Background: an optimization exercise with open tools, aiming at small area and a short achievable clock period. Do not read the settings as production practice.
RTL that was checked went through simulation tests only; none was proved equivalent to the original.
Not every run is shown, and edits may drop behaviour that the tests do not exercise.
The RTL of runs 3 to 6 was laid out without a check of its function.
Power and IR drop assume default switching activity.

--- flow/design.v: outline only ---
// module MAC: 3447 lines
module MAC(
	clk,
	rst_n,
	in_valid,
	in_mode,
	in_act,
	in_wgt,
	out_act_idx,
	out_wgt_idx,
	out_idx,
	out_valid,
	out_data,
	out_finish
);
  // ...
==> flow/flow/run.sh <==
#!/bin/bash
# Layout flow: the standard flow, except that synthesis skips Yosys's early
# "abc -fast" pass (SYNTH_ARGS=-noabc), so the full adders the RTL spells out
# map to full-adder cells without inverters between them. The registers keep
# the standard synthesis's instance names and cell types: the standard
# synthesis is run first for reference, and if the two differ in anything but
# the names, its netlist is used unchanged. Each step logs to a file here.
set -u
RES=$PWD/orfs/results/$FLOW_PLATFORM/MAC/base

bash standard.sh synth > 1_synth_standard.log 2>&1 || exit 1
cp "$RES/1_2_yosys.v" standard_netlist.v

bash standard.sh clean_synth > 1_clean.log 2>&1
if SYNTH_ARGS=-noabc bash standard.sh "$RES/1_2_yosys.v" > 1_synth_noabc.log 2>&1 &&
   python3 flow/match_regs.py standard_netlist.v "$RES/1_2_yosys.v" > 1_match_regs.log 2>&1; then
  echo "using the netlist synthesized without the early ABC pass" >> 1_match_regs.log
else
  echo "falling back to the standard netlist" >> 1_match_regs.log
  bash standard.sh clean_synth >> 1_clean.log 2>&1
  bash standard.sh synth > 1_synth_standard2.log 2>&1 || exit 1
fi

bash standard.sh > 2_layout.log 2>&1
==> flow/flow/match_regs.py <==
#!/usr/bin/env python3
"""Give the registers of a netlist the instance names of a reference netlist.

usage: match_regs.py REF.v NET.v

Both netlists come from the same RTL; register instance names have the form
<register bit>$<Yosys flip-flop type>, and the type part can differ between two
syntheses (an enable or reset absorbed with the other polarity). Each register
of NET.v is renamed to the reference register with the same register bit. NET.v
is rewritten only if both hold the same register bits in the same cell types;
otherwise the script exits with status 1 and leaves NET.v alone.
"""
import re
import sys

INST = re.compile(r'^(\s*)(sky130_fd_sc_hd__\w+)(\s+)(\S+)(\s*\()')
SEQ = re.compile(r'sky130_fd_sc_hd__(df|edf|sdf|dl)')


def regs(lines):
    found = {}
    for k, line in enumerate(lines):
        m = INST.match(line)
        if not m or not SEQ.match(m.group(2)):
            continue
        name = m.group(4)
        plain = name[1:] if name.startswith('\\') else name
        cut = plain.rfind('$_')
        base = plain[:cut] if cut >= 0 else plain
        if base in found:
            raise SystemExit(f"two registers share the bit name {base}")
        found[base] = (m.group(2), name, k)
    return found


def main():
    ref_lines = open(sys.argv[1]).read().split('\n')
    net_lines = open(sys.argv[2]).read().split('\n')
    ref, net = regs(ref_lines), regs(net_lines)
    if set(ref) != set(net):
        print("register bits differ:", sorted(set(ref) ^ set(net))[:20])
        return 1
    bad = [b for b in ref if ref[b][0] != net[b][0]]
    if bad:
        print("cell types differ:", [(b, ref[b][0], net[b][0]) for b in bad[:20]])
        return 1
    renamed = 0
    for b, (cell, name, k) in net.items():
        new = ref[b][1]
        if new != name:
            m = INST.match(net_lines[k])
            net_lines[k] = m.group(1) + cell + m.group(3) + new + \
                (' ' if new.startswith('\\') and not m.group(5).startswith(' ') else '') + \
                m.group(5) + net_lines[k][m.end():]
            renamed += 1
    open(sys.argv[2], 'w').write('\n'.join(net_lines))
    print(f"{len(net)} registers, {renamed} renamed")
    return 0


if __name__ == '__main__':
    sys.exit(main())
==> flow/standard.sh <==
#!/bin/bash
# synth_recipe.tcl (not shown) runs the flow's synth.tcl, then flattens the netlist and writes it again
# the make line also repeats each setting of config.mk as NAME=value (left out here)
make -C /OpenROAD-flow-scripts/flow DESIGN_CONFIG=/design/flow/config.mk WORK_HOME=/design/flow/orfs CLKGATE_MAP_FILE= SYNTH_SCRIPT=/design/flow/synth_recipe.tcl "${@:-finish}"
==> flow/config.mk <==
export PLATFORM = sky130hd
export DESIGN_NAME = MAC
export DESIGN_NICKNAME = MAC
export VERILOG_FILES = /design/flow/design.v
export SDC_FILE = /design/flow/constraint.sdc
export NUM_CORES = 4
export LEC_CHECK = 0
export CAP_MARGIN = 20
export CORE_MARGIN = 2
export CORE_UTILIZATION = 40
export SETUP_SLACK_MARGIN = 3.5
export SLEW_MARGIN = 20
==> flow/constraint.sdc <==
create_clock -name core_clock -period 8.4 [get_ports {clk}]
set_input_delay 1.6800 -clock core_clock [delete_from_list [all_inputs] [get_ports {clk}]]
set_output_delay 1.6800 -clock core_clock [all_outputs]
set_load 0.01 [all_outputs]
==> run_1/m1.png <==
Scale: 1.5 px per um.
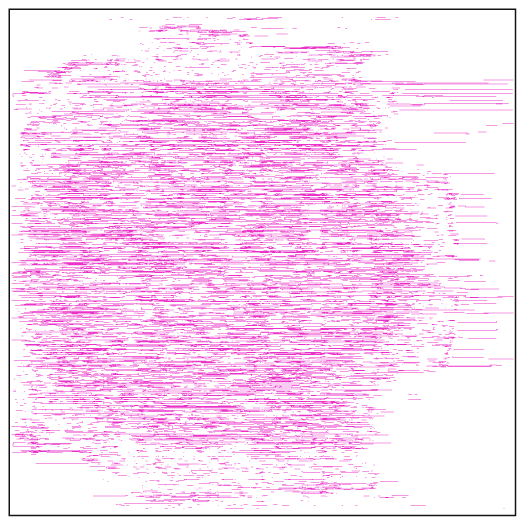
wire length on this layer	58.0 mm
longest straight run	128 um
share of all routed wire	39%
nets with wire on the layer	4188
main direction	horizontal

==> run_1/clock_wires.png <==
Scale: 1.5 px per um.
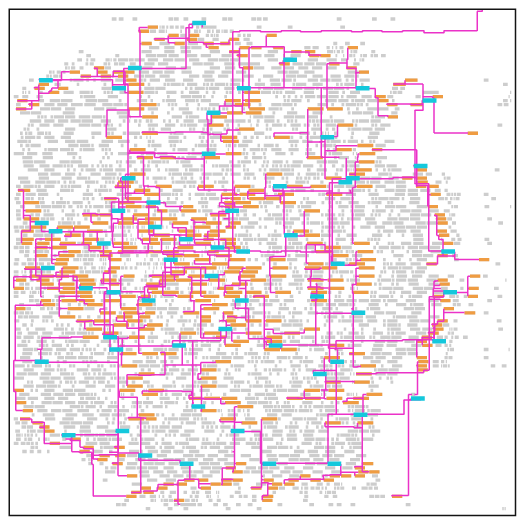
[flip-flops] orange | count: 462
[clock wires] magenta | length: 8060 um
[clock-net drivers] cyan | count: 58
routed clock nets	59
flops lie	spread over the die

==> run_1/placed.png <==
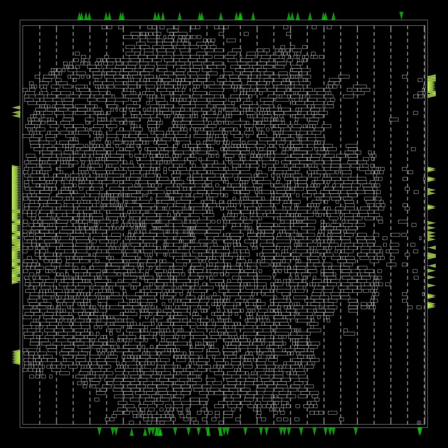
core area: 109000 um2
Seq cells: 462
Seq/total area: 0.240

==> flow_summary_export.csv, run 1 <==
group,metric,value,unit
run_status,outcome,"no timing/DRC/antenna violations",
place,post-place-ws,2.74,ns
timing,finalCritPeriodShare,0.579,
die,die_x,336,um
route,met2_length,66600,um
power_and_ir_drop,power_density,338,nW/um2
timing,fin_hold_ws,0.486,ns
yosys,ys_ff_latch,462,
route,vias,27922,
timing,fin_setup_tns,0,ns
yosys,yosys_warnings,1,
route,drt_iter0_markers,3052,
power_and_ir_drop,ir_drop,0.000308,V
worst_setup_path,critPathTopFamily,"adder cells",
route,drc,0,
worst_setup_path,crit_arrival,5.42,ns
worst_setup_path,cp.depth,11,
yosys,yosysUniqueCellTypes,43,
die,die_h,336,um
place,port_buffers,173,
timing,finalClockSkew,0.0359,ns
route,ant_nets,0,
timing,period_needed,4.86,ns
route,avgViaCountPerCell,5.48,
route,drtPass1Iterations,5,
yosys,avgSynthCellArea,12.8,um2
yosys,synth_top_area_cell,"fa_1",
worst_setup_path,cp_slowest_cell,"dfrtp_4",
power_and_ir_drop,power_leakage,0.0227,uW
clock_network,cts-root-buf,"clkbuf_16",
die,num_rows,121,
-- run 1: synthesized netlist by cell type, drive strengths merged --
cell	count
and2	1066
fa	988
edfxtp	256
dfxtp	198
nand2	180
a21o	163
clkbuf	123
and3	101
ha	72
buf	60
nor2b	41
xnor2	40
a21oi	29
xor2	19
nor2	16
a31oi	14
o21ai	11
dfrtp	8
inv	8
o21a	8
o21bai	6
a211o	4
mux2i	4
nand2b	4
nand3	4
a311o	3
a31o	3
a211oi	2
a311oi	2
nand4	2
nor4bb	2
o211ai	2
o22ai	2
or3	2
and4	1
conb	1
nor3	1
or2	1
-- run 1: metal layers --
layer  vias to the layer above  GRT usage
li1                      11215          -
met1                     14645      0.374
met2                      1691      0.412
met3                       359     0.0609
met4                        12      0.121
met5                         -          0
-- run 1: where the power goes --
| part | total [uW] | internal (uW) | switching (uW) |
|---|---|---|---|
| sequential | 3710 | 3210 | 496 |
| combinational | 10500 | 5200 | 5260 |
| clock | 2650 | 1520 | 1130 |
| total | 16800 | 9940 | 6880 |
-- run 1: through the flow --
stage          cell area, um2  utilization  std cells  total power (uW)
2_1_floorplan           44200            -       3454             10700
3_3_place_gp            47200        0.431       4947             14100
3_5_place_dp            47200        0.431       4947             14300
4_1_cts                 49600        0.454       5075             17100
5_1_grt                 49800        0.455       5082             18800
6_report                49800        0.456       5091             16800
-- run 1: area by class of cell --
| cell class | count | area, um2 |
|---|---|---|
| fill | 10033 | 59500 |
| multi-input combinational | 2801 | 31700 |
| sequential | 462 | 11900 |
| timing repair buffer | 224 | 2310 |
| tap | 1476 | 1850 |
| clock buffer | 75 | 1590 |
| clock inverter | 34 | 385 |
| inverter | 8 | 30.0 |
| antenna | 11 | 27.5 |
-- run 1: worst reg2reg max path: cells and delay by family, from the launching register on --
family | cells | cell delay [ns]
adders and majority gates | 8 | 3.56
buffers and inverters | 1 | 0.21
DFF | 1 | 0.60
and+or+nand+nor | 2 | 0.36
-- run 1: logic make-up after synthesis --
group | after synthesis | share of synthesized area
AND/OR/NAND/NOR | 1421 | 0.190
adder cells (fa/ha/maj) | 1060 | 0.468
flip-flops | 462 | 0.268
AO/OA/AOI/OAI | 249 | 0.0401
buffers and inverters | 191 | 0.0213
XOR/XNOR | 59 | 0.0117
multiplexers | 4 | 0.000906
other | 1 | 0.0000848
==> run_1/clock_nets.png <==
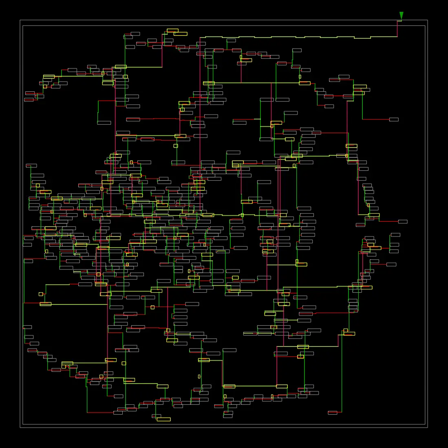

==> run 2: changes to the inputs <==
--- a/flow/config.mk
+++ b/flow/config.mk
@@ -8,5 +8,5 @@
 export CAP_MARGIN = 20
 export CORE_MARGIN = 2
 export CORE_UTILIZATION = 40
-export SETUP_SLACK_MARGIN = 3.5
+export SETUP_SLACK_MARGIN = 2.5
 export SLEW_MARGIN = 20
==> run_2/clock_nets.png <==
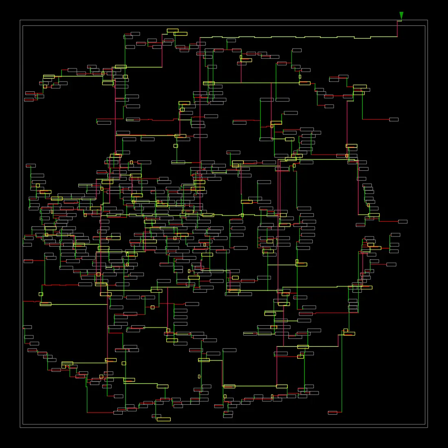
final setup skew: 0.0338 ns
CTS Sinks: 462

==> run_2/clock_wires.png <==
Scale: 1.5 px per um.
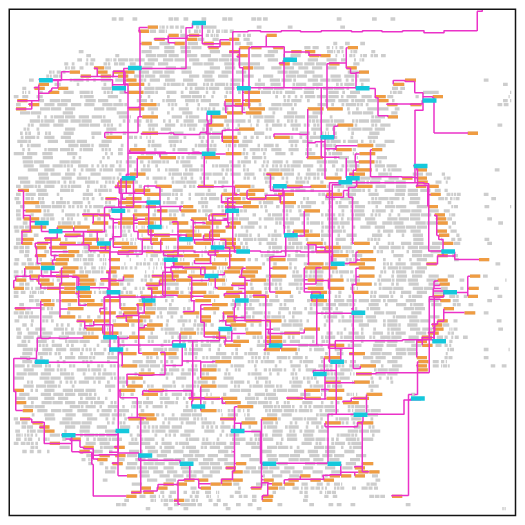
[flip-flops] orange | count: 462
[clock-net drivers] cyan | count: 58
[clock wires] magenta | length: 7960 um
routed clock nets	59
flops lie	spread over the die

==> run 2 against run 1 <==
Sequential share of layout area rose by 0.20 points. Area after synthesis did not move. Combinational power barely moved. Setup slack got worse by 0.85 ns. Via count fell by 0.91%. Critical path type unchanged. Largest power group unchanged.
==> flow_summary_export.csv, run 2 <==
group,metric,value,unit
final_layout,final_cells,5063,
power_and_ir_drop,power_leakage,0.0225,uW
timing,relSlewSlack,0.217,
yosys,synth_top_area_frac,0.447,
place,place_inst,4947,
yosys,yosysUniqueCellTypes,43,
route,ant_nets,0,
yosys,ys_top_cells_by_count,"and2_1 (1066), fa_1 (988), edfxtp_1 (256)",
route,vias,27669,
place,post-place-ws,2.74,ns
power_and_ir_drop,power_density,339,nW/um2
route,avgViaCountPerCell,5.46,
yosys,yosysMostFrequentCell,"and2_1",
route,wirelength,143000,um
clock_network,numCtsBuffers,58,
clock_network,postCtsHoldBufs,0,
power_and_ir_drop,p_int,9850,uW
yosys,avgSynthCellArea,12.8,um2
place,placed_area,47200,um2
worst_setup_path,reg2reg_depth,11,
yosys,synth_top_area_cell,"fa_1",
yosys,yosys_warnings,1,
power_and_ir_drop,clockPowerShare,0.158,
die,die_h,336,um
place,port_buffers,173,
route,drc,0,
timing,fin_setup_tns,0,ns
clock_network,cts_tree,"yes",
yosys,synth_top_flop_cell,"edfxtp_1",
clock_network,cts-root-buf,"clkbuf_16",
final_layout,layout_common_cells,"and2_1 (1065), fa_1 (988), edfxtp_1 (256)",
timing,finalCritPeriodShare,0.680,
worst_setup_path,crit_arrival,6.27,ns
die,coreArea,109000,um2
power_and_ir_drop,power.net_switching,6800,uW
power_and_ir_drop,ir_drop,0.000298,V
route,drtPass1Iterations,5,
die,num_rows,121,
final_layout,nNetsFinal,4664,
final_layout,stdcell_area,49200,um2
run_status,outcome,"no timing/DRC/antenna violations",
route,drt_iter0_markers,2798,
yosys,ys_ff_latch,462,
timing,slew_viol_final,0,
die,io-pin-count,182,
job,cap_violations,0,
timing,fin_hold_ws,0.496,ns
power_and_ir_drop,pwr-share-seq,0.224,
timing,period_needed,5.71,ns
yosys,synth_edf_count,256,
power_and_ir_drop,combPwrFrac,0.618,
die,die_x,336,um
yosys,synthArstFlopShare,0.0173,
power_and_ir_drop,p_sw_frac,0.409,
==> run_2/placed.png <==
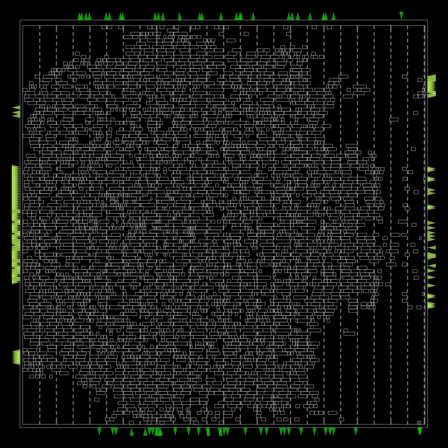
Fill cells: 10107
Seq/total area: 0.242
fin util: 0.450

[run 2: cell count changes in the layout (fill, tap and decap cells not counted), moves of 6 or more]
| cell | change |
|---|---|
| buf_6 | -7 |
| buf_12 | -11 |
| nor2b_2 | -8 |
| fa_1 | +33 |
| nor2b_4 | -6 |
| nor2b_1 | +14 |
| dfxtp_4 | -21 |
| fa_2 | -33 |
| dfxtp_2 | +17 |
[run 2: cell families after synthesis]
family | count (synthesis) | synth area share
flops | 462 | 0.268
other cells | 1 | 0.0000848
compound gates | 249 | 0.0401
fa+ha+maj | 1060 | 0.468
xor+xnor | 59 | 0.0117
mux | 4 | 0.000906
buf+inv | 191 | 0.0213
simple gates | 1421 | 0.190
[run 2: power by group through the flow]
stage	combinational [uW]	clock [uW]	sequential [uW]
after floorplan	7230	0	3460
after global placement	10400	0	3760
after detailed placement	10600	0	3760
after CTS	10600	2700	3720
after global routing	12100	2770	3780
final	10300	2640	3730
[run 2: through the flow]
stage | total power [uW] | utilization
2_1_floorplan | 10700 | -
3_3_place_gp | 14100 | 0.431
3_5_place_dp | 14300 | 0.431
4_1_cts | 17000 | 0.449
5_1_grt | 18600 | 0.450
6_report | 16600 | 0.450
[run 2: layer usage]
metal | vias to the layer above | global-route usage | part of all wire
met3 | 291 | 0.0515 | 0.10
met2 | 1506 | 0.405 | 0.46
met5 | - | 0 | 0.00070
met4 | 14 | 0.0999 | 0.041
met1 | 14710 | 0.367 | 0.40
li1 | 11148 | - | -
[run 2: worst max-delay path, stage by stage (launching register included)]
cell	delay (ns)
dfxtp_1	0.81
buf_4	0.43
nor2b_1	0.39
and2_1	0.21
fa_1	0.45
fa_1	0.49
fa_1	0.54
fa_1	0.44
fa_1	0.41
fa_1	0.47
fa_1	0.46
fa_1	0.46
[run 2: layout make-up]
| class | count | area, um2 | share of cell area |
|---|---|---|---|
| multi-input cells | 2801 | 31500 | 0.640 |
| well taps | 1476 | 1850 | 0.0376 |
| flip-flops and latches | 462 | 11900 | 0.242 |
| clock inverters | 34 | 385 | 0.00784 |
| repair buffers | 201 | 1950 | 0.0396 |
| clock buffers | 75 | 1590 | 0.0322 |
| diodes | 6 | 15.0 | 0.000305 |
| inverters | 8 | 30.0 | 0.000611 |
==> run_2/closeup.png <==
Window x 69 to 99, y 237 to 267 um. Cells in gray, sequential cells in the stronger gray; small squares are vias.
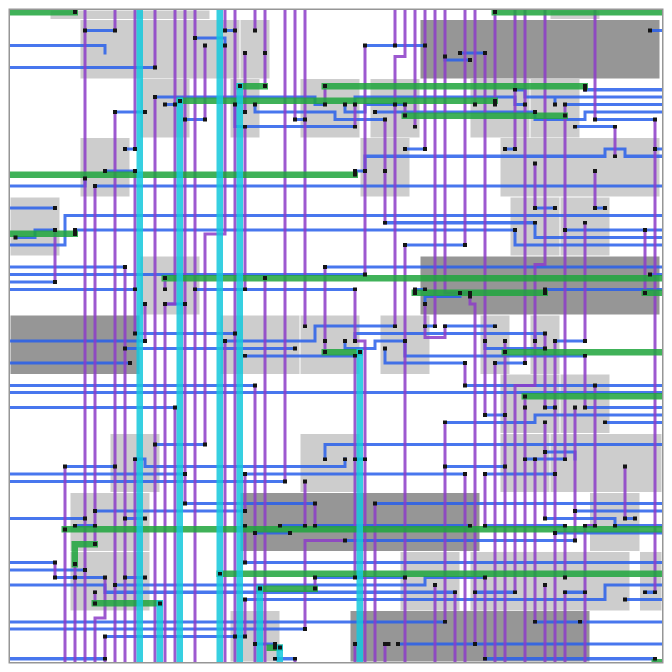

==> run 3: changes to the inputs <==
--- a/flow/design.v
+++ b/flow/design.v
@@ -312,8 +312,8 @@
 wire fc0_10 = (fs0_4 & fs0_5) | (fs0_4 & fs0_6) | (fs0_5 & fs0_6);
 wire fs0_11 = fs0_7 ^ fs0_8 ^ fc0_3;
 wire fc0_11 = (fs0_7 & fs0_8) | (fs0_7 & fc0_3) | (fs0_8 & fc0_3);
-wire fs0_12 = fs0_9 ^ fs0_10;
-wire fc0_12 = fs0_9 & fs0_10;
+wire fs0_12 = fs0_9 ^ fs0_10 ^ fs0_11;
+wire fc0_12 = (fs0_9 & fs0_10) | (fs0_9 & fs0_11) | (fs0_10 & fs0_11);
 wire fs0_13 = q0_0_02 ^ q0_0_11 ^ q0_0_20;
 wire fc0_13 = (q0_0_02 & q0_0_11) | (q0_0_02 & q0_0_20) | (q0_0_11 & q0_0_20);
 wire fs0_14 = q0_1_02 ^ q0_1_11 ^ q0_1_20;
@@ -342,10 +342,10 @@
 wire fc0_25 = (fs0_20 & fc0_9) | (fs0_20 & fc0_10) | (fc0_9 & fc0_10);
 wire fs0_26 = fs0_21 ^ fs0_22 ^ fs0_23;
 wire fc0_26 = (fs0_21 & fs0_22) | (fs0_21 & fs0_23) | (fs0_22 & fs0_23);
-wire fs0_27 = fs0_24 ^ fc0_12 ^ fc0_11;
-wire fc0_27 = (fs0_24 & fc0_12) | (fs0_24 & fc0_11) | (fc0_12 & fc0_11);
-wire fs0_28 = fs0_25 ^ fs0_26 ^ fs0_27;
-wire fc0_28 = (fs0_25 & fs0_26) | (fs0_25 & fs0_27) | (fs0_26 & fs0_27);
+wire fs0_27 = fs0_24 ^ fc0_11 ^ fs0_25;
+wire fc0_27 = (fs0_24 & fc0_11) | (fs0_24 & fs0_25) | (fc0_11 & fs0_25);
+wire fs0_28 = fs0_26 ^ fc0_12 ^ fs0_27;
+wire fc0_28 = (fs0_26 & fc0_12) | (fs0_26 & fs0_27) | (fc0_12 & fs0_27);
 wire fs0_29 = q0_0_03 ^ q0_0_12 ^ q0_0_21;
 wire fc0_29 = (q0_0_03 & q0_0_12) | (q0_0_03 & q0_0_21) | (q0_0_12 & q0_0_21);
 wire fs0_30 = q0_0_30 ^ q0_1_03 ^ q0_1_12;
@@ -512,8 +512,8 @@
 wire fc0_110 = (fs0_108 & fc0_102) | (fs0_108 & fs0_109) | (fc0_102 & fs0_109);
 wire fs0_111 = fc0_103 ^ fc0_104 ^ fs0_110;
 wire fc0_111 = (fc0_103 & fc0_104) | (fc0_103 & fs0_110) | (fc0_104 & fs0_110);
-wire fs0_112 = fc0_105 ^ fs0_111;
-wire fc0_112 = fc0_105 & fs0_111;
+wire fs0_112 = fc0_105 ^ fs0_111 ^ fc0_106;
+wire fc0_112 = (fc0_105 & fs0_111) | (fc0_105 & fc0_106) | (fs0_111 & fc0_106);
 wire fs0_113 = fc0_107 ^ fc0_108 ^ fc0_109;
 wire fc0_113 = (fc0_107 & fc0_108) | (fc0_107 & fc0_109) | (fc0_108 & fc0_109);
 wire fs0_114 = fc0_110 ^ fs0_113 ^ fc0_111;
@@ -522,23 +522,21 @@
 always @(posedge clk) begin
 	rx0[0] <= fs0_2;
 	ry0[0] <= fs0_3;
-	rx0[1] <= fs0_11;
-	ry0[1] <= fs0_12;
+	rx0[1] <= fs0_12;
 	rx0[2] <= fs0_28;
 	rx0[3] <= fc0_28;
 	ry0[3] <= fs0_51;
 	rx0[4] <= fs0_74;
 	rx0[5] <= fs0_93;
 	rx0[6] <= fs0_106;
-	rx0[7] <= fc0_106;
-	ry0[7] <= fs0_112;
+	rx0[7] <= fs0_112;
 	rx0[8] <= fc0_112;
 	ry0[8] <= fs0_114;
 	rx0[9] <= fc0_113;
 	ry0[9] <= fc0_114;
 end
 wire [10:0] tx0 = {1'b0 , rx0[9] , rx0[8] , rx0[7] , rx0[6] , rx0[5] , rx0[4] , rx0[3] , rx0[2] , rx0[1] , rx0[0]};
-wire [10:0] ty0 = {1'b0 , ry0[9] , ry0[8] , ry0[7] , 1'b0 , 1'b0 , 1'b0 , ry0[3] , 1'b0 , ry0[1] , ry0[0]};
+wire [10:0] ty0 = {1'b0 , ry0[9] , ry0[8] , 1'b0 , 1'b0 , 1'b0 , 1'b0 , ry0[3] , 1'b0 , 1'b0 , ry0[0]};
 assign out_data[0] = {1'b0, tx0 + ty0};
 wire q1_0_00 = a1[0][0] & wr[0][0];
 wire q1_0_01 = a1[0][0] & wr[0][1];
@@ -3216,8 +3214,8 @@
 wire fc7_10 = (fs7_4 & fs7_5) | (fs7_4 & fs7_6) | (fs7_5 & fs7_6);
 wire fs7_11 = fs7_7 ^ fs7_8 ^ fc7_3;
 wire fc7_11 = (fs7_7 & fs7_8) | (fs7_7 & fc7_3) | (fs7_8 & fc7_3);
-wire fs7_12 = fs7_9 ^ fs7_10;
-wire fc7_12 = fs7_9 & fs7_10;
+wire fs7_12 = fs7_9 ^ fs7_10 ^ fs7_11;
+wire fc7_12 = (fs7_9 & fs7_10) | (fs7_9 & fs7_11) | (fs7_10 & fs7_11);
 wire fs7_13 = q7_0_02 ^ q7_0_11 ^ q7_0_20;
 wire fc7_13 = (q7_0_02 & q7_0_11) | (q7_0_02 & q7_0_20) | (q7_0_11 & q7_0_20);
 wire fs7_14 = q7_1_02 ^ q7_1_11 ^ q7_1_20;
@@ -3246,10 +3244,10 @@
 wire fc7_25 = (fs7_20 & fc7_9) | (fs7_20 & fc7_10) | (fc7_9 & fc7_10);
 wire fs7_26 = fs7_21 ^ fs7_22 ^ fs7_23;
 wire fc7_26 = (fs7_21 & fs7_22) | (fs7_21 & fs7_23) | (fs7_22 & fs7_23);
-wire fs7_27 = fs7_24 ^ fc7_12 ^ fc7_11;
-wire fc7_27 = (fs7_24 & fc7_12) | (fs7_24 & fc7_11) | (fc7_12 & fc7_11);
-wire fs7_28 = fs7_25 ^ fs7_26 ^ fs7_27;
-wire fc7_28 = (fs7_25 & fs7_26) | (fs7_25 & fs7_27) | (fs7_26 & fs7_27);
+wire fs7_27 = fs7_24 ^ fc7_11 ^ fs7_25;
+wire fc7_27 = (fs7_24 & fc7_11) | (fs7_24 & fs7_25) | (fc7_11 & fs7_25);
+wire fs7_28 = fs7_26 ^ fc7_12 ^ fs7_27;
+wire fc7_28 = (fs7_26 & fc7_12) | (fs7_26 & fs7_27) | (fc7_12 & fs7_27);
 wire fs7_29 = q7_0_03 ^ q7_0_12 ^ q7_0_21;
 wire fc7_29 = (q7_0_03 & q7_0_12) | (q7_0_03 & q7_0_21) | (q7_0_12 & q7_0_21);
 wire fs7_30 = q7_0_30 ^ q7_1_03 ^ q7_1_12;
@@ -3416,8 +3414,8 @@
 wire fc7_110 = (fs7_108 & fc7_102) | (fs7_108 & fs7_109) | (fc7_102 & fs7_109);
 wire fs7_111 = fc7_103 ^ fc7_104 ^ fs7_110;
 wire fc7_111 = (fc7_103 & fc7_104) | (fc7_103 & fs7_110) | (fc7_104 & fs7_110);
-wire fs7_112 = fc7_105 ^ fs7_111;
-wire fc7_112 = fc7_105 & fs7_111;
+wire fs7_112 = fc7_105 ^ fs7_111 ^ fc7_106;
+wire fc7_112 = (fc7_105 & fs7_111) | (fc7_105 & fc7_106) | (fs7_111 & fc7_106);
 wire fs7_113 = fc7_107 ^ fc7_108 ^ fc7_109;
 wire fc7_113 = (fc7_107 & fc7_108) | (fc7_107 & fc7_109) | (fc7_108 & fc7_109);
 wire fs7_114 = fc7_110 ^ fs7_113 ^ fc7_111;
@@ -3426,22 +3424,20 @@
 always @(posedge clk) begin
 	rx7[0] <= fs7_2;
 	ry7[0] <= fs7_3;
-	rx7[1] <= fs7_11;
-	ry7[1] <= fs7_12;
+	rx7[1] <= fs7_12;
 	rx7[2] <= fs7_28;
 	rx7[3] <= fc7_28;
 	ry7[3] <= fs7_51;
 	rx7[4] <= fs7_74;
 	rx7[5] <= fs7_93;
 	rx7[6] <= fs7_106;
-	rx7[7] <= fc7_106;
-	ry7[7] <= fs7_112;
+	rx7[7] <= fs7_112;
 	rx7[8] <= fc7_112;
 	ry7[8] <= fs7_114;
 	rx7[9] <= fc7_113;
 	ry7[9] <= fc7_114;
 end
 wire [10:0] tx7 = {1'b0 , rx7[9] , rx7[8] , rx7[7] , rx7[6] , rx7[5] , rx7[4] , rx7[3] , rx7[2] , rx7[1] , rx7[0]};
-wire [10:0] ty7 = {1'b0 , ry7[9] , ry7[8] , ry7[7] , 1'b0 , 1'b0 , 1'b0 , ry7[3] , 1'b0 , ry7[1] , ry7[0]};
+wire [10:0] ty7 = {1'b0 , ry7[9] , ry7[8] , 1'b0 , 1'b0 , 1'b0 , 1'b0 , ry7[3] , 1'b0 , 1'b0 , ry7[0]};
 assign out_data[7] = {1'b0, tx7 + ty7};
 endmodule
==> flow/run.sh (new file) <==
#!/bin/bash
# synth_recipe.tcl (not shown) runs the flow's synth.tcl, then flattens the netlist and writes it again
# the make line also repeats each setting of config.mk as NAME=value (left out here)
make -C /OpenROAD-flow-scripts/flow DESIGN_CONFIG=/design/flow/config.mk WORK_HOME=/design/flow/orfs CLKGATE_MAP_FILE= SYNTH_SCRIPT=/design/flow/synth_recipe.tcl finish
--- a/flow/config.mk
+++ b/flow/config.mk
@@ -8,5 +8,4 @@
 export CAP_MARGIN = 20
 export CORE_MARGIN = 2
 export CORE_UTILIZATION = 40
-export SETUP_SLACK_MARGIN = 2.5
 export SLEW_MARGIN = 20
removed: flow/flow/run.sh
removed: flow/flow/match_regs.py
removed: flow/standard.sh
==> run_3/closeup.png <==
Window x 72 to 102, y 245 to 275 um. Cells in gray, sequential cells in the stronger gray; small squares are vias.
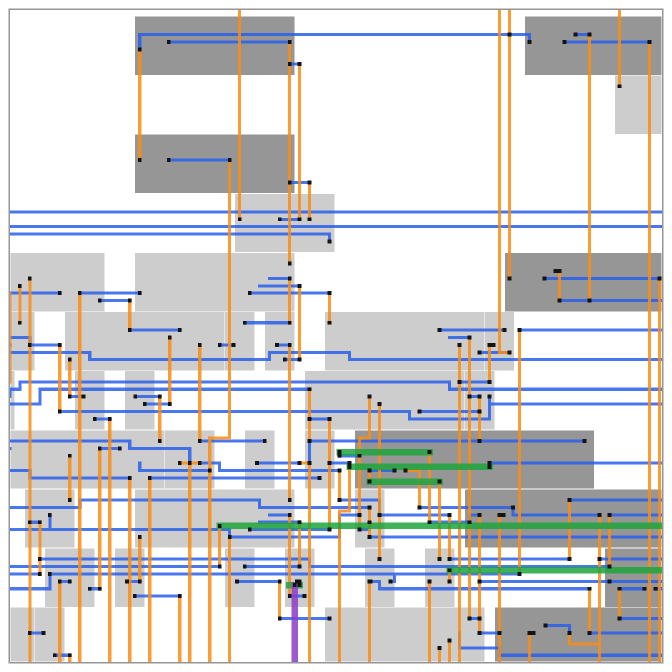
layer	color
M4	purple
M2	orange
M3	green
M1	blue
most frequent	inv_1 (10), fa_1 (8), nand2_1 (6)
sequential cells in the window	7
cells with their middle in the window	35

==> run_3/port_trees.png <==
Scale: 1.5 px per um.
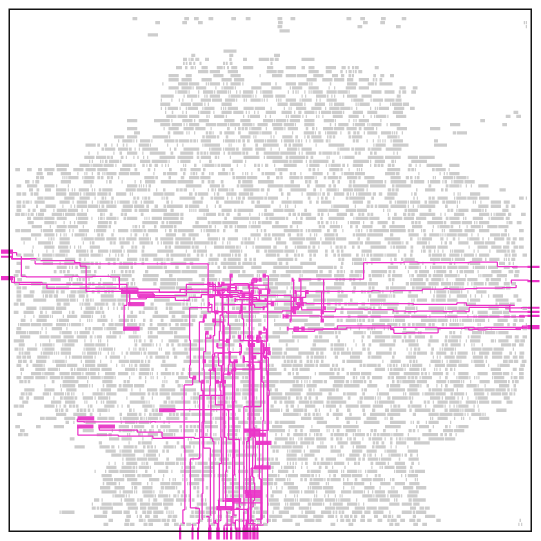
port	color	direction	end cells	buffers	wire
in_act	magenta	input	108	33	6170 um

==> run 3 against run 2 <==
Synthesized cell count is 29% higher. Global-route usage is 1.0 points lower. Die area is 6.4% higher. Largest cell class unchanged. Highest routed layer is now met4. Sequential cell count is 4 lower. Clock skew is 0.0027 ns higher. Largest power group unchanged.
==> flow_summary_export.csv, run 3 <==
group,metric,value,unit
final_layout,multi_input_area,30600,um2
job,cap_violations,0,
worst_setup_path,timing.critical_path.mode_cell,"fa_1",
yosys,synth_top_area_cell,"fa_1",
route,drc,0,
worst_setup_path,cp.depth,17,
route,avgViaCountPerCell,5.09,
route,wirelength,148000,um
yosys,yosysMostFrequentCell,"inv_1",
final_layout,nNetsFinal,5659,
die,die_h,347,um
die,coreArea,117000,um2
power_and_ir_drop,power_density,339,nW/um2
timing,finalCritPeriodShare,0.702,
yosys,synth_edf_count,256,
power_and_ir_drop,power_leakage,0.0254,uW
clock_network,cts_tree,"yes",
route,vias,31103,
final_layout,utilization,0.449,
place,port_buffers,173,
final_layout,seq_area,11800,um2
die,die_x,347,um
worst_setup_path,crit_chain,"buf_4, mux2_2, nand2_1, fa_1, inv_1, fa_1, fa_1, inv_1, fa_1, inv_1, fa_1, fa_1, fa_1, inv_1, fa_1, inv_1, fa_1",
run_status,outcome,"no timing/DRC/antenna violations",
clock_network,cts-root-buf,"clkbuf_16",
die,num_rows,125,
route,drt_iter0_markers,2987,
timing,relSlewSlack,0.133,
die,io-pin-count,182,
timing,finalClockSkew,0.0365,ns
yosys,synthArstFlopShare,0.0175,
worst_setup_path,cp_slowest_cell,"dfxtp_1",
yosys,synth_top_area_frac,0.421,
final_layout,layout_common_cells,"inv_1 (1025), fa_1 (990), and2_1 (799)",
timing,fin_hold_ws,0.473,ns
timing,fin_setup_tns,0,ns
yosys,yosysUniqueCellTypes,42,
yosys,synth_top_flop_cell,"edfxtp_1",
power_and_ir_drop,ir_drop,0.000399,V
timing,period_needed,5.90,ns
yosys,yosys_warnings,1,
place,post-place-ws,2.55,ns
yosys,ys_top_cells_by_count,"inv_1 (1025), fa_1 (990), and2_1 (799)",
==> run_3/clock_nets.png <==
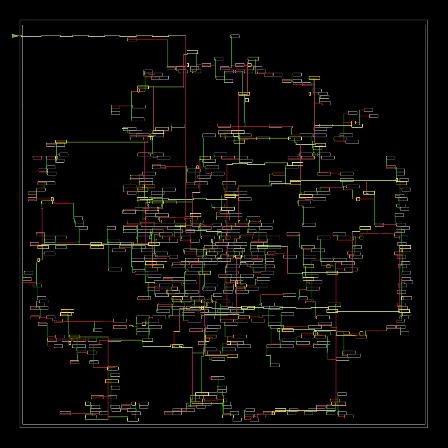
clk pwr: 2790 uW
clock buf count: 69
CTS Sinks: 458

-- run 3: cell count changes after synthesis, sizes merged, moves of 5 or more --
cell,before,now
nand2,180,466
ha,72,64
xor2,19,26
inv,8,1026
nor2,16,10
buf,60,50
clkbuf,123,133
and2,1066,799
o21a,8,0
nor2b,41,26
xnor2,40,35
a21oi,29,21
-- run 3: power by group --
part / internal (uW) / switching, uW
logic: 5060 / 6170
clock network: 1630 / 1160
registers: 3200 / 480
total: 9890 / 7810
-- run 3: metal layers --
metal  GRT usage  vias to the layer above  share of wire
met1       0.346                    16233           0.41
li1            -                    13101              -
met5           0                        -              0
met4      0.0942                        0          0.041
met2       0.393                     1490           0.45
met3      0.0529                      279          0.093
-- run 3: kinds of logic (layout without fill, tap and decap cells) --
group | after synthesis | count (layout) | synth area share
AOI/OAI and AO/OA | 228 | 228 | 0.0347
xor gates and xnor gates | 61 | 61 | 0.0113
adders and majority gates | 1054 | 1054 | 0.438
buffers and inverters | 1209 | 1348 | 0.101
DFF | 458 | 458 | 0.250
muxes | 4 | 4 | 0.000957
other | 1 | 14 | 0.0000797
and+or+nand+nor | 1422 | 1422 | 0.164
-- run 3: final cells by class --
class / instances / share of cell area
clock buffer: 69 / 0.0302
multi-input combinational: 2777 / 0.585
tap: 1524 / 0.0365
inverter: 1026 / 0.0737
sequential: 458 / 0.225
antenna: 6 / 0.000287
clock inverter: 41 / 0.00996
timing repair buffer: 212 / 0.0390
-- run 3: through the flow --
stage	power (uW)	cells
floorplan	11200	4444
global placement	15000	5997
detailed placement	15100	5997
CTS	18100	6107
global route	19900	6107
finish	17700	6113
==> run_3/m1.png <==
Scale: 1.5 px per um.
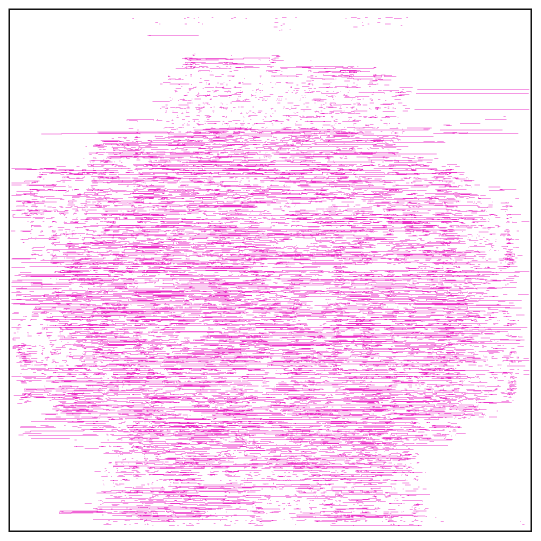

==> run 4: changes to the inputs <==
==> flow/flow/run.sh (new file) <==
#!/bin/bash
# Standard flow with Yosys's early ABC pass skipped.
export SYNTH_ARGS="-noabc"
bash standard.sh > standard_run.log 2>&1
==> flow/standard.sh (new file) <==
#!/bin/bash
# synth_recipe.tcl (not shown) runs the flow's synth.tcl, then flattens the netlist and writes it again
# the make line also repeats each setting of config.mk as NAME=value (left out here)
make -C /OpenROAD-flow-scripts/flow DESIGN_CONFIG=/design/flow/config.mk WORK_HOME=/design/flow/orfs CLKGATE_MAP_FILE= SYNTH_SCRIPT=/design/flow/synth_recipe.tcl "${@:-finish}"
removed: flow/run.sh
==> run_4/m1.png <==
Scale: 1.5 px per um.
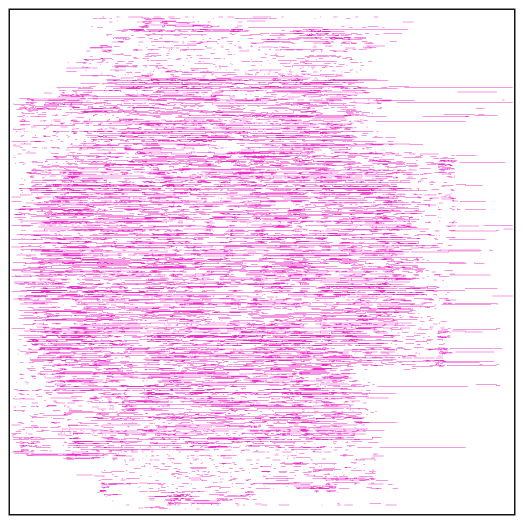
main direction	horizontal
longest straight run	129 um
nets with wire on the layer	4157
share of all routed wire	41%
wire length on this layer	57.5 mm

==> run_4/clock_nets.png <==
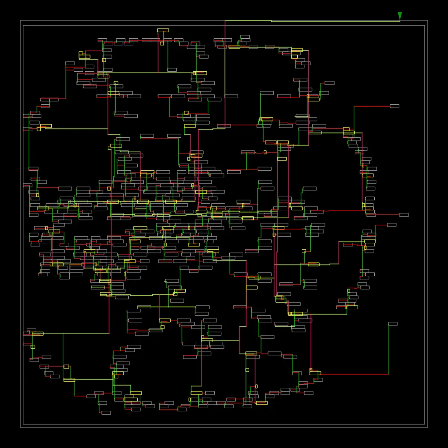
clk latency of the worst-skew pair: 0.69 ns
Seq cells: 458
clock buf count: 72
CTS buffer count: 57
final setup skew: 0.0486 ns

==> run 4 against run 3 <==
Largest power group unchanged. Wire length decreased by 4.2%. Via count decreased by 13%. Power decreased by 6.1%. Die area decreased by 6.3%. Synthesized cell count decreased by 22%. Critical path depth decreased by 5. Final cell count decreased by 18%. Largest cell class unchanged. Maximum frequency decreased by 0.75%.
==> flow_summary_export.csv, run 4 <==
group,metric,value,unit
route,wire_per_inst,28.3,um
yosys,yosys_warnings,1,
grt,grt_max_degree,96,
yosys,synth_simple_gate_area_frac,0.193,
die,die_x,336,um
place,port_buffers,173,
die,coreArea,109000,um2
final_layout,layout_common_cells,"and2_1 (1064), fa_1 (990), edfxtp_1 (256)",
yosys,synthArstFlopShare,0.0175,
worst_setup_path,worst-path-buf-inv,1,
run_status,outcome,"no timing/DRC/antenna violations",
yosys,synth_top_area_frac,0.450,
yosys,yosysMostFrequentCell,"and2_1",
clock_network,cts_tree,"yes",
yosys,yosysUniqueCellTypes,47,
die,die_h,336,um
clock_network,cts-root-buf,"clkbuf_16",
yosys,synth_top_area_cell,"fa_1",
yosys,synth_top_flop_cell,"edfxtp_1",
worst_setup_path,crit_chain,"buf_4, nor2b_1, and2_1, fa_1, fa_1, fa_1, fa_1, fa_1, fa_1, fa_1, fa_1, fa_1",
power_and_ir_drop,ir_drop,0.000412,V
yosys,ys_top_cells_by_count,"and2_1 (1064), fa_1 (990), edfxtp_1 (256)",
yosys,synth_compound_area_frac,0.0394,
worst_setup_path,timing.critical_path.mode_cell,"fa_1",
timing,fin_hold_ws,0.481,ns
yosys,synthAdderAreaFrac,0.468,
clock_network,cts.sinks,458,
timing,relSlewSlack,0.141,
timing,fin_setup_tns,0,ns
worst_setup_path,cp.depth,12,
final_layout,nNetsFinal,4659,
route,vias,27195,
power_and_ir_drop,power_density,340,nW/um2
job,cap_violations,0,
route,drt_iter0_markers,2827,
yosys,synth_top_family_by_area,"adder cells",
timing,finalCritPeriodShare,0.708,
yosys,synth_area,44100,um2
worst_setup_path,cp_slowest_cell,"dfxtp_1",
yosys,synth_xor_xnor_area_share,0.0113,
yosys,synth_edf_count,256,
die,io-pin-count,182,
die,num_rows,121,
clock_network,postCtsResizedCells,0,
route,wirelength,141000,um
clock_network,htreeDepth,2,
yosys,synthMuxAreaShare,0.000908,
worst_setup_path,critPathTopFamily,"adder cells",
route,avgViaCountPerCell,5.44,
power_and_ir_drop,power_leakage,0.0224,uW
timing,period_needed,5.94,ns
yosys,netlist_instances,3445,
min_path,holdPathStages,1,
route,drc,0,
final_layout,utilization,0.449,
==> run_4/clock_wires.png <==
Scale: 1.5 px per um.
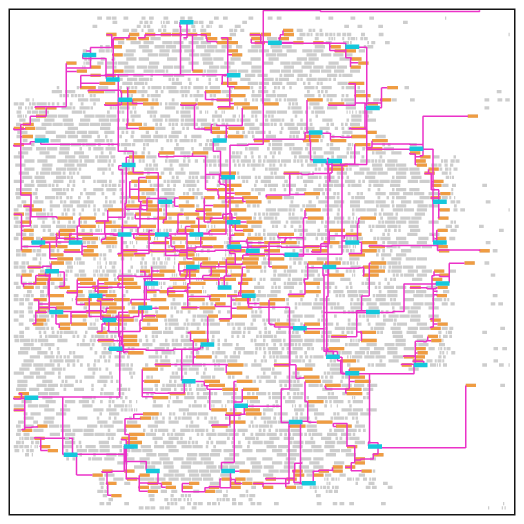
[clock-net drivers] cyan | count: 57
[clock wires] magenta | length: 7890 um
[flip-flops] orange | count: 458
routed clock nets	58
flops lie	spread over the die

## run 4: changes by cell type in the layout (fill, tap and decap cells not counted), sizes merged, moves of 5 or more
cell and delta:
xnor2 -6, a21oi +7, o211ai +6, inv -1018
bufinv -6, o21bai -6, a31oi -7, and2 +266
o21ai +6, buf -9, nand2 -278, nor4 +5
nor2b +15
## run 4: power breakdown
part           internal, uW  leakage [uW]  total, uW  switching (uW)
clock network          1420      0.000912       2530            1120
logic                  5150        0.0171      10400            5260
registers              3200       0.00443       3690             489
## run 4: final cells by class
type / count / area [um2] / share of cell area
repair buffers: 203 / 1990 / 0.0407
flip-flops and latches: 458 / 11800 / 0.241
well taps: 1414 / 1770 / 0.0362
multi-input cells: 2805 / 31500 / 0.643
clock inverters: 36 / 324 / 0.00662
inverters: 6 / 22.5 / 0.000460
clock buffers: 72 / 1560 / 0.0318
diodes: 6 / 15.0 / 0.000307
## run 4: layer usage
metal	track usage	wire (um)	vias up
li1	-	-	11173
met1	0.357	57500	14435
met2	0.403	65100	1311
met3	0.0542	12800	262
met4	0.102	5990	14
met5	0	93	-
## run 4: logic make-up after synthesis
family	Yosys count
multiplexers	4
XOR/XNOR	57
flip-flops	458
AND/OR/NAND/NOR	1436
adder cells (fa/ha/maj)	1056
AO/OA/AOI/OAI	244
buffers and inverters	189
other	1
## run 4: per-stage QoR
step | instances | power [uW] | area (um2) | setup WS [ns]
finish | 5000 | 16600 | 48900 | 2.46
global placement | 4885 | 14200 | 47000 | 2.35
CTS | 4994 | 17000 | 48900 | 2.50
global route | 4994 | 18500 | 48900 | 2.22
detailed placement | 4886 | 14400 | 47000 | 2.50
floorplan | 3452 | 10700 | 44100 | 3.06
==> run_4/placed.png <==
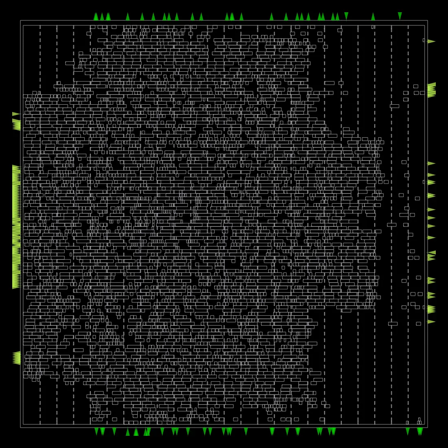

==> run 5: too many edits to list; what changed since run 4 <==
flow/design.v: 3443 -> 3443 lines; modules unchanged: 0
  MAC: edited, 3443 -> 3443 lines
==> flow/flow/run.sh (replaced) <==
#!/bin/bash
# Layout flow: the standard flow, except that synthesis skips Yosys's early
# "abc -fast" pass (SYNTH_ARGS=-noabc), so the full adders the RTL spells out
# map to full-adder cells without inverters between them. The registers keep
# the standard synthesis's instance names and cell types: the standard
# synthesis is run first for reference, and if the two differ in anything but
# the names, its netlist is used unchanged. Each step logs to a file here.
set -u
RES=$PWD/orfs/results/$FLOW_PLATFORM/MAC/base

bash standard.sh synth > 1_synth_standard.log 2>&1 || exit 1
cp "$RES/1_2_yosys.v" standard_netlist.v

bash standard.sh clean_synth > 1_clean.log 2>&1
if SYNTH_ARGS=-noabc bash standard.sh "$RES/1_2_yosys.v" > 1_synth_noabc.log 2>&1 &&
   python3 flow/match_regs.py standard_netlist.v "$RES/1_2_yosys.v" > 1_match_regs.log 2>&1; then
  echo "using the netlist synthesized without the early ABC pass" >> 1_match_regs.log
else
  echo "falling back to the standard netlist" >> 1_match_regs.log
  bash standard.sh clean_synth >> 1_clean.log 2>&1
  bash standard.sh synth > 1_synth_standard2.log 2>&1 || exit 1
fi

bash standard.sh > 2_layout.log 2>&1
==> flow/flow/match_regs.py (new file) <==
#!/usr/bin/env python3
"""Give the registers of a netlist the instance names of a reference netlist.

usage: match_regs.py REF.v NET.v

Both netlists come from the same RTL; register instance names have the form
<register bit>$<Yosys flip-flop type>, and the type part can differ between two
syntheses (an enable or reset absorbed with the other polarity). Each register
of NET.v is renamed to the reference register with the same register bit. NET.v
is rewritten only if both hold the same register bits in the same cell types;
otherwise the script exits with status 1 and leaves NET.v alone.
"""
import re
import sys

INST = re.compile(r'^(\s*)(sky130_fd_sc_hd__\w+)(\s+)(\S+)(\s*\()')
SEQ = re.compile(r'sky130_fd_sc_hd__(df|edf|sdf|dl)')


def regs(lines):
    found = {}
    for k, line in enumerate(lines):
        m = INST.match(line)
        if not m or not SEQ.match(m.group(2)):
            continue
        name = m.group(4)
        plain = name[1:] if name.startswith('\\') else name
        cut = plain.rfind('$_')
        base = plain[:cut] if cut >= 0 else plain
        if base in found:
            raise SystemExit(f"two registers share the bit name {base}")
        found[base] = (m.group(2), name, k)
    return found


def main():
    ref_lines = open(sys.argv[1]).read().split('\n')
    net_lines = open(sys.argv[2]).read().split('\n')
    ref, net = regs(ref_lines), regs(net_lines)
    if set(ref) != set(net):
        print("register bits differ:", sorted(set(ref) ^ set(net))[:20])
        return 1
    bad = [b for b in ref if ref[b][0] != net[b][0]]
    if bad:
        print("cell types differ:", [(b, ref[b][0], net[b][0]) for b in bad[:20]])
        return 1
    renamed = 0
    for b, (cell, name, k) in net.items():
        new = ref[b][1]
        if new != name:
            m = INST.match(net_lines[k])
            net_lines[k] = m.group(1) + cell + m.group(3) + new + \
                (' ' if new.startswith('\\') and not m.group(5).startswith(' ') else '') + \
                m.group(5) + net_lines[k][m.end():]
            renamed += 1
    open(sys.argv[2], 'w').write('\n'.join(net_lines))
    print(f"{len(net)} registers, {renamed} renamed")
    return 0


if __name__ == '__main__':
    sys.exit(main())
--- a/flow/config.mk
+++ b/flow/config.mk
@@ -9,3 +9,4 @@
 export CORE_MARGIN = 2
 export CORE_UTILIZATION = 40
+export SETUP_SLACK_MARGIN = 4.5
 export SLEW_MARGIN = 20
==> run_5/placed.png <==
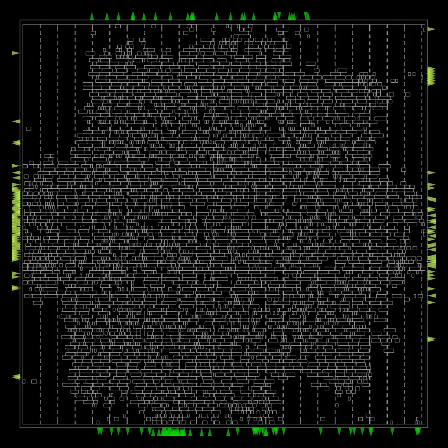
Seq cells: 438
Seq/total area: 0.231

==> run_5/clock_nets.png <==
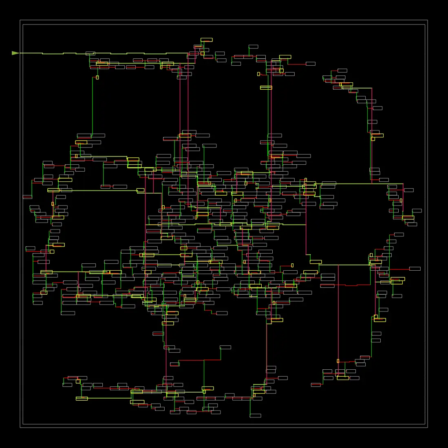
clk pwr: 2340 uW
final setup skew: 0.0295 ns

==> run 5 against run 4 <==
Still clean on timing, DRC and antenna. Design area up 1.3%. Combinational power about the same. Setup slack better by 1.2 ns. Via count up 7.2%. Synthesized cell count about the same. Clock power down 8%. Final cell count up 1.1%. Area after synthesis down 6.8%. Wire length up 5.2%. Sequential power down 3%. Critical path type unchanged. Critical endpoint is now rx0[6]. Largest power group unchanged. Highest routed layer unchanged.
==> flow_summary_export.csv, run 5 <==
group,metric,value,unit
clock_network,htreeDepth,2,
clock_network,cts-root-buf,"clkbuf_16",
route,wire_per_inst,29.5,um
timing,finalCritPeriodShare,0.566,
yosys,yosysUniqueCellTypes,53,
die,die_h,325,um
yosys,synth_area_leaders,"fa_1 (48%), edfxtp_1 (19%), nor2_1 (9.8%)",
timing,slew_viol_final,0,
die,io-pin-count,182,
yosys,ys_top_cells_by_count,"nor2_1 (1073), fa_1 (988), edfxtp_1 (256)",
yosys,netlist_instances,3443,
route,avgViaCountPerCell,5.77,
route,wirelength,149000,um
worst_setup_path,cp.depth,11,
route,vias,29146,
yosys,synth_top_area_cell,"fa_1",
yosys,yosysMostFrequentCell,"nor2_1",
power_and_ir_drop,power_leakage,0.0206,uW
route,drtPass1Iterations,8,
yosys,synth_top_area_frac,0.481,
timing,period_needed,4.75,ns
yosys,synth_top_flop_cell,"edfxtp_1",
timing,relSlewSlack,0.270,
final_layout,multi_input_area,30800,um2
worst_setup_path,critPathTopFamily,"adder cells",
power_and_ir_drop,ir_drop,0.000224,V
worst_setup_path,worst-path-buf-inv,1,
clock_network,cts.sinks,438,
clock_network,insertion_delay,0.65,ns
power_and_ir_drop,power_density,326,nW/um2
yosys,synthArstFlopShare,0.0183,
min_path,holdPathStages,1,
yosys,synth_edf_count,256,
place,port_buffers,173,
die,die_x,325,um
worst_setup_path,cp_slowest_cell,"fa_2",
yosys,synth_area,41100,um2
route,drt_iter0_markers,3483,
grt,grt_max_degree,113,
timing,fin_setup_tns,0,ns
clock_network,numCtsBuffers,52,
route,drc,0,
run_status,outcome,"no timing/DRC/antenna violations",
worst_setup_path,timing.critical_path.mode_cell,"fa_2",
yosys,yosys_warnings,1,
final_layout,seq_area,11500,um2
die,num_rows,117,
worst_setup_path,crit_chain,"buf_12, mux2_4, nor2_4, fa_1, fa_2, fa_2, fa_2, fa_2, fa_1, fa_2, fa_1",
==> run_5/port_trees.png <==
Scale: 1.5 px per um.
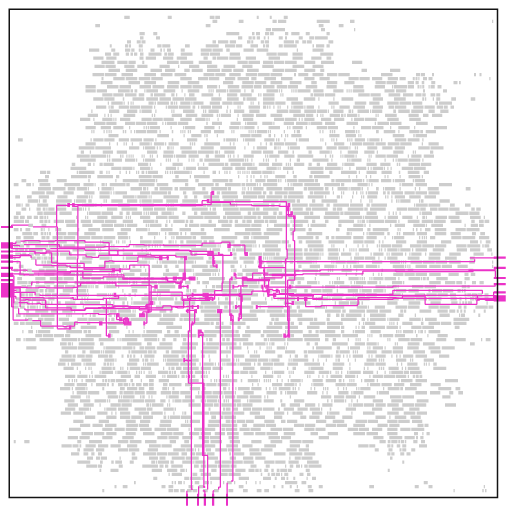
port	color	direction	end cells	buffers	wire
in_act	magenta	input	93	32	5360 um

## run 5: layout make-up
cell class / count / share of cell area
Tap cell: 1368 / 0.0345
Clock buffer: 65 / 0.0285
Timing Repair Buffer: 327 / 0.0725
Inverter: 59 / 0.00447
Antenna cell: 1 / 0.0000505
Clock inverter: 31 / 0.00654
Multi-Input combinational cell: 2765 / 0.622
Sequential cell: 438 / 0.231
## run 5: where the power goes
group | internal [uW] | leakage [uW] | switching, uW
combinational | 5090 | 0.0158 | 5170
clock | 1320 | 0.000842 | 1010
sequential | 3020 | 0.00400 | 555
total | 9430 | 0.0206 | 6730
## run 5: timing repair
action,4_1_cts,5_1_grt
pin swaps,70,126
setup buffers,44,54
setup endpoints to repair,310,229
gates cloned,9,4
gates resized for setup,370,202
## run 5: cells by family (layout without fill, tap and decap cells)
kind of cell / count (synthesis) / after routing / synth area share
AOI/OAI and AO/OA: 301 / 301 / 0.0519
and+or+nand+nor: 1332 / 1334 / 0.129
buffers and inverters: 249 / 482 / 0.0261
other: 1 / 9 / 0.0000912
adders and majority gates: 1060 / 1060 / 0.503
DFF: 438 / 438 / 0.277
xor gates and xnor gates: 58 / 58 / 0.0124
muxes: 4 / 4 / 0.00110
## run 5: per-stage QoR
| step | cell area [um2] | hold WS (ns) | std cells | utilization |
|---|---|---|---|---|
| floorplan | 42400 | 0.442 | 3450 | - |
| global placement | 45000 | 0.459 | 4846 | 0.442 |
| detailed placement | 45000 | 0.483 | 4846 | 0.442 |
| CTS | 48300 | 0.497 | 4995 | 0.474 |
| global route | 49600 | 0.520 | 5053 | 0.486 |
| finish | 49600 | 0.490 | 5054 | 0.486 |
## run 5: routing by layer
metal | GRT usage | part of all wire | up-vias | routed length, um
li1 | - | - | 11359 | -
met1 | 0.362 | 0.36 | 15243 | 53300
met2 | 0.431 | 0.45 | 2089 | 67600
met3 | 0.0822 | 0.13 | 445 | 19000
met4 | 0.141 | 0.060 | 10 | 8940
met5 | 0 | 0.00046 | - | 69
==> run_5/clock_wires.png <==
Scale: 1.5 px per um.
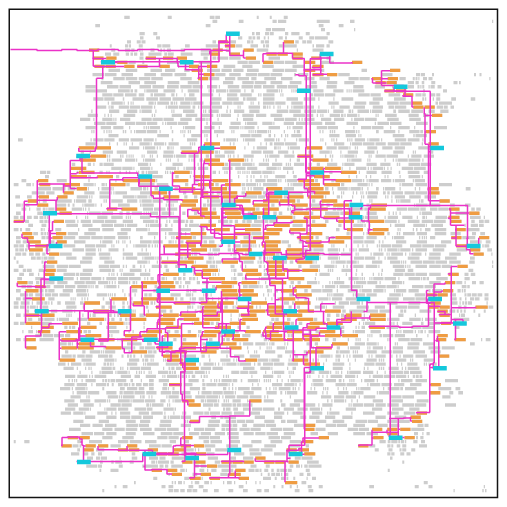

## Run 6: large edit since run 5, in outline
flow/design.v: 3443 -> 3508 lines; modules unchanged: 0
  MAC: edited, 3443 -> 3508 lines
--- a/flow/flow/run.sh
+++ b/flow/flow/run.sh
@@ -5,5 +5,6 @@
 # the standard synthesis's instance names and cell types: the standard
 # synthesis is run first for reference, and if the two differ in anything but
-# the names, its netlist is used unchanged. Each step logs to a file here.
+# the names, its netlist is used unchanged. Ports are buffered with buf_2 rather
+# than the delay cell buffer_ports picks by default. Each step logs to a file here.
 set -u
 RES=$PWD/orfs/results/$FLOW_PLATFORM/MAC/base
@@ -22,3 +23,4 @@
 fi
 
+export BUFFER_PORTS_ARGS="-buffer_cell sky130_fd_sc_hd__buf_2"
 bash standard.sh > 2_layout.log 2>&1
==> run_6/clock_wires.png <==
Scale: 1.5 px per um.
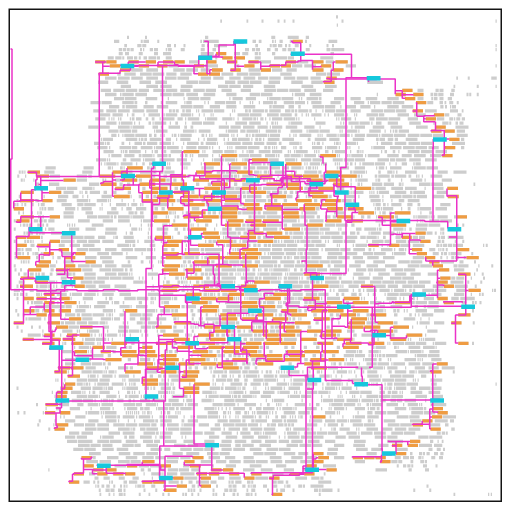
[flip-flops] orange | count: 464
[clock wires] magenta | length: 7520 um
[clock-net drivers] cyan | count: 54
routed clock nets	55

==> run_6/placed.png <==
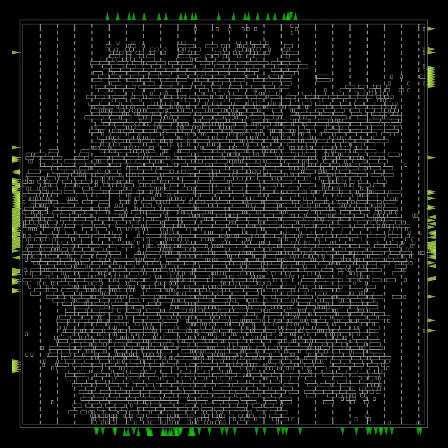
fin util: 0.522
Seq cells: 464
core area: 103000 um2
tap cells: 1380
Cell Rows: 118

==> run 6 against run 5 <==
Area after synthesis rose by 1.5%. Critical endpoint is now r4_1[6]. Wire length rose by 26%. Maximum frequency rose by 12%. Design area rose by 9.1%. Highest routed layer unchanged. Via count rose by 12%. Sequential power rose by 4%. First-iteration DRC count rose by 52%. Critical path type unchanged. Sequential cell count rose by 26. Utilization rose by 3.6 points.
==> flow_summary_export.csv, run 6 <==
group,metric,value,unit
run_status,outcome,"no timing/DRC/antenna violations",
power_and_ir_drop,clockPowerShare,0.162,
yosys,synth_top_area_frac,0.472,
clock_network,htreeDepth,2,
route,drtPass1Iterations,10,
yosys,netlist_instances,3497,
power_and_ir_drop,power_density,309,nW/um2
yosys,synth_area,41700,um2
yosys,synth_top_area_cell,"fa_1",
yosys,yosysMostFrequentCell,"nor2_1",
yosys,synth_top_flop_cell,"edfxtp_1",
power_and_ir_drop,pwr-share-seq,0.222,
place,place_inst,4927,
route,wire_per_inst,35.4,um
worst_setup_path,crit_chain,"buf_12, nor2_2, fa_1, fa_2, fa_2, fa_2, fa_2, fa_2, fa_2",
yosys,synthArstFlopShare,0.0259,
route,vias,32739,
place,port_buffers,173,
route,wirelength,188000,um
power_and_ir_drop,ir_drop,0.000268,V
die,die_h,327,um
worst_setup_path,timing.critical_path.mode_cell,"fa_2",
power_and_ir_drop,power_leakage,0.0225,uW
die,io-pin-count,182,
power_and_ir_drop,power.net_switching,7030,uW
clock_network,cts_tree,"yes",
yosys,synth_edf_count,256,
final_layout,final_common_cell,"nor2_1",
timing,relSlewSlack,0.174,
clock_network,cts-root-buf,"clkbuf_16",
yosys,synth_area_leaders,"fa_1 (47%), edfxtp_1 (18%), nor2_1 (10%)",
route,ant_nets,0,
power_and_ir_drop,p_int,9660,uW
clock_network,clkSlewWorstSetupHoldPaths,0.06,ns
route,drt_iter0_markers,5287,
yosys,yosys_warnings,1,
die,die_x,327,um
timing,fin_setup_tns,0,ns
power_and_ir_drop,combPwrFrac,0.616,
timing,finalCritPeriodShare,0.505,
yosys,yosysUniqueCellTypes,46,
route,drc,0,
timing,period_needed,4.24,ns
min_path,holdPathStages,1,
power_and_ir_drop,p_sw_frac,0.421,
yosys,ys_top_cells_by_count,"nor2_1 (1134), fa_1 (984), edfxtp_1 (256)",
==> run_6/clock_nets.png <==
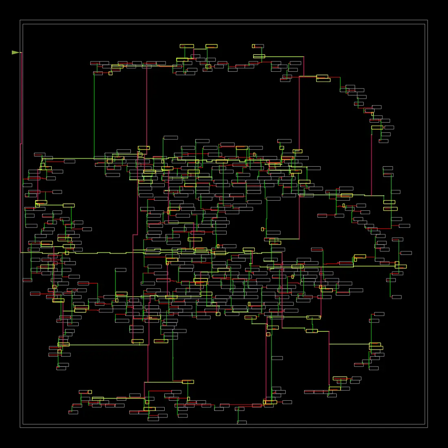
CTS Sinks: 464
final setup skew: 0.0306 ns
CTS buffer count: 54

## run 6: cell types whose count changed after synthesis, sizes merged, moves of 10 or more
cell	change
nor3	-62
nor2	+60
dfxtp	+22
ha	+22
buf	-20
nand2	+17
xnor2	-12
a21o	+10
clkbuf	+10
## run 6: cells by family (layout without fill, tap and decap cells)
kind of cell,count (synthesis),after routing,share of synthesized area
AO/OA/AOI/OAI,321,321,0.0542
XOR/XNOR,55,55,0.0115
adder cells (fa/ha/maj),1078,1078,0.500
buffers and inverters,237,660,0.0236
flip-flops,464,464,0.286
other,1,19,0.0000899
AND/OR/NAND/NOR,1341,1341,0.125
## run 6: layout make-up
type / instances / area, um2 / share of cell area
inverters: 57 / 214 / 0.00396
repair buffers: 502 / 6130 / 0.113
clock inverters: 44 / 609 / 0.0113
multi-input cells: 2803 / 31900 / 0.591
diodes: 11 / 27.5 / 0.000509
well taps: 1380 / 1730 / 0.0319
flip-flops and latches: 464 / 12100 / 0.223
clock buffers: 57 / 1360 / 0.0252
## run 6: stage by stage
stage	power, uW	cell area, um2	setup WS, ns	hold WS [ns]
2_1_floorplan	9780	42900	4.47	0.441
6_report	16700	54100	4.16	0.485
3_3_place_gp	12300	44600	3.52	0.457
5_1_grt	18300	54100	4.14	0.508
4_1_cts	16200	51800	4.24	0.489
3_5_place_dp	12500	44600	3.46	0.475
## run 6: critical path, delay by kind of cell, from the launching register on
family | cells | cell delay [ns]
buffers and inverters | 1 | 0.22
adder cells (fa/ha/maj) | 7 | 3.24
flip-flops | 1 | 0.56
AND/OR/NAND/NOR | 1 | 0.07
## run 6: power groups by stage
stage	combinational [uW]	sequential, uW	clock, uW
final	10300	3710	2700
after global routing	11800	3730	2800
after CTS	9880	3630	2700
after detailed placement	8890	3640	0
after global placement	8650	3640	0
after floorplan	6390	3390	0
## run 6: repair_timing
| item | 4_1_cts | 5_1_grt |
|---|---|---|
| pin swaps | 163 | 221 |
| gates resized for setup | 656 | 368 |
| setup buffers | 143 | 64 |
| gates cloned | 58 | 14 |
| setup endpoints to repair | 129 | 151 |
## run 6: layer usage
metal	track usage	wire, um	up-vias
met5	0.0200	530	-
met1	0.401	59800	16454
met2	0.462	74200	3359
li1	-	-	11924
met3	0.199	35500	967
met4	0.232	18000	35
==> run_6/port_trees.png <==
Scale: 1.5 px per um.
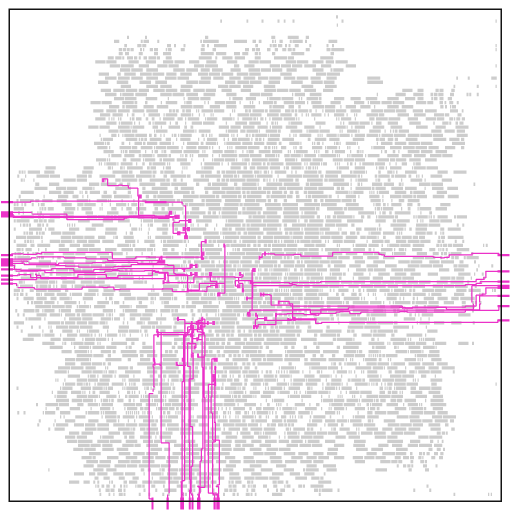

==> run 7: changes to the inputs <==
--- a/flow/design.v
+++ b/flow/design.v
@@ -46,20 +46,19 @@
 always @(posedge clk) begin
 	out_idx <= {~mode, out_cnt};
 end
-logic [0:8][3:0] wr;
-always @(posedge clk) begin
-	for (integer x = 0; x < 9; x = x + 1) begin
-		wr[x] <= ~in_wgt[x];
+logic mode_nx, pad_top, pad_bot;
+assign mode_nx = in_valid ? in_mode : mode;    
+assign pad_top = mode_nx & (cnt == 4'd1);
+assign pad_bot = mode_nx & (cnt == 4'd8);
+logic [0:7][3:0] wr;
+always @(posedge clk) begin
+	for (integer x = 0; x < 8; x = x + 1) begin
+		if ((x < 3 && pad_top) || (x >= 6 && pad_bot)) wr[x] <= 4'hf;
+		else wr[x] <= ~in_wgt[x];
 	end
 end
-logic mode_nx;
-assign mode_nx = in_valid ? in_mode : mode;
-logic csel, ld_zero;
-logic [0:7][3:0] act_z;
-assign csel = mode | in_valid;
-assign ld_zero = in_valid | cnt[3];
-assign act_z = ld_zero ? 32'd0 : in_act;
-wire [0:7][3:0] act_zn = ~act_z;
+logic csel;
+assign csel = mode;
 wire [0:7][3:0] act_n = ~in_act;
 logic [0:8][3:0] a0;    
 logic [0:8][3:0] a1;    
@@ -71,17 +70,17 @@
 logic [0:8][3:0] a7;    
 wire ld0 = csel | (cnt == 4'd0);
 always @(posedge clk) begin
-	if (ld0) a0[0] <= csel ? act_zn[1] : act_n[0];
+	if (ld0) a0[0] <= csel ? act_n[1] : act_n[0];
 	if (ld0) a0[1] <= csel ? a0[4] : act_n[1];
 	if (ld0) a0[2] <= csel ? a0[5] : act_n[2];
 	if (cnt == 4'd0) a0[3] <= act_n[3];
 	if (ld0) a0[4] <= csel ? a0[7] : act_n[4];
 	if (ld0) a0[5] <= csel ? a0[0] : act_n[5];
 	if (cnt == 4'd0) a0[6] <= act_n[6];
-	if (ld0) a0[7] <= csel ? act_zn[0] : act_n[7];
+	if (ld0) a0[7] <= csel ? act_n[0] : act_n[7];
 end
 logic [3:0] ws8_0;
-always @(posedge clk) ws8_0 <= mode_nx ? ~in_wgt[8] : ~in_wgt[0];
+always @(posedge clk) ws8_0 <= mode_nx ? (pad_bot ? 4'hf : ~in_wgt[8]) : ~in_wgt[0];
 logic [3:0] wm3;
 always @(posedge clk) wm3 <= mode_nx ? 4'hf : ~in_wgt[3];
 logic [3:0] wm6;
@@ -94,11 +93,11 @@
 	if (ld1) a1[3] <= csel ? a1[6] : act_n[3];
 	if (ld1) a1[4] <= csel ? a1[7] : act_n[4];
 	if (ld1) a1[5] <= csel ? a2[7] : act_n[5];
-	if (ld1) a1[6] <= csel ? act_zn[0] : act_n[6];
-	if (ld1) a1[7] <= csel ? act_zn[1] : act_n[7];
+	if (ld1) a1[6] <= csel ? act_n[0] : act_n[6];
+	if (ld1) a1[7] <= csel ? act_n[1] : act_n[7];
 end
 logic [3:0] wc8;
-always @(posedge clk) wc8 <= mode_nx ? ~in_wgt[8] : 4'hf;
+always @(posedge clk) wc8 <= (mode_nx && !pad_bot) ? ~in_wgt[8] : 4'hf;
 wire ld2 = csel | (cnt == 4'd2);
 always @(posedge clk) begin
 	if (ld2) a2[0] <= csel ? a2[3] : act_n[0];
@@ -107,8 +106,8 @@
 	if (ld2) a2[3] <= csel ? a2[6] : act_n[3];
 	if (ld2) a2[4] <= csel ? a2[7] : act_n[4];
 	if (ld2) a2[5] <= csel ? a3[7] : act_n[5];
-	if (ld2) a2[6] <= csel ? act_zn[1] : act_n[6];
-	if (ld2) a2[7] <= csel ? act_zn[2] : act_n[7];
+	if (ld2) a2[6] <= csel ? act_n[1] : act_n[6];
+	if (ld2) a2[7] <= csel ? act_n[2] : act_n[7];
 end
 wire ld3 = csel | (cnt == 4'd3);
 always @(posedge clk) begin
@@ -118,8 +117,8 @@
 	if (ld3) a3[3] <= csel ? a3[6] : act_n[3];
 	if (ld3) a3[4] <= csel ? a3[7] : act_n[4];
 	if (ld3) a3[5] <= csel ? a4[7] : act_n[5];
-	if (ld3) a3[6] <= csel ? act_zn[2] : act_n[6];
-	if (ld3) a3[7] <= csel ? act_zn[3] : act_n[7];
+	if (ld3) a3[6] <= csel ? act_n[2] : act_n[6];
+	if (ld3) a3[7] <= csel ? act_n[3] : act_n[7];
 end
 wire ld4 = csel | (cnt == 4'd4);
 always @(posedge clk) begin
@@ -129,8 +128,8 @@
 	if (ld4) a4[3] <= csel ? a4[6] : act_n[3];
 	if (ld4) a4[4] <= csel ? a4[7] : act_n[4];
 	if (ld4) a4[5] <= csel ? a5[7] : act_n[5];
-	if (ld4) a4[6] <= csel ? act_zn[3] : act_n[6];
-	if (ld4) a4[7] <= csel ? act_zn[4] : act_n[7];
+	if (ld4) a4[6] <= csel ? act_n[3] : act_n[6];
+	if (ld4) a4[7] <= csel ? act_n[4] : act_n[7];
 end
 wire ld5 = csel | (cnt == 4'd5);
 always @(posedge clk) begin
@@ -140,8 +139,8 @@
 	if (ld5) a5[3] <= csel ? a5[6] : act_n[3];
 	if (ld5) a5[4] <= csel ? a5[7] : act_n[4];
 	if (ld5) a5[5] <= csel ? a6[7] : act_n[5];
-	if (ld5) a5[6] <= csel ? act_zn[4] : act_n[6];
-	if (ld5) a5[7] <= csel ? act_zn[5] : act_n[7];
+	if (ld5) a5[6] <= csel ? act_n[4] : act_n[6];
+	if (ld5) a5[7] <= csel ? act_n[5] : act_n[7];
 end
 wire ld6 = csel | (cnt == 4'd6);
 always @(posedge clk) begin
@@ -151,8 +150,8 @@
 	if (ld6) a6[3] <= csel ? a6[6] : act_n[3];
 	if (ld6) a6[4] <= csel ? a6[7] : act_n[4];
 	if (ld6) a6[5] <= csel ? a7[7] : act_n[5];
-	if (ld6) a6[6] <= csel ? act_zn[5] : act_n[6];
-	if (ld6) a6[7] <= csel ? act_zn[6] : act_n[7];
+	if (ld6) a6[6] <= csel ? act_n[5] : act_n[6];
+	if (ld6) a6[7] <= csel ? act_n[6] : act_n[7];
 end
 wire ld7 = csel | (cnt == 4'd7);
 always @(posedge clk) begin
@@ -162,8 +161,8 @@
 	if (ld7) a7[3] <= csel ? a7[6] : act_n[3];
 	if (ld7) a7[4] <= csel ? a7[7] : act_n[4];
 	if (cnt == 4'd7) a7[5] <= act_n[5];
-	if (ld7) a7[6] <= csel ? act_zn[6] : act_n[6];
-	if (ld7) a7[7] <= csel ? act_zn[7] : act_n[7];
+	if (ld7) a7[6] <= csel ? act_n[6] : act_n[6];
+	if (ld7) a7[7] <= csel ? act_n[7] : act_n[7];
 end
 logic [3:0] wm2;
 always @(posedge clk) wm2 <= mode_nx ? 4'hf : ~in_wgt[2];
--- a/flow/config.mk
+++ b/flow/config.mk
@@ -8,5 +8,5 @@
 export CAP_MARGIN = 20
 export CORE_MARGIN = 2
 export CORE_UTILIZATION = 40
-export SETUP_SLACK_MARGIN = 4.5
+export SETUP_SLACK_MARGIN = 4.2
 export SLEW_MARGIN = 20
==> run_7/port_trees.png <==
Scale: 1.5 px per um.
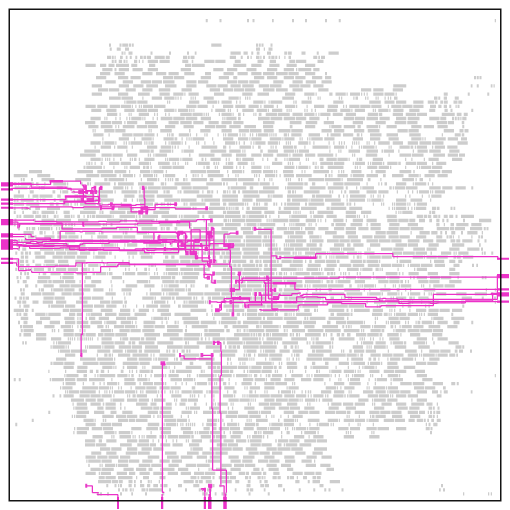
port	color	direction	end cells	buffers	wire
in_act	magenta	input	91	32	4490 um

==> run_7/clock_wires.png <==
Scale: 1.5 px per um.
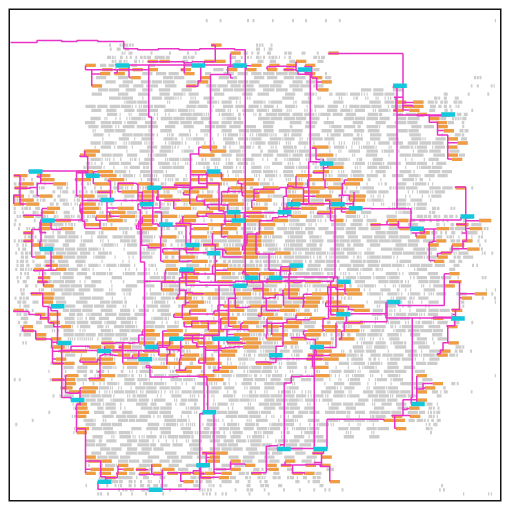
[clock wires] magenta | length: 6900 um
[clock-net drivers] cyan | count: 53
[flip-flops] orange | count: 464
routed clock nets	54

==> run_7/clock_nets.png <==
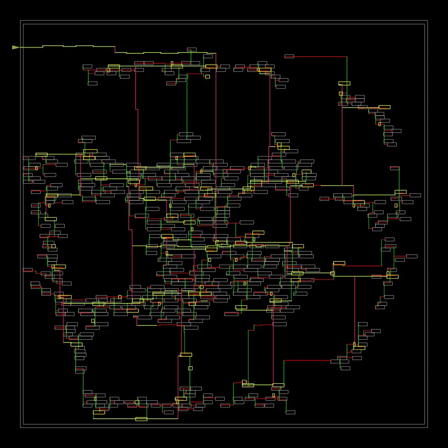
clk pwr: 2290 uW
final setup skew: 0.0224 ns
clk latency of the worst-skew pair: 0.65 ns
CTS buffer count: 53

==> run 7 against run 6 <==
Power rose by 2.3%. Global-route usage fell by 4.3 points. Maximum frequency barely moved. Setup slack improved by 0.0019 ns. Clock skew fell by 0.0083 ns. Clock power fell by 15%. Worst hold slack got worse by 0.014 ns. Count of clock-buffer cells in the layout rose by 10.
==> flow_summary_export.csv, run 7 <==
group,metric,value,unit
run_status,outcome,"no timing/DRC/antenna violations",
yosys,synthArstFlopShare,0.0259,
die,coreArea,103000,um2
yosys,synth_top_flop_cell,"edfxtp_1",
power_and_ir_drop,ir_drop,0.000260,V
die,die_h,327,um
clock_network,clkSlewWorstSetupHoldPaths,0.06,ns
yosys,synth_edf_count,256,
route,drt_iter0_markers,5230,
route,wirelength,173000,um
route,drc,0,
yosys,synth_area,41600,um2
yosys,netlist_instances,3581,
yosys,synth_area_leaders,"fa_1 (47%), edfxtp_1 (18%), nor2_1 (11%)",
yosys,ys_top_cells_by_count,"nor2_1 (1192), fa_1 (984), edfxtp_1 (256)",
yosys,synth_top_area_cell,"fa_1",
final_layout,final_common_cell,"nor2_1",
place,place_inst,4996,
power_and_ir_drop,clockPowerShare,0.134,
power_and_ir_drop,power_leakage,0.0218,uW
die,num_rows,118,
route,vias,31606,
worst_setup_path,crit_chain,"bufbuf_16, nor2_1, fa_1, fa_1, fa_1, fa_1, fa_2, fa_1",
clock_network,cts_tree,"yes",
clock_network,cts.sinks,464,
worst_setup_path,timing.critical_path.mode_cell,"fa_1",
timing,fin_hold_ws,0.471,ns
run 7: cell count changes in the layout (fill, tap and decap cells not counted), moves of 95 or more:
cell	previous run	this run
nor2_2	198	75
fa_2	529	225
nor2_1	859	1115
inv_1	55	150
o21a_1	102	5
fa_1	455	759
a21oi_1	25	192
run 7: cell families (layout without fill, tap and decap cells):
kind of cell               Yosys count  in the layout  share of synthesized area
AOI/OAI and AO/OA                  323            323                     0.0454
adders and majority gates         1078           1078                      0.501
and+or+nand+nor                   1318           1318                      0.122
xor gates and xnor gates            56             56                     0.0118
muxes                                2              2                   0.000481
buffers and inverters              339            652                     0.0329
other                                1             26                  0.0000900
DFF                                464            464                      0.286
run 7: through the flow:
step	cell area (um2)	power, uW	setup slack [ns]
3_3_place_gp	43800	13900	3.72
5_1_grt	49700	18800	4.13
3_5_place_dp	43800	14100	3.66
6_report	49700	17100	4.16
4_1_cts	47600	16800	4.16
2_1_floorplan	41700	10800	4.20
run 7: final cells by class:
type                            count  area [um2]  area share
Multi-Input combinational cell   2785       29200       0.587
Antenna cell                       18        45.0    0.000906
Clock inverter                     32         255     0.00514
Clock buffer                       67        1390      0.0280
Tap cell                         1380        1730      0.0347
Sequential cell                   464       12000       0.242
Inverter                          152         571      0.0115
Timing Repair Buffer              401        4480      0.0902
run 7: repair_timing:
action,4_1_cts,5_1_grt
gates cloned,14,28
endpoints found under the setup margin,78,64
setup buffers,85,59
pin swaps,6,54
gates resized for setup,144,299
endpoints found under the hold margin,0,0
run 7: power by group through the flow:
stage | Clock, uW | Combinational, uW | Sequential, uW
finish | 2290 | 11100 | 3680
global placement | 0 | 10100 | 3790
detailed placement | 0 | 10300 | 3780
CTS | 2290 | 10800 | 3650
floorplan | 0 | 7340 | 3480
global route | 2370 | 12800 | 3710
run 7: routing by layer:
metal  up-vias  share of wire  track usage
li1      11828              -            -
met1     15891           0.33        0.384
met2      3055           0.40        0.416
met3       800           0.18        0.135
met4        32          0.083        0.158
met5         -         0.0023      0.00754
==> run_7/placed.png <==
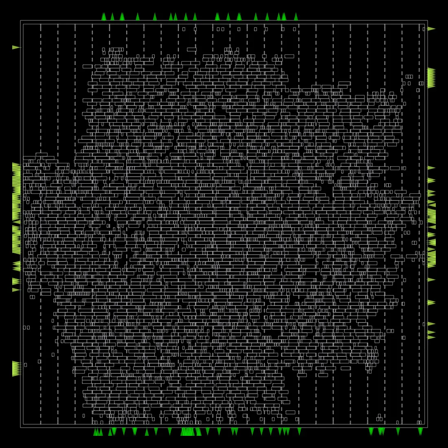

==> run 8: changes to the inputs <==
--- a/flow/config.mk
+++ b/flow/config.mk
@@ -8,5 +8,6 @@
 export CAP_MARGIN = 20
 export CORE_MARGIN = 2
 export CORE_UTILIZATION = 40
-export SETUP_SLACK_MARGIN = 4.2
+export CTS_BUF_LIST = sky130_fd_sc_hd__clkbuf_8
+export SETUP_SLACK_MARGIN = 4.0
 export SLEW_MARGIN = 20
==> run_8/placed.png <==
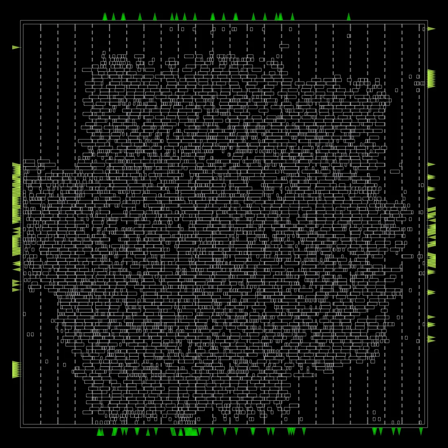
Seq/total area: 0.254
final std cells w/o fill: 5249
core area: 103000 um2
Fill cells: 9467

==> run_8/m1.png <==
Scale: 1.5 px per um.
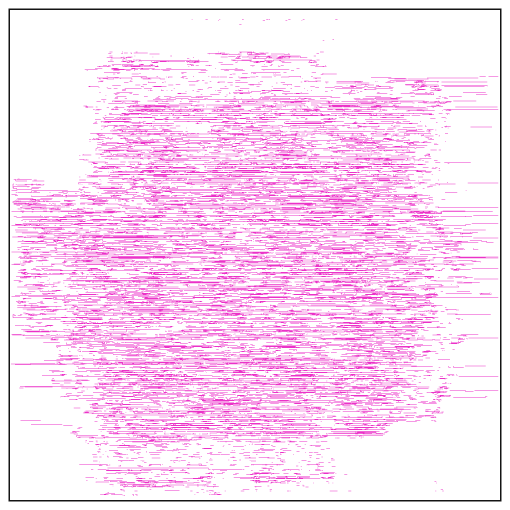
share of all routed wire	35%
wire length on this layer	53.5 mm

==> run 8 against run 7 <==
Sequential power about the same. Worst hold slack gained 0.0079 ns. Non-clock buffer count shrank 94. Utilization decreased by 2.4 points. Via count fell by 6.4%. Critical path type unchanged. Largest power group unchanged.
==> flow_summary_export.csv, run 8 <==
group,metric,value,unit
run_status,outcome,"no timing/DRC/antenna violations",
grt,grt_pass1_vias,31666,
route,ant_nets,0,
final_layout,nNetsFinal,4944,
clock_network,htreeDepth,3,
timing,period_needed,4.34,ns
clock_network,cts.path.max_buffers,3,
yosys,synthArstFlopShare,0.0259,
yosys,synth_top_flop_cell,"edfxtp_1",
route,drt_iter0_markers,4215,
worst_setup_path,crit_arrival,4.91,ns
route,wirelength,152000,um
yosys,synth_top_area_frac,0.473,
yosys,yosys_warnings,1,
yosys,synthAdderAreaFrac,0.501,
yosys,synth_compound_area_frac,0.0454,
power_and_ir_drop,power_leakage,0.0215,uW
grt,overflow,0,
yosys,synth_area_leaders,"fa_1 (47%), edfxtp_1 (18%), nor2_1 (11%)",
die,die_h,327,um
yosys,ys_top_cells_by_count,"nor2_1 (1192), fa_1 (984), edfxtp_1 (256)",
timing,report.final.hold_viol_count,0,
timing,finalCritPeriodShare,0.516,
yosys,synth_simple_gate_area_frac,0.122,
clock_network,clkSlewWorstSetupHoldPaths,0.06,ns
route,avgViaCountPerCell,5.64,
yosys,synth_top_family_by_area,"adder cells",
grt,grt_pass1_wl,212000,um
route,wire_per_inst,28.9,um
yosys,netlist_instances,3581,
grt,grt_max_degree,91,
timing,finalClockSkew,0.0611,ns
power_and_ir_drop,ir_drop,0.000246,V
yosys,synth_xor_xnor_area_share,0.0118,
clock_network,insertion_delay,0.74,ns
worst_setup_path,ff2ff_setup_slack,4.06,ns
clock_network,cts-root-buf,"clkbuf_8",
place,place_inst,4995,
clock_network,numCtsBuffers,84,
timing,tightest_slew,1.27,ns
final_layout,areaGrowthSynthToFinish,13.5,%
yosys,synth_edf_count,256,
yosys,yosysMostFrequentCell,"nor2_1",
yosys,synthMuxAreaShare,0.000481,
route,drc,0,
power_and_ir_drop,design_power_total,16300,uW
route,vias,29596,
clock_network,cts.sinks,464,
worst_setup_path,crit_required,8.98,ns
place,hpwl,99800,um
final_layout,final_common_cell,"nor2_1",
clock_network,cts_tree,"yes",
grt,grt_antenna_before_repair,17,
die,initial_core_util,0.403,
yosys,synth_top_area_cell,"fa_1",
yosys,synth_area,41600,um2
timing,fin_setup_tns,0,ns
die,num_rows,118,
timing,max_freq,0.231,GHz
die,die-area,107000,um2
==> run_8/clock_wires.png <==
Scale: 1.5 px per um.
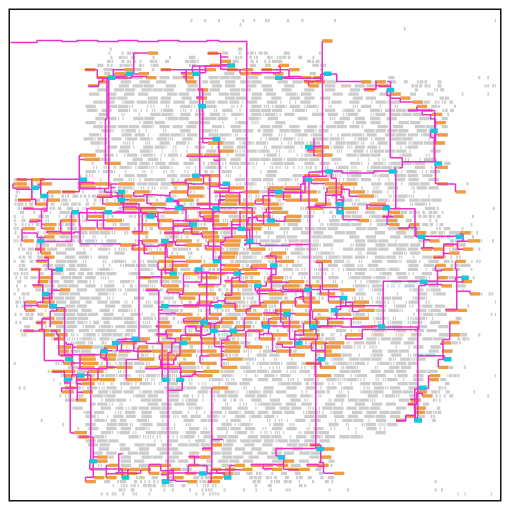
[clock wires] magenta | length: 7480 um
[clock-net drivers] cyan | count: 84
[flip-flops] orange | count: 464
routed clock nets	85

## run 8: cell counts after synthesis
No cell type changed its count.
## run 8: metal layers
layer / vias to the layer above / global-route usage / part of all wire
li1: 11692 / - / -
met1: 15004 / 0.362 / 0.35
met2: 2462 / 0.400 / 0.42
met3: 416 / 0.111 / 0.17
met4: 22 / 0.131 / 0.055
met5: - / 0 / 0.00095
## run 8: repair_timing
action / CTS / global route
setup buffers: 39 / 47
setup endpoints to repair: 71 / 55
cloned: 0 / 7
gates resized for setup: 36 / 57
pin swaps: 0 / 2
## run 8: layout make-up
class | count | area, um2 | area share
Multi-Input combinational cell | 2785 | 28400 | 0.601
Sequential cell | 464 | 12000 | 0.254
Timing Repair Buffer | 307 | 2850 | 0.0603
Clock buffer | 86 | 1180 | 0.0251
Clock inverter | 70 | 493 | 0.0104
Inverter | 152 | 571 | 0.0121
Antenna cell | 5 | 12.5 | 0.000265
Tap cell | 1380 | 1730 | 0.0365
## run 8: cells by family (layout without fill, tap and decap cells)
group	Yosys count	count (layout)
adder cells (fa/ha/maj)	1078	1078
buffers and inverters	339	615
other	1	13
multiplexers	2	2
XOR/XNOR	56	56
flip-flops	464	464
AND/OR/NAND/NOR	1318	1318
AO/OA/AOI/OAI	323	323
## run 8: power breakdown
| part | total [uW] | switching, uW | internal, uW | leakage, uW |
|---|---|---|---|---|
| clock | 2210 | 1060 | 1150 | 0.000952 |
| combinational | 10400 | 5670 | 4770 | 0.0163 |
| sequential | 3660 | 431 | 3230 | 0.00426 |
## run 8: per-stage QoR
step | cell area [um2] | worst slack (ns) | hold slack (ns)
floorplan | 41700 | 4.07 | 0.441
global placement | 43800 | 3.59 | 0.464
detailed placement | 43800 | 3.60 | 0.467
CTS | 46200 | 3.99 | 0.480
global route | 47200 | 3.98 | 0.490
finish | 47300 | 4.06 | 0.479
## run 8: worst max-delay path: stages, from the launching register on
cell,delay [ns]
dfxtp_1,0.35
buf_12,0.28
nor2_1,0.12
fa_1,0.56
fa_1,0.45
fa_1,0.43
fa_1,0.45
fa_1,0.48
fa_1,0.57
fa_1,0.45
==> run_8/closeup.png <==
Window x 67 to 97, y 230 to 260 um. Cells in gray, sequential cells in the stronger gray; small squares are vias.
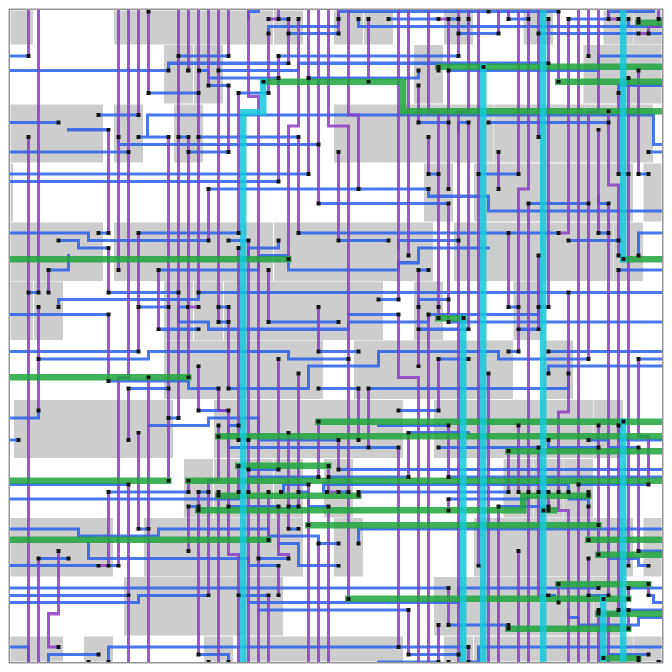

==> run 9: too many edits to list; what changed since run 8 <==
flow/design.v: 3507 -> 3803 lines; modules unchanged: 0
  MAC: edited, 3507 -> 3803 lines
==> run_9/closeup.png <==
Window x 66 to 96, y 229 to 259 um. Cells in gray, sequential cells in the stronger gray; small squares are vias.
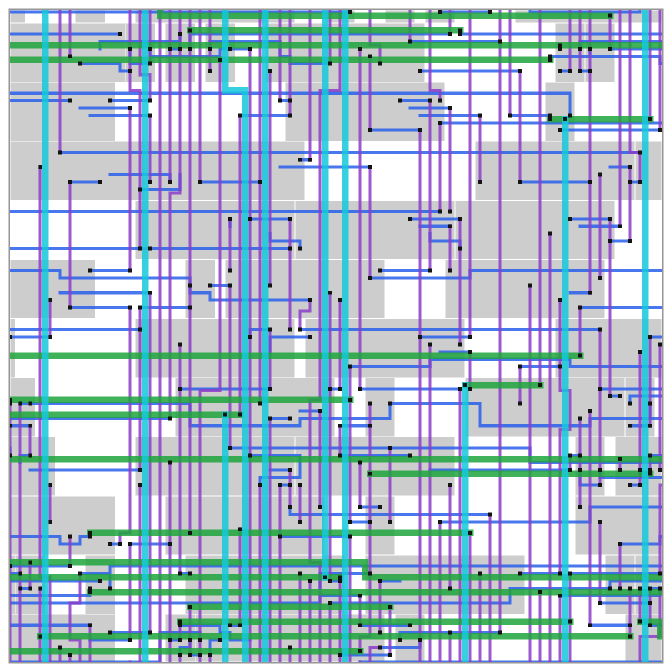
layer	color
M1	blue
M2	purple
M4	cyan
M3	green
sequential cells in the window	0
most frequent	fa_1 (27), nor2_1 (21)
cells with their middle in the window	48

==> run_9/clock_nets.png <==
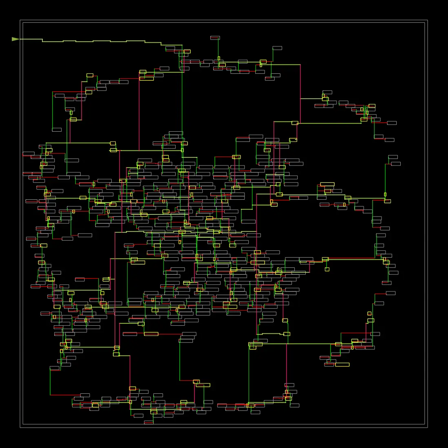
clk pwr: 2340 uW
CTS buffer count: 83

==> run_9/placed.png <==
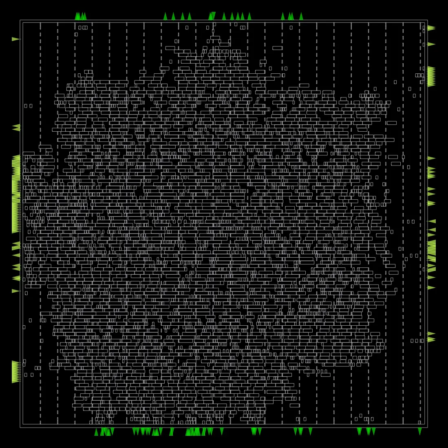
core area: 103000 um2
Seq/total area: 0.253
fin util: 0.454
final std cells w/o fill: 5203

==> run 9 against run 8 <==
Highest routed layer unchanged. Power increased by 7.9%. First-iteration DRC count grew 1.0%. Global-route usage fell by 0.55 points. Count of clock-buffer cells in the layout up 2. Maximum frequency decreased by 0.26%. Area after synthesis decreased by 0.59%. Die area fell by 0.58%. Largest power group unchanged. Synthesized cell count decreased by 0.59%. Combinational power grew 11%. Utilization fell by 0.35 points. Sequential cell count decreased by 8. Setup slack worse by 0.011 ns.
==> flow_summary_export.csv, run 9 <==
group,metric,value,unit
final_layout,final_common_cell,"nor2_1",
place,hpwl,101000,um
clock_network,cts-root-buf,"clkbuf_8",
worst_setup_path,timing.critical_path.mode_cell,"fa_1",
clock_network,clkSlewWorstSetupHoldPaths,0.06,ns
yosys,synth_area_leaders,"fa_1 (48%), edfxtp_1 (19%), nor2_1 (11%)",
die,initial_core_util,0.402,
timing,fin_hold_ws,0.481,ns
clock_network,cts.sinks,456,
yosys,synth_edf_count,256,
yosys,synth_top_area_frac,0.480,
run_status,outcome,"no timing/DRC/antenna violations",
worst_setup_path,cp_slowest_cell,"edfxtp_1",
worst_setup_path,crit_arrival,4.93,ns
clock_network,insertion_delay,0.75,ns
die,die-area,106000,um2
timing,finalCritPeriodShare,0.518,
timing,finalClockSkew,0.0519,ns
grt,grt_antenna_before_repair,18,
timing,report.final.hold_viol_count,0,
yosys,synth_top_area_cell,"fa_1",
worst_setup_path,crit_chain,"nor2_1, fa_1, fa_1, fa_1, fa_1, fa_1, fa_1, fa_1",
yosys,synth_top_flop_cell,"edfxtp_1",
final_layout,areaGrowthSynthToFinish,12.9,%
timing,max_freq,0.230,GHz
worst_setup_path,ff2ff_setup_slack,4.05,ns
route,vias,29512,
clock_network,cts_tree,"yes",
timing,tightest_slew,1.27,ns
final_layout,multi_input_area,28200,um2
grt,grt_max_degree,176,
## run 9: what timing repair did
| action | 4_1_cts | 5_1_grt |
|---|---|---|
| endpoints found under the setup margin | 93 | 57 |
| buffers inserted | 14 | 55 |
| gates resized for setup | 40 | 55 |
| cloned | 0 | 3 |
## run 9: metrics by stage
stage	instances	area, um2	setup slack, ns	utilization
floorplan	3567	41400	4.07	-
global placement	4973	43600	3.49	0.423
detailed placement	4973	43600	3.32	0.423
CTS	5136	45600	3.95	0.443
global route	5198	46700	3.98	0.454
finish	5203	46800	4.05	0.454
## run 9: metal layers
metal	global-route usage	wire length [um]	vias up
li1	-	-	11539
met1	0.364	53800	15074
met2	0.395	63400	2399
met3	0.0988	24200	476
met4	0.115	8270	24
met5	0	361	-
## run 9: power by group
group | internal (uW) | switching [uW] | total (uW)
combinational | 5260 | 6260 | 11500
clock | 1260 | 1080 | 2340
sequential | 3250 | 490 | 3740
## run 9: cell families after synthesis
logic type	after synthesis	synth area share
AOI/OAI and AO/OA	287	0.0400
xor gates and xnor gates	34	0.00719
adders and majority gates	1086	0.508
buffers and inverters	357	0.0351
DFF	456	0.284
muxes	1	0.000544
other	1	0.0000906
and+or+nand+nor	1338	0.125
## run 9: worst max-delay path, delay by kind of cell, from the launching register on
kind | cells | cell delay [ns]
adder cells (fa/ha/maj) | 7 | 3.29
AND/OR/NAND/NOR | 1 | 0.16
flip-flops | 1 | 0.71
## run 9: cell type report
type,instances,share of cell area
Sequential cell,456,0.253
Multi-Input combinational cell,2754,0.604
Tap cell,1380,0.0369
Clock inverter,61,0.0115
Timing Repair Buffer,287,0.0547
Clock buffer,88,0.0259
Inverter,168,0.0135
Antenna cell,9,0.000482
==> run_9/m1.png <==
Scale: 1.5 px per um.
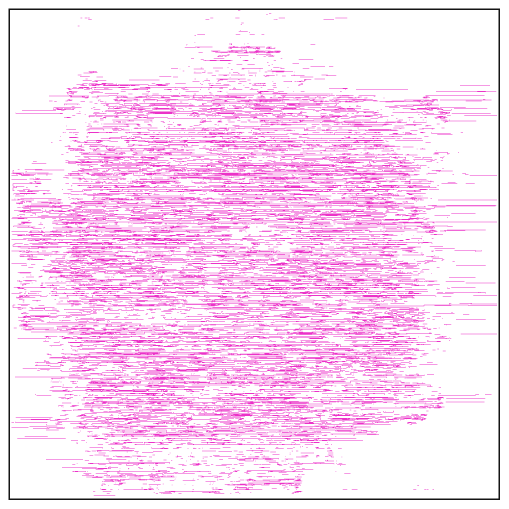

==> run 10: changes to the inputs <==
--- a/flow/config.mk
+++ b/flow/config.mk
@@ -5,6 +5,7 @@
 export SDC_FILE = /design/flow/constraint.sdc
 export NUM_CORES = 4
 export LEC_CHECK = 0
+export ABC_AREA = 1
 export CAP_MARGIN = 20
 export CORE_MARGIN = 2
 export CORE_UTILIZATION = 40
==> run_10/m1.png <==
Scale: 1.5 px per um.
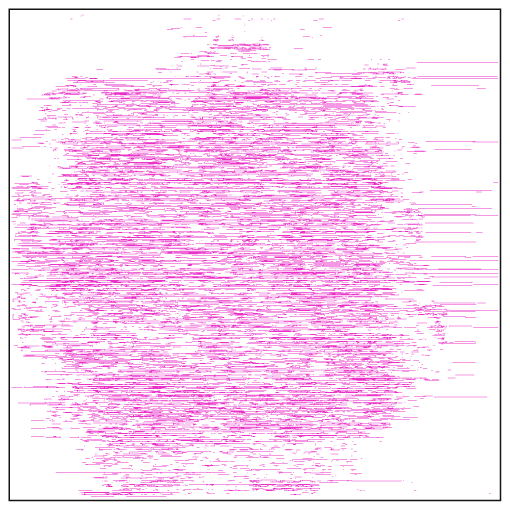
longest straight run	109 um
share of all routed wire	36%

==> run_10/closeup.png <==
Window x 67 to 97, y 230 to 260 um. Cells in gray, sequential cells in the stronger gray; small squares are vias.
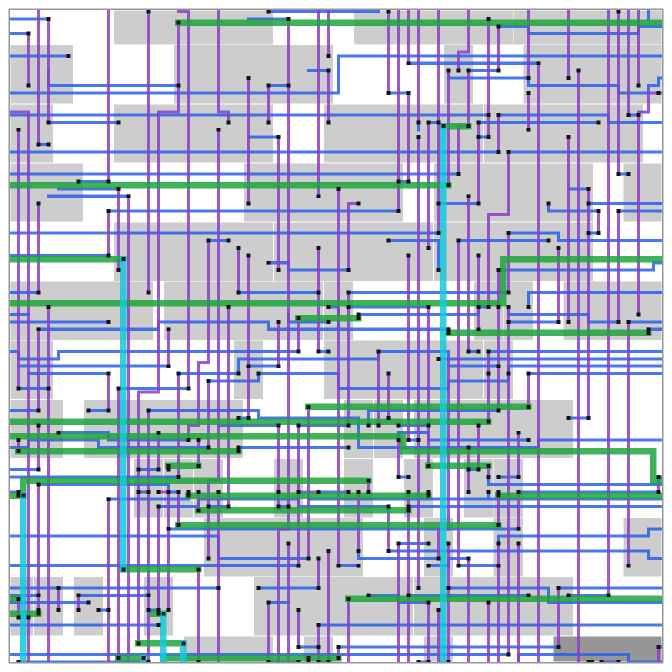
layer	color
M2	purple
M1	blue
M3	green
M4	cyan
most frequent	fa_1 (22), nor2_1 (21)
cells with their middle in the window	43
sequential cells in the window	0

==> run_10/clock_nets.png <==
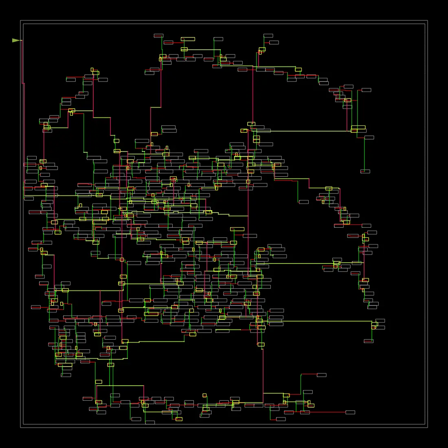
Seq cells: 456
clk pwr: 2270 uW
final setup skew: 0.0492 ns
clk latency of the worst-skew pair: 0.73 ns

==> run 10 against run 9 <==
Still clean on timing, DRC and antenna. Sequential cell count is the same. Utilization rose by 0.074 points. Register-to-register slack got worse by 0.03 ns. Design area is 0.45% higher. Sequential share of layout area shrank 0.10 points. Critical path depth rose by 1. Critical endpoint is now rx4[8]. Largest power group unchanged. Highest routed layer unchanged.
==> flow_summary_export.csv, run 10 <==
group,metric,value,unit
run_status,outcome,"no timing/DRC/antenna violations",
yosys,synth_edf_count,256,
yosys,synth_top_area_cell,"fa_1",
min_path,holdPathStages,1,
die,die-area,107000,um2
worst_setup_path,max_stage_delay,0.57,ns
final_layout,final_common_cell,"nor2_1",
worst_setup_path,crit_arrival,4.93,ns
final_layout,nNetsFinal,5102,
worst_setup_path,critPathCaptureType,"flip-flop",
worst_setup_path,worst-path-buf-inv,1,
route,vias,29989,
yosys,synth_area_leaders,"fa_1 (48%), edfxtp_1 (18%), nor2_1 (10%)",
timing,relSlewSlack,0.230,
final_layout,utilization,0.454,
timing,report.final.hold_viol_count,0,
worst_setup_path,crit_chain,"buf_8, nor2_1, fa_1, fa_1, fa_1, fa_1, fa_1, fa_1, fa_1",
yosys,synth_top_area_frac,0.477,
clock_network,cts-root-buf,"clkbuf_8",
min_path,hp-class,"flip-flop to flip-flop",
yosys,synth_top_flop_cell,"edfxtp_1",
timing,tightest_slew,1.15,ns
die,initial_core_util,0.402,
timing,setup_viol,0,
grt,grt_max_degree,113,
worst_setup_path,ff2ff_setup_slack,4.02,ns
clock_network,numCtsBuffers,82,
yosys,ys_top_cells_by_count,"nor2_1 (1162), fa_1 (992), nand2_1 (516)",
worst_setup_path,timing.critical_path.mode_cell,"fa_1",
clock_network,cts_tree,"yes",
worst_setup_path,cp_slowest_cell,"fa_1",
grt,grt_antenna_before_repair,9,
worst_setup_path,cp.depth,9,
place,hpwl,100000,um
place,port_buffers,173,
worst_setup_path,critPathTopFamily,"adder cells",
clock_network,cts.sinks,456,
die,coreArea,103000,um2
final_layout,final_cells,5396,
route,wire_per_inst,28.0,um
yosys,netlist_instances,3754,
clock_network,clkSlewWorstSetupHoldPaths,0.06,ns
place,place_inst,5156,
yosys,synthArstFlopShare,0.0263,
final_layout,areaGrowthSynthToFinish,12.9,%
worst_setup_path,crit_fanout,28,
grt,grt_pass1_wl,213000,um
timing,max_freq,0.228,GHz
timing,finalCritPeriodShare,0.522,
run 10: cell types whose count changed after synthesis, moves of 14 or more:
cell and delta:
clkbuf_1 -15, a21o_1 -19, nand2_1 +453, inv_1 -18
nor2b_1 -16, a31oi_1 -14, xnor2_1 -15, nand3_1 +33
o21ai_0 +85, a21oi_1 -176, nor2_1 -68
run 10: layout make-up:
cell class	instances	area [um2]	area share
well taps	1380	1730	0.0368
flip-flops and latches	456	11800	0.252
diodes	4	10.0	0.000213
clock buffers	87	1200	0.0255
repair buffers	287	2610	0.0556
clock inverters	65	524	0.0112
inverters	152	572	0.0122
multi-input cells	2965	28500	0.607
run 10: what timing repair did:
action | 4_1_cts | 5_1_grt
resized for setup | 39 | 49
setup buffers | 17 | 66
endpoints found under the setup margin | 87 | 52
cloned | 0 | 1
hold buffers | 0 | 0
run 10: cells by family after synthesis:
kind of cell               synth area share
other                             0.0000902
and+or+nand+nor                       0.158
DFF                                   0.283
adders and majority gates             0.506
xor gates and xnor gates            0.00566
AOI/OAI and AO/OA                    0.0150
buffers and inverters                0.0335
run 10: metrics by stage:
step / worst slack, ns / hold slack (ns) / instance area [um2] / total power, uW
detailed placement: 3.44 / 0.485 / 43700 / 15600
CTS: 3.98 / 0.497 / 45800 / 18000
floorplan: 4.07 / 0.498 / 41600 / 11900
global route: 3.95 / 0.515 / 47000 / 20000
finish: 4.02 / 0.494 / 47000 / 17800
global placement: 3.49 / 0.449 / 43700 / 15300
run 10: report_power, final:
part	total (uW)	switching [uW]	internal [uW]
sequential	3730	470	3260
clock	2270	1100	1170
combinational	11800	6430	5360
run 10: routing by layer:
metal  vias to the layer above  GRT usage  share of wire
met2                      2360      0.400           0.42
met4                        16      0.133          0.065
li1                      11910          -              -
met1                     15195      0.367           0.36
met5                         -          0        0.00074
met3                       508      0.101           0.15
==> run_10/port_trees.png <==
Scale: 1.5 px per um.
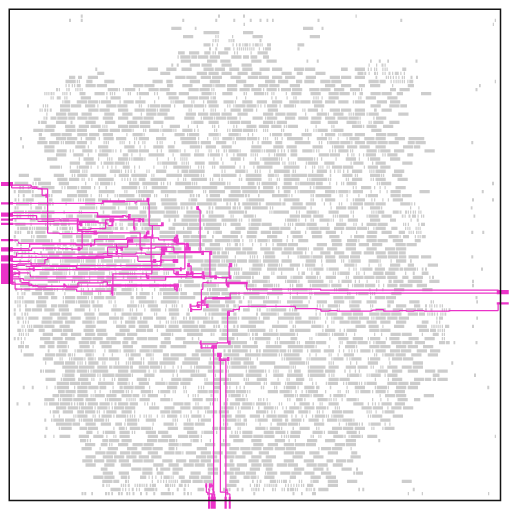

==> run 11: changes to the inputs <==
--- a/flow/config.mk
+++ b/flow/config.mk
@@ -5,10 +5,10 @@
 export SDC_FILE = /design/flow/constraint.sdc
 export NUM_CORES = 4
 export LEC_CHECK = 0
-export ABC_AREA = 1
 export CAP_MARGIN = 20
 export CORE_MARGIN = 2
 export CORE_UTILIZATION = 40
 export CTS_BUF_LIST = sky130_fd_sc_hd__clkbuf_8
+export PLACE_DENSITY = 0.7
 export SETUP_SLACK_MARGIN = 4.0
 export SLEW_MARGIN = 20
==> run_11/port_trees.png <==
Scale: 1.5 px per um.
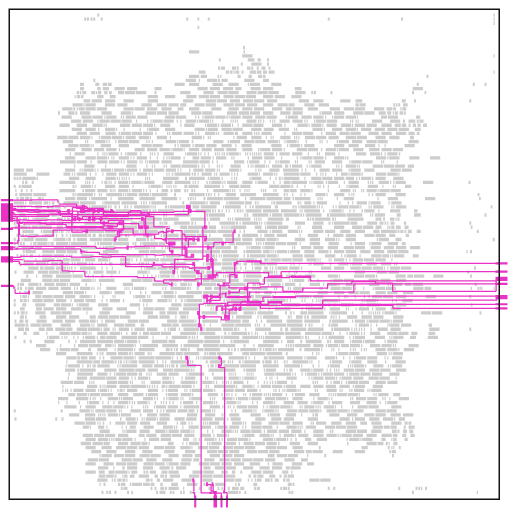
port	color	direction	end cells	buffers	wire
in_act	magenta	input	90	32	4450 um

==> run_11/clock_wires.png <==
Scale: 1.5 px per um.
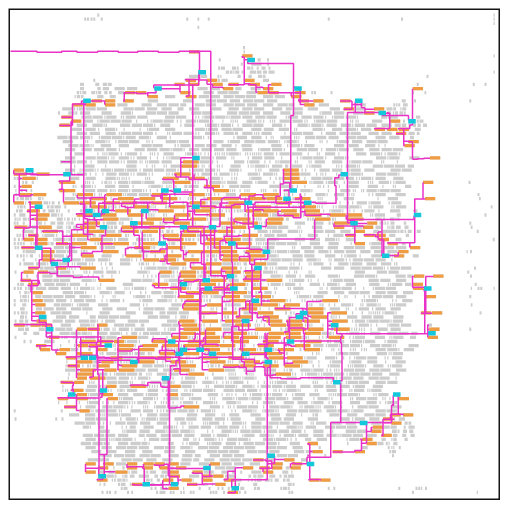
[clock wires] magenta | length: 6980 um
[clock-net drivers] cyan | count: 79
[flip-flops] orange | count: 456
routed clock nets	80

==> run 11 against run 10 <==
First-iteration DRC count rose by 13%. Setup slack lost 0.040 ns. Combinational power about the same. Largest power group unchanged.
==> flow_summary_export.csv, run 11 <==
group,metric,value,unit
yosys,synth_area,41400,um2
die,die-area,106000,um2
clock_network,numCtsBuffers,79,
place,gp_routability_congestion,0.957,
clock_network,clkSlewWorstSetupHoldPaths,0.06,ns
route,drtPass1Iterations,6,
yosys,synth_edf_count,256,
worst_setup_path,crit_path_start_kind,"flip-flop",
power_and_ir_drop,power_leakage,0.0209,uW
place,post-place-ws,3.63,ns
yosys,netlist_instances,3560,
clock_network,cts-root-buf,"clkbuf_8",
yosys,synth_top_flop_cell,"edfxtp_1",
min_path,holdPathStages,1,
place,port_buffers,173,
timing,finalClockSkew,0.0407,ns
clock_network,cts_tree,"yes",
die,initial_core_util,0.402,
grt,grt_pass1_wl,202000,um
final_layout,final_common_cell,"nor2_1",
timing,slew_viol_final,0,
worst_setup_path,crit_arrival,5.01,ns
yosys,synthArstFlopShare,0.0263,
yosys,ys_top_cells_by_count,"nor2_1 (1230), fa_1 (992), edfxtp_1 (256)",
timing,finalCritPeriodShare,0.526,
run_status,outcome,"no timing/DRC/antenna violations",
route,vias,29686,
clock_network,cts.path.max_buffers,3,
clock_network,cts.sinks,456,
timing,relSlewSlack,0.137,
grt,grt_max_degree,206,
yosys,synth_area_leaders,"fa_1 (48%), edfxtp_1 (19%), nor2_1 (11%)",
timing,report.final.hold_viol_count,0,
worst_setup_path,critPathCaptureType,"flip-flop",
yosys,synth_top_area_frac,0.480,
worst_setup_path,ff2ff_setup_slack,3.98,ns
timing,setup_viol,0,
timing,tightest_slew,1.29,ns
timing,period_needed,4.42,ns
timing,setup_ws,3.98,ns
place,hpwl,97700,um
yosys,synth_top_area_cell,"fa_1",
clock_network,htreeDepth,3,
die,coreArea,103000,um2
place,place_inst,4962,
grt,grt_antenna_before_repair,16,
clock_network,insertion_delay,0.73,ns
final_layout,areaGrowthSynthToFinish,12.1,%
min_path,hp-class,"flip-flop to flip-flop",
route,wire_per_inst,28.2,um
worst_setup_path,crit_fanout,28,
final_layout,nNetsFinal,4886,
timing,max_freq,0.226,GHz
==> run_11/placed.png <==
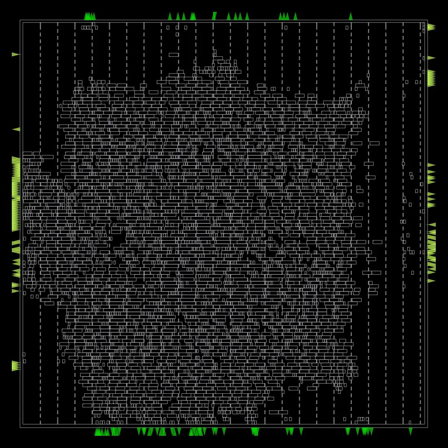
Fill cells: 9468
Seq/total area: 0.255
final std cells w/o fill: 5186

run 11: layout make-up:
cell class | count | area (um2) | share of cell area
multi-input cells | 2754 | 28200 | 0.609
flip-flops and latches | 456 | 11800 | 0.255
repair buffers | 269 | 2380 | 0.0514
well taps | 1380 | 1730 | 0.0372
clock buffers | 80 | 1100 | 0.0237
inverters | 168 | 631 | 0.0136
clock inverters | 68 | 433 | 0.00933
diodes | 11 | 27.5 | 0.000593
run 11: cells by family (layout without fill, tap and decap cells):
family	after synthesis	count (layout)	share of synthesized area
AND/OR/NAND/NOR	1338	1338	0.125
adder cells (fa/ha/maj)	1086	1086	0.508
flip-flops	456	456	0.284
buffers and inverters	357	585	0.0351
AO/OA/AOI/OAI	287	287	0.0400
XOR/XNOR	34	34	0.00719
other	1	19	0.0000906
multiplexers	1	1	0.000544
run 11: where the power goes:
part	switching, uW	internal, uW
combinational	6260	5260
clock	1030	1000
sequential	511	3250
run 11: worst max-delay path, cell delays in order (launching register included):
cell	delay, ns
dfxtp_4	0.75
nor2_1	0.15
fa_1	0.50
fa_1	0.53
fa_1	0.44
fa_1	0.49
fa_1	0.47
fa_1	0.57
fa_1	0.41
run 11: metrics by stage:
step	cell area, um2	total power [uW]	util	hold WS, ns
detailed placement	43500	15300	0.422	0.461
finish	46400	17300	0.450	0.471
global route	46400	19300	0.450	0.506
global placement	43500	14900	0.422	0.455
floorplan	41400	11500	-	0.441
CTS	45400	17400	0.440	0.475
run 11: repair_timing:
action | CTS | global route
cloned | 0 | 1
setup endpoints to repair | 77 | 55
endpoints found under the hold margin | 0 | 0
hold buffers | 0 | 0
buffers inserted | 14 | 50
gates resized for setup | 37 | 38
run 11: per-layer routing:
layer	vias to the layer above	wire length, um	global-route usage
met3	503	26200	0.111
met4	16	9600	0.128
li1	11515	-	-
met1	15013	48400	0.336
met5	-	82	0.00133
met2	2639	61900	0.379
==> run_11/closeup.png <==
Window x 66 to 96, y 229 to 259 um. Cells in gray, sequential cells in the stronger gray; small squares are vias.
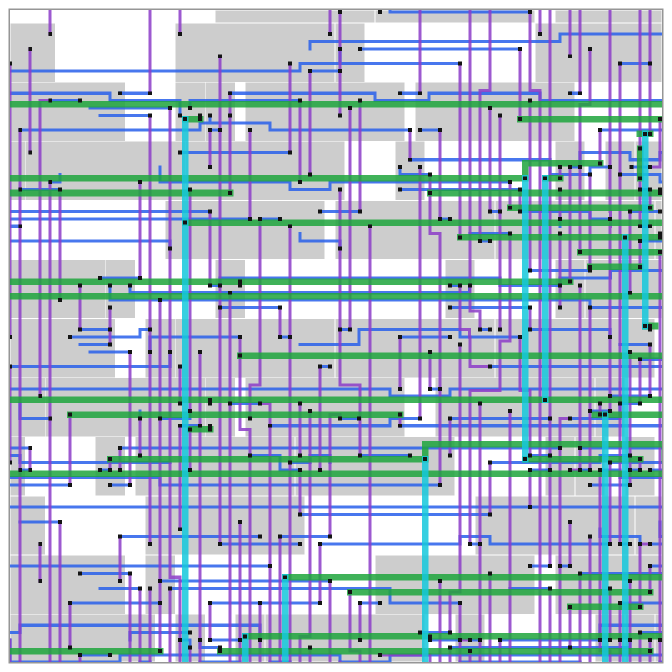

==> run 12: changes to the inputs <==
--- a/flow/config.mk
+++ b/flow/config.mk
@@ -8,7 +8,5 @@
 export CAP_MARGIN = 20
 export CORE_MARGIN = 2
 export CORE_UTILIZATION = 40
-export CTS_BUF_LIST = sky130_fd_sc_hd__clkbuf_8
-export PLACE_DENSITY = 0.7
 export SETUP_SLACK_MARGIN = 4.0
 export SLEW_MARGIN = 20
==> run_12/closeup.png <==
Window x 66 to 96, y 229 to 259 um. Cells in gray, sequential cells in the stronger gray; small squares are vias.
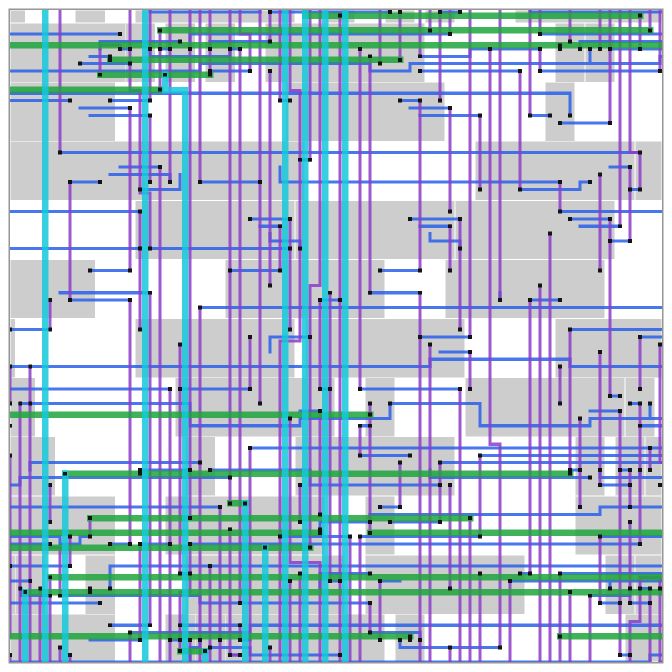
layer	color
M1	blue
M2	purple
M3	green
M4	cyan
sequential cells in the window	0
cells with their middle in the window	47
most frequent	fa_1 (26), nor2_1 (21)

==> run_12/port_trees.png <==
Scale: 1.5 px per um.
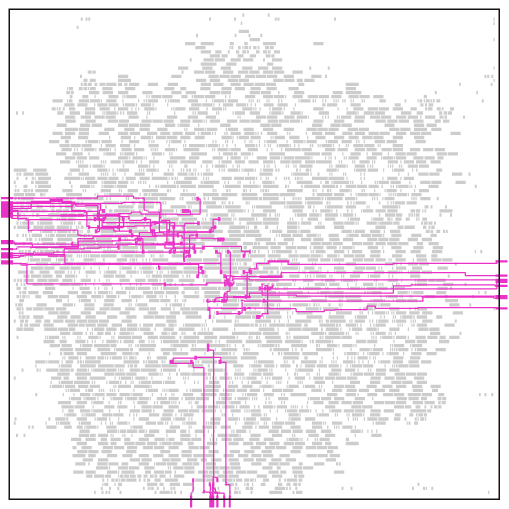
port	color	direction	end cells	buffers	wire
in_act	magenta	input	90	32	4520 um

==> run 12 against run 11 <==
Worst hold slack improved by 0.012 ns. Highest routed layer unchanged. Utilization grew 0.30 points. Setup slack better by 0.081 ns. Maximum frequency increased by 1.9%. Combinational power is essentially flat. Design area up 0.66%.
==> flow_summary_export.csv, run 12 <==
group,metric,value,unit
run_status,outcome,"no timing/DRC/antenna violations",
yosys,synth_compound_area_frac,0.0400,
timing,finalClockSkew,0.0225,ns
place,place_inst,4973,
yosys,synthAdderAreaFrac,0.508,
yosys,ys_top_cells_by_count,"nor2_1 (1230), fa_1 (992), edfxtp_1 (256)",
clock_network,clkSlewWorstSetupHoldPaths,0.07,ns
timing,setup_ws,4.06,ns
final_layout,final_common_cell,"nor2_1",
timing,finalCritPeriodShare,0.517,
yosys,synth_top_area_frac,0.480,
worst_setup_path,crit_arrival,4.84,ns
final_layout,utilization,0.453,
power_and_ir_drop,design_power_total,17700,uW
timing,report.final.hold_viol_count,0,
timing,max_freq,0.230,GHz
min_path,holdPathStages,1,
timing,period_needed,4.34,ns
timing,relSlewSlack,0.169,
final_layout,final_cells,5144,
final_layout,nNetsFinal,4869,
yosys,synth_area,41400,um2
place,hpwl,101000,um
die,initial_core_util,0.402,
timing,slew_viol_final,0,
yosys,netlist_instances,3560,
yosys,synth_xor_xnor_area_share,0.00719,
route,drtPass1Iterations,6,
clock_network,insertion_delay,0.65,ns
yosys,synth_area_leaders,"fa_1 (48%), edfxtp_1 (19%), nor2_1 (11%)",
die,die-area,106000,um2
worst_setup_path,crit_path_start_kind,"flip-flop",
clock_network,cts.path.max_buffers,3,
yosys,synthArstFlopShare,0.0263,
clock_network,cts_tree,"yes",
place,gp_routability_congestion,0.948,
grt,grt_antenna_before_repair,16,
grt,grt_max_degree,176,
worst_setup_path,crit_fanout,24,
yosys,synth_edf_count,256,
clock_network,htreeDepth,2,
final_layout,areaGrowthSynthToFinish,12.8,%
min_path,hp-class,"flip-flop to flip-flop",
yosys,synth_top_area_cell,"fa_1",
yosys,synthMuxAreaShare,0.000544,
grt,grt_pass1_wl,207000,um
clock_network,postCtsHoldBufs,0,
yosys,synth_simple_gate_area_frac,0.125,
==> run_12/clock_nets.png <==
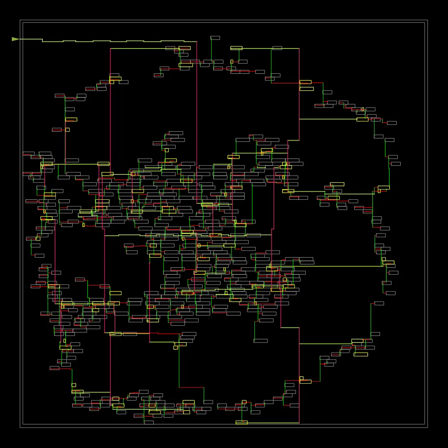
CTS buffer count: 54
clk pwr: 2470 uW

-- run 12: cell types whose count changed in the layout (fill, tap and decap cells not counted), moves of 7 or more --
| cell | change |
|---|---|
| clkinv_2 | -7 |
| inv_1 | -26 |
| buf_12 | -8 |
| clkbuf_16 | +59 |
| clkbuf_8 | -76 |
| buf_4 | +9 |
-- run 12: layer usage --
layer  GRT usage  wire (um)  vias up
li1            -          -    11461
met1       0.366      53000    14956
met2       0.394      63700     2299
met3      0.0896      23200      379
met4       0.113       7870       16
met5     0.00932         98        -
-- run 12: kinds of logic (layout without fill, tap and decap cells) --
kind of cell | Yosys count | in the layout
simple gates | 1338 | 1338
fa+ha+maj | 1086 | 1086
flops | 456 | 456
buf+inv | 357 | 546
compound gates | 287 | 287
xor+xnor | 34 | 34
other cells | 1 | 16
mux | 1 | 1
-- run 12: what timing repair did --
item	CTS	global route
endpoints found under the setup margin	93	57
cloned	0	4
setup buffers	11	47
gates resized for setup	40	51
-- run 12: power breakdown --
part | switching [uW] | internal (uW)
clock | 1020 | 1450
sequential | 499 | 3250
combinational | 6220 | 5230
total | 7740 | 9930
-- run 12: worst max-delay path: stages, from the launching register on --
cell and delay [ns]:
dfxtp_4 0.68, nor2_1 0.16, fa_1 0.55, fa_1 0.41, fa_1 0.45, fa_1 0.43, fa_1 0.51, fa_1 0.52
fa_1 0.41
-- run 12: layout make-up --
cell class,instances,area (um2)
fillers,9562,56400
flip-flops and latches,456,11800
repair buffers,277,2400
clock inverters,33,344
multi-input cells,2754,28200
inverters,168,631
clock buffers,68,1510
well taps,1380,1730
diodes,8,20.0
-- run 12: through the flow --
| step | area [um2] | hold slack [ns] |
|---|---|---|
| finish | 46700 | 0.482 |
| global route | 46700 | 0.512 |
| CTS | 45700 | 0.488 |
| detailed placement | 43600 | 0.474 |
| global placement | 43600 | 0.456 |
| floorplan | 41400 | 0.441 |

==> layout pictures side by side <==
Signal wires on met1.
Scale: 1.5 px per um.
panel A
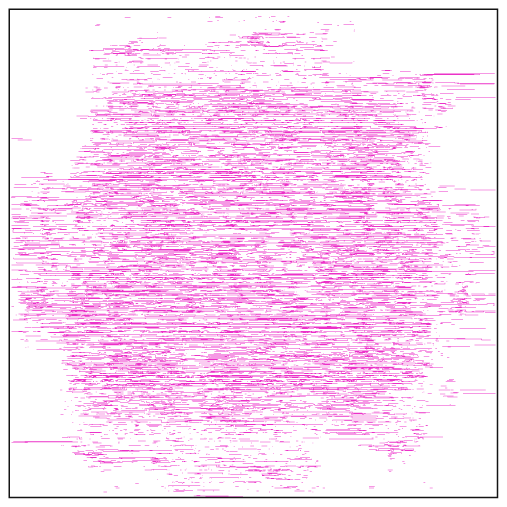
panel B
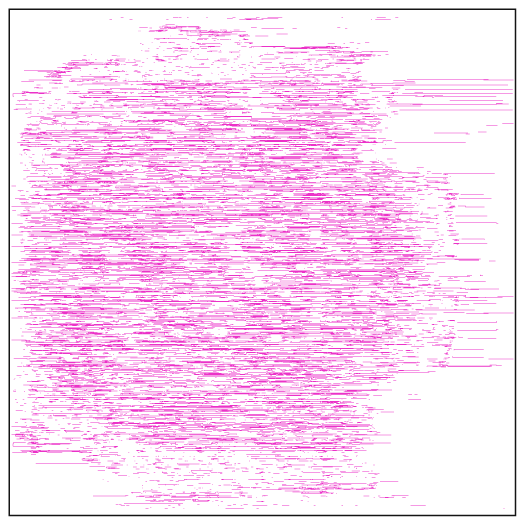
panel C
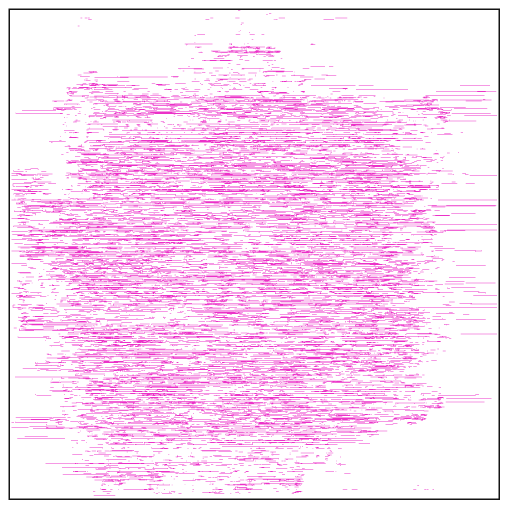
| picture | from |
|---|---|
| panel C | run 12 |
| panel A | run 5 |
| panel B | run 2 |

Key to panel C:
nets with wire on the layer	4376
wire length on this layer	53.0 mm
longest straight run	72.2 um

[what the ideal ports hide]
No port has a modelled driver above. Below, the same layouts with a new extraction and two added sets of constraints.
Step 1, drivers: a clkbuf_16 drives clk and a buf_2 each remaining input, both assumed.
Step 2 adds t to the input delays and takes it off the output delays; t is the mean of the earliest and latest rising clock arrival at the registers after step 1. Input paths then give back, and output paths get back, about the clock's delay inside the block.
Slacks: no drivers / after step 1 / after step 2; pairs: no drivers / after step 1.
| run | t, ns | setup slack, ns | cell pins on the clock port's net |
|---|---|---|---|
| run 1 | 0.735 | 3.536 / 3.536 / 3.536 | 1 |
| run 2 | 0.731 | 2.685 / 2.685 / 2.685 | 1 |
| run 3 | 0.759 | 2.500 / 2.500 / 2.500 | 1 |
| run 4 | 0.731 | 2.456 / 2.456 / 2.456 | 1 |
| run 5 | 0.710 | 3.646 / 3.646 / 3.646 | 1 |
| run 6 | 0.764 | 4.161 / 4.161 / 3.869 | 1 |
| run 7 | 0.712 | 4.163 / 4.163 / 4.163 | 1 |
| run 8 | 0.778 | 4.064 / 4.064 / 4.064 | 1 |
| run 9 | 0.790 | 4.053 / 4.053 / 4.053 | 1 |
| run 10 | 0.776 | 4.019 / 4.019 / 4.019 | 1 |
| run 11 | 0.772 | 3.980 / 3.980 / 3.980 | 1 |
| run 12 | 0.710 | 4.061 / 4.061 / 4.061 | 1 |
After both steps setup and hold are still met in every run listed. The setup slack of run 6, which loses most, moves by 0.000 ns with the drivers and by -0.292 ns with both steps.
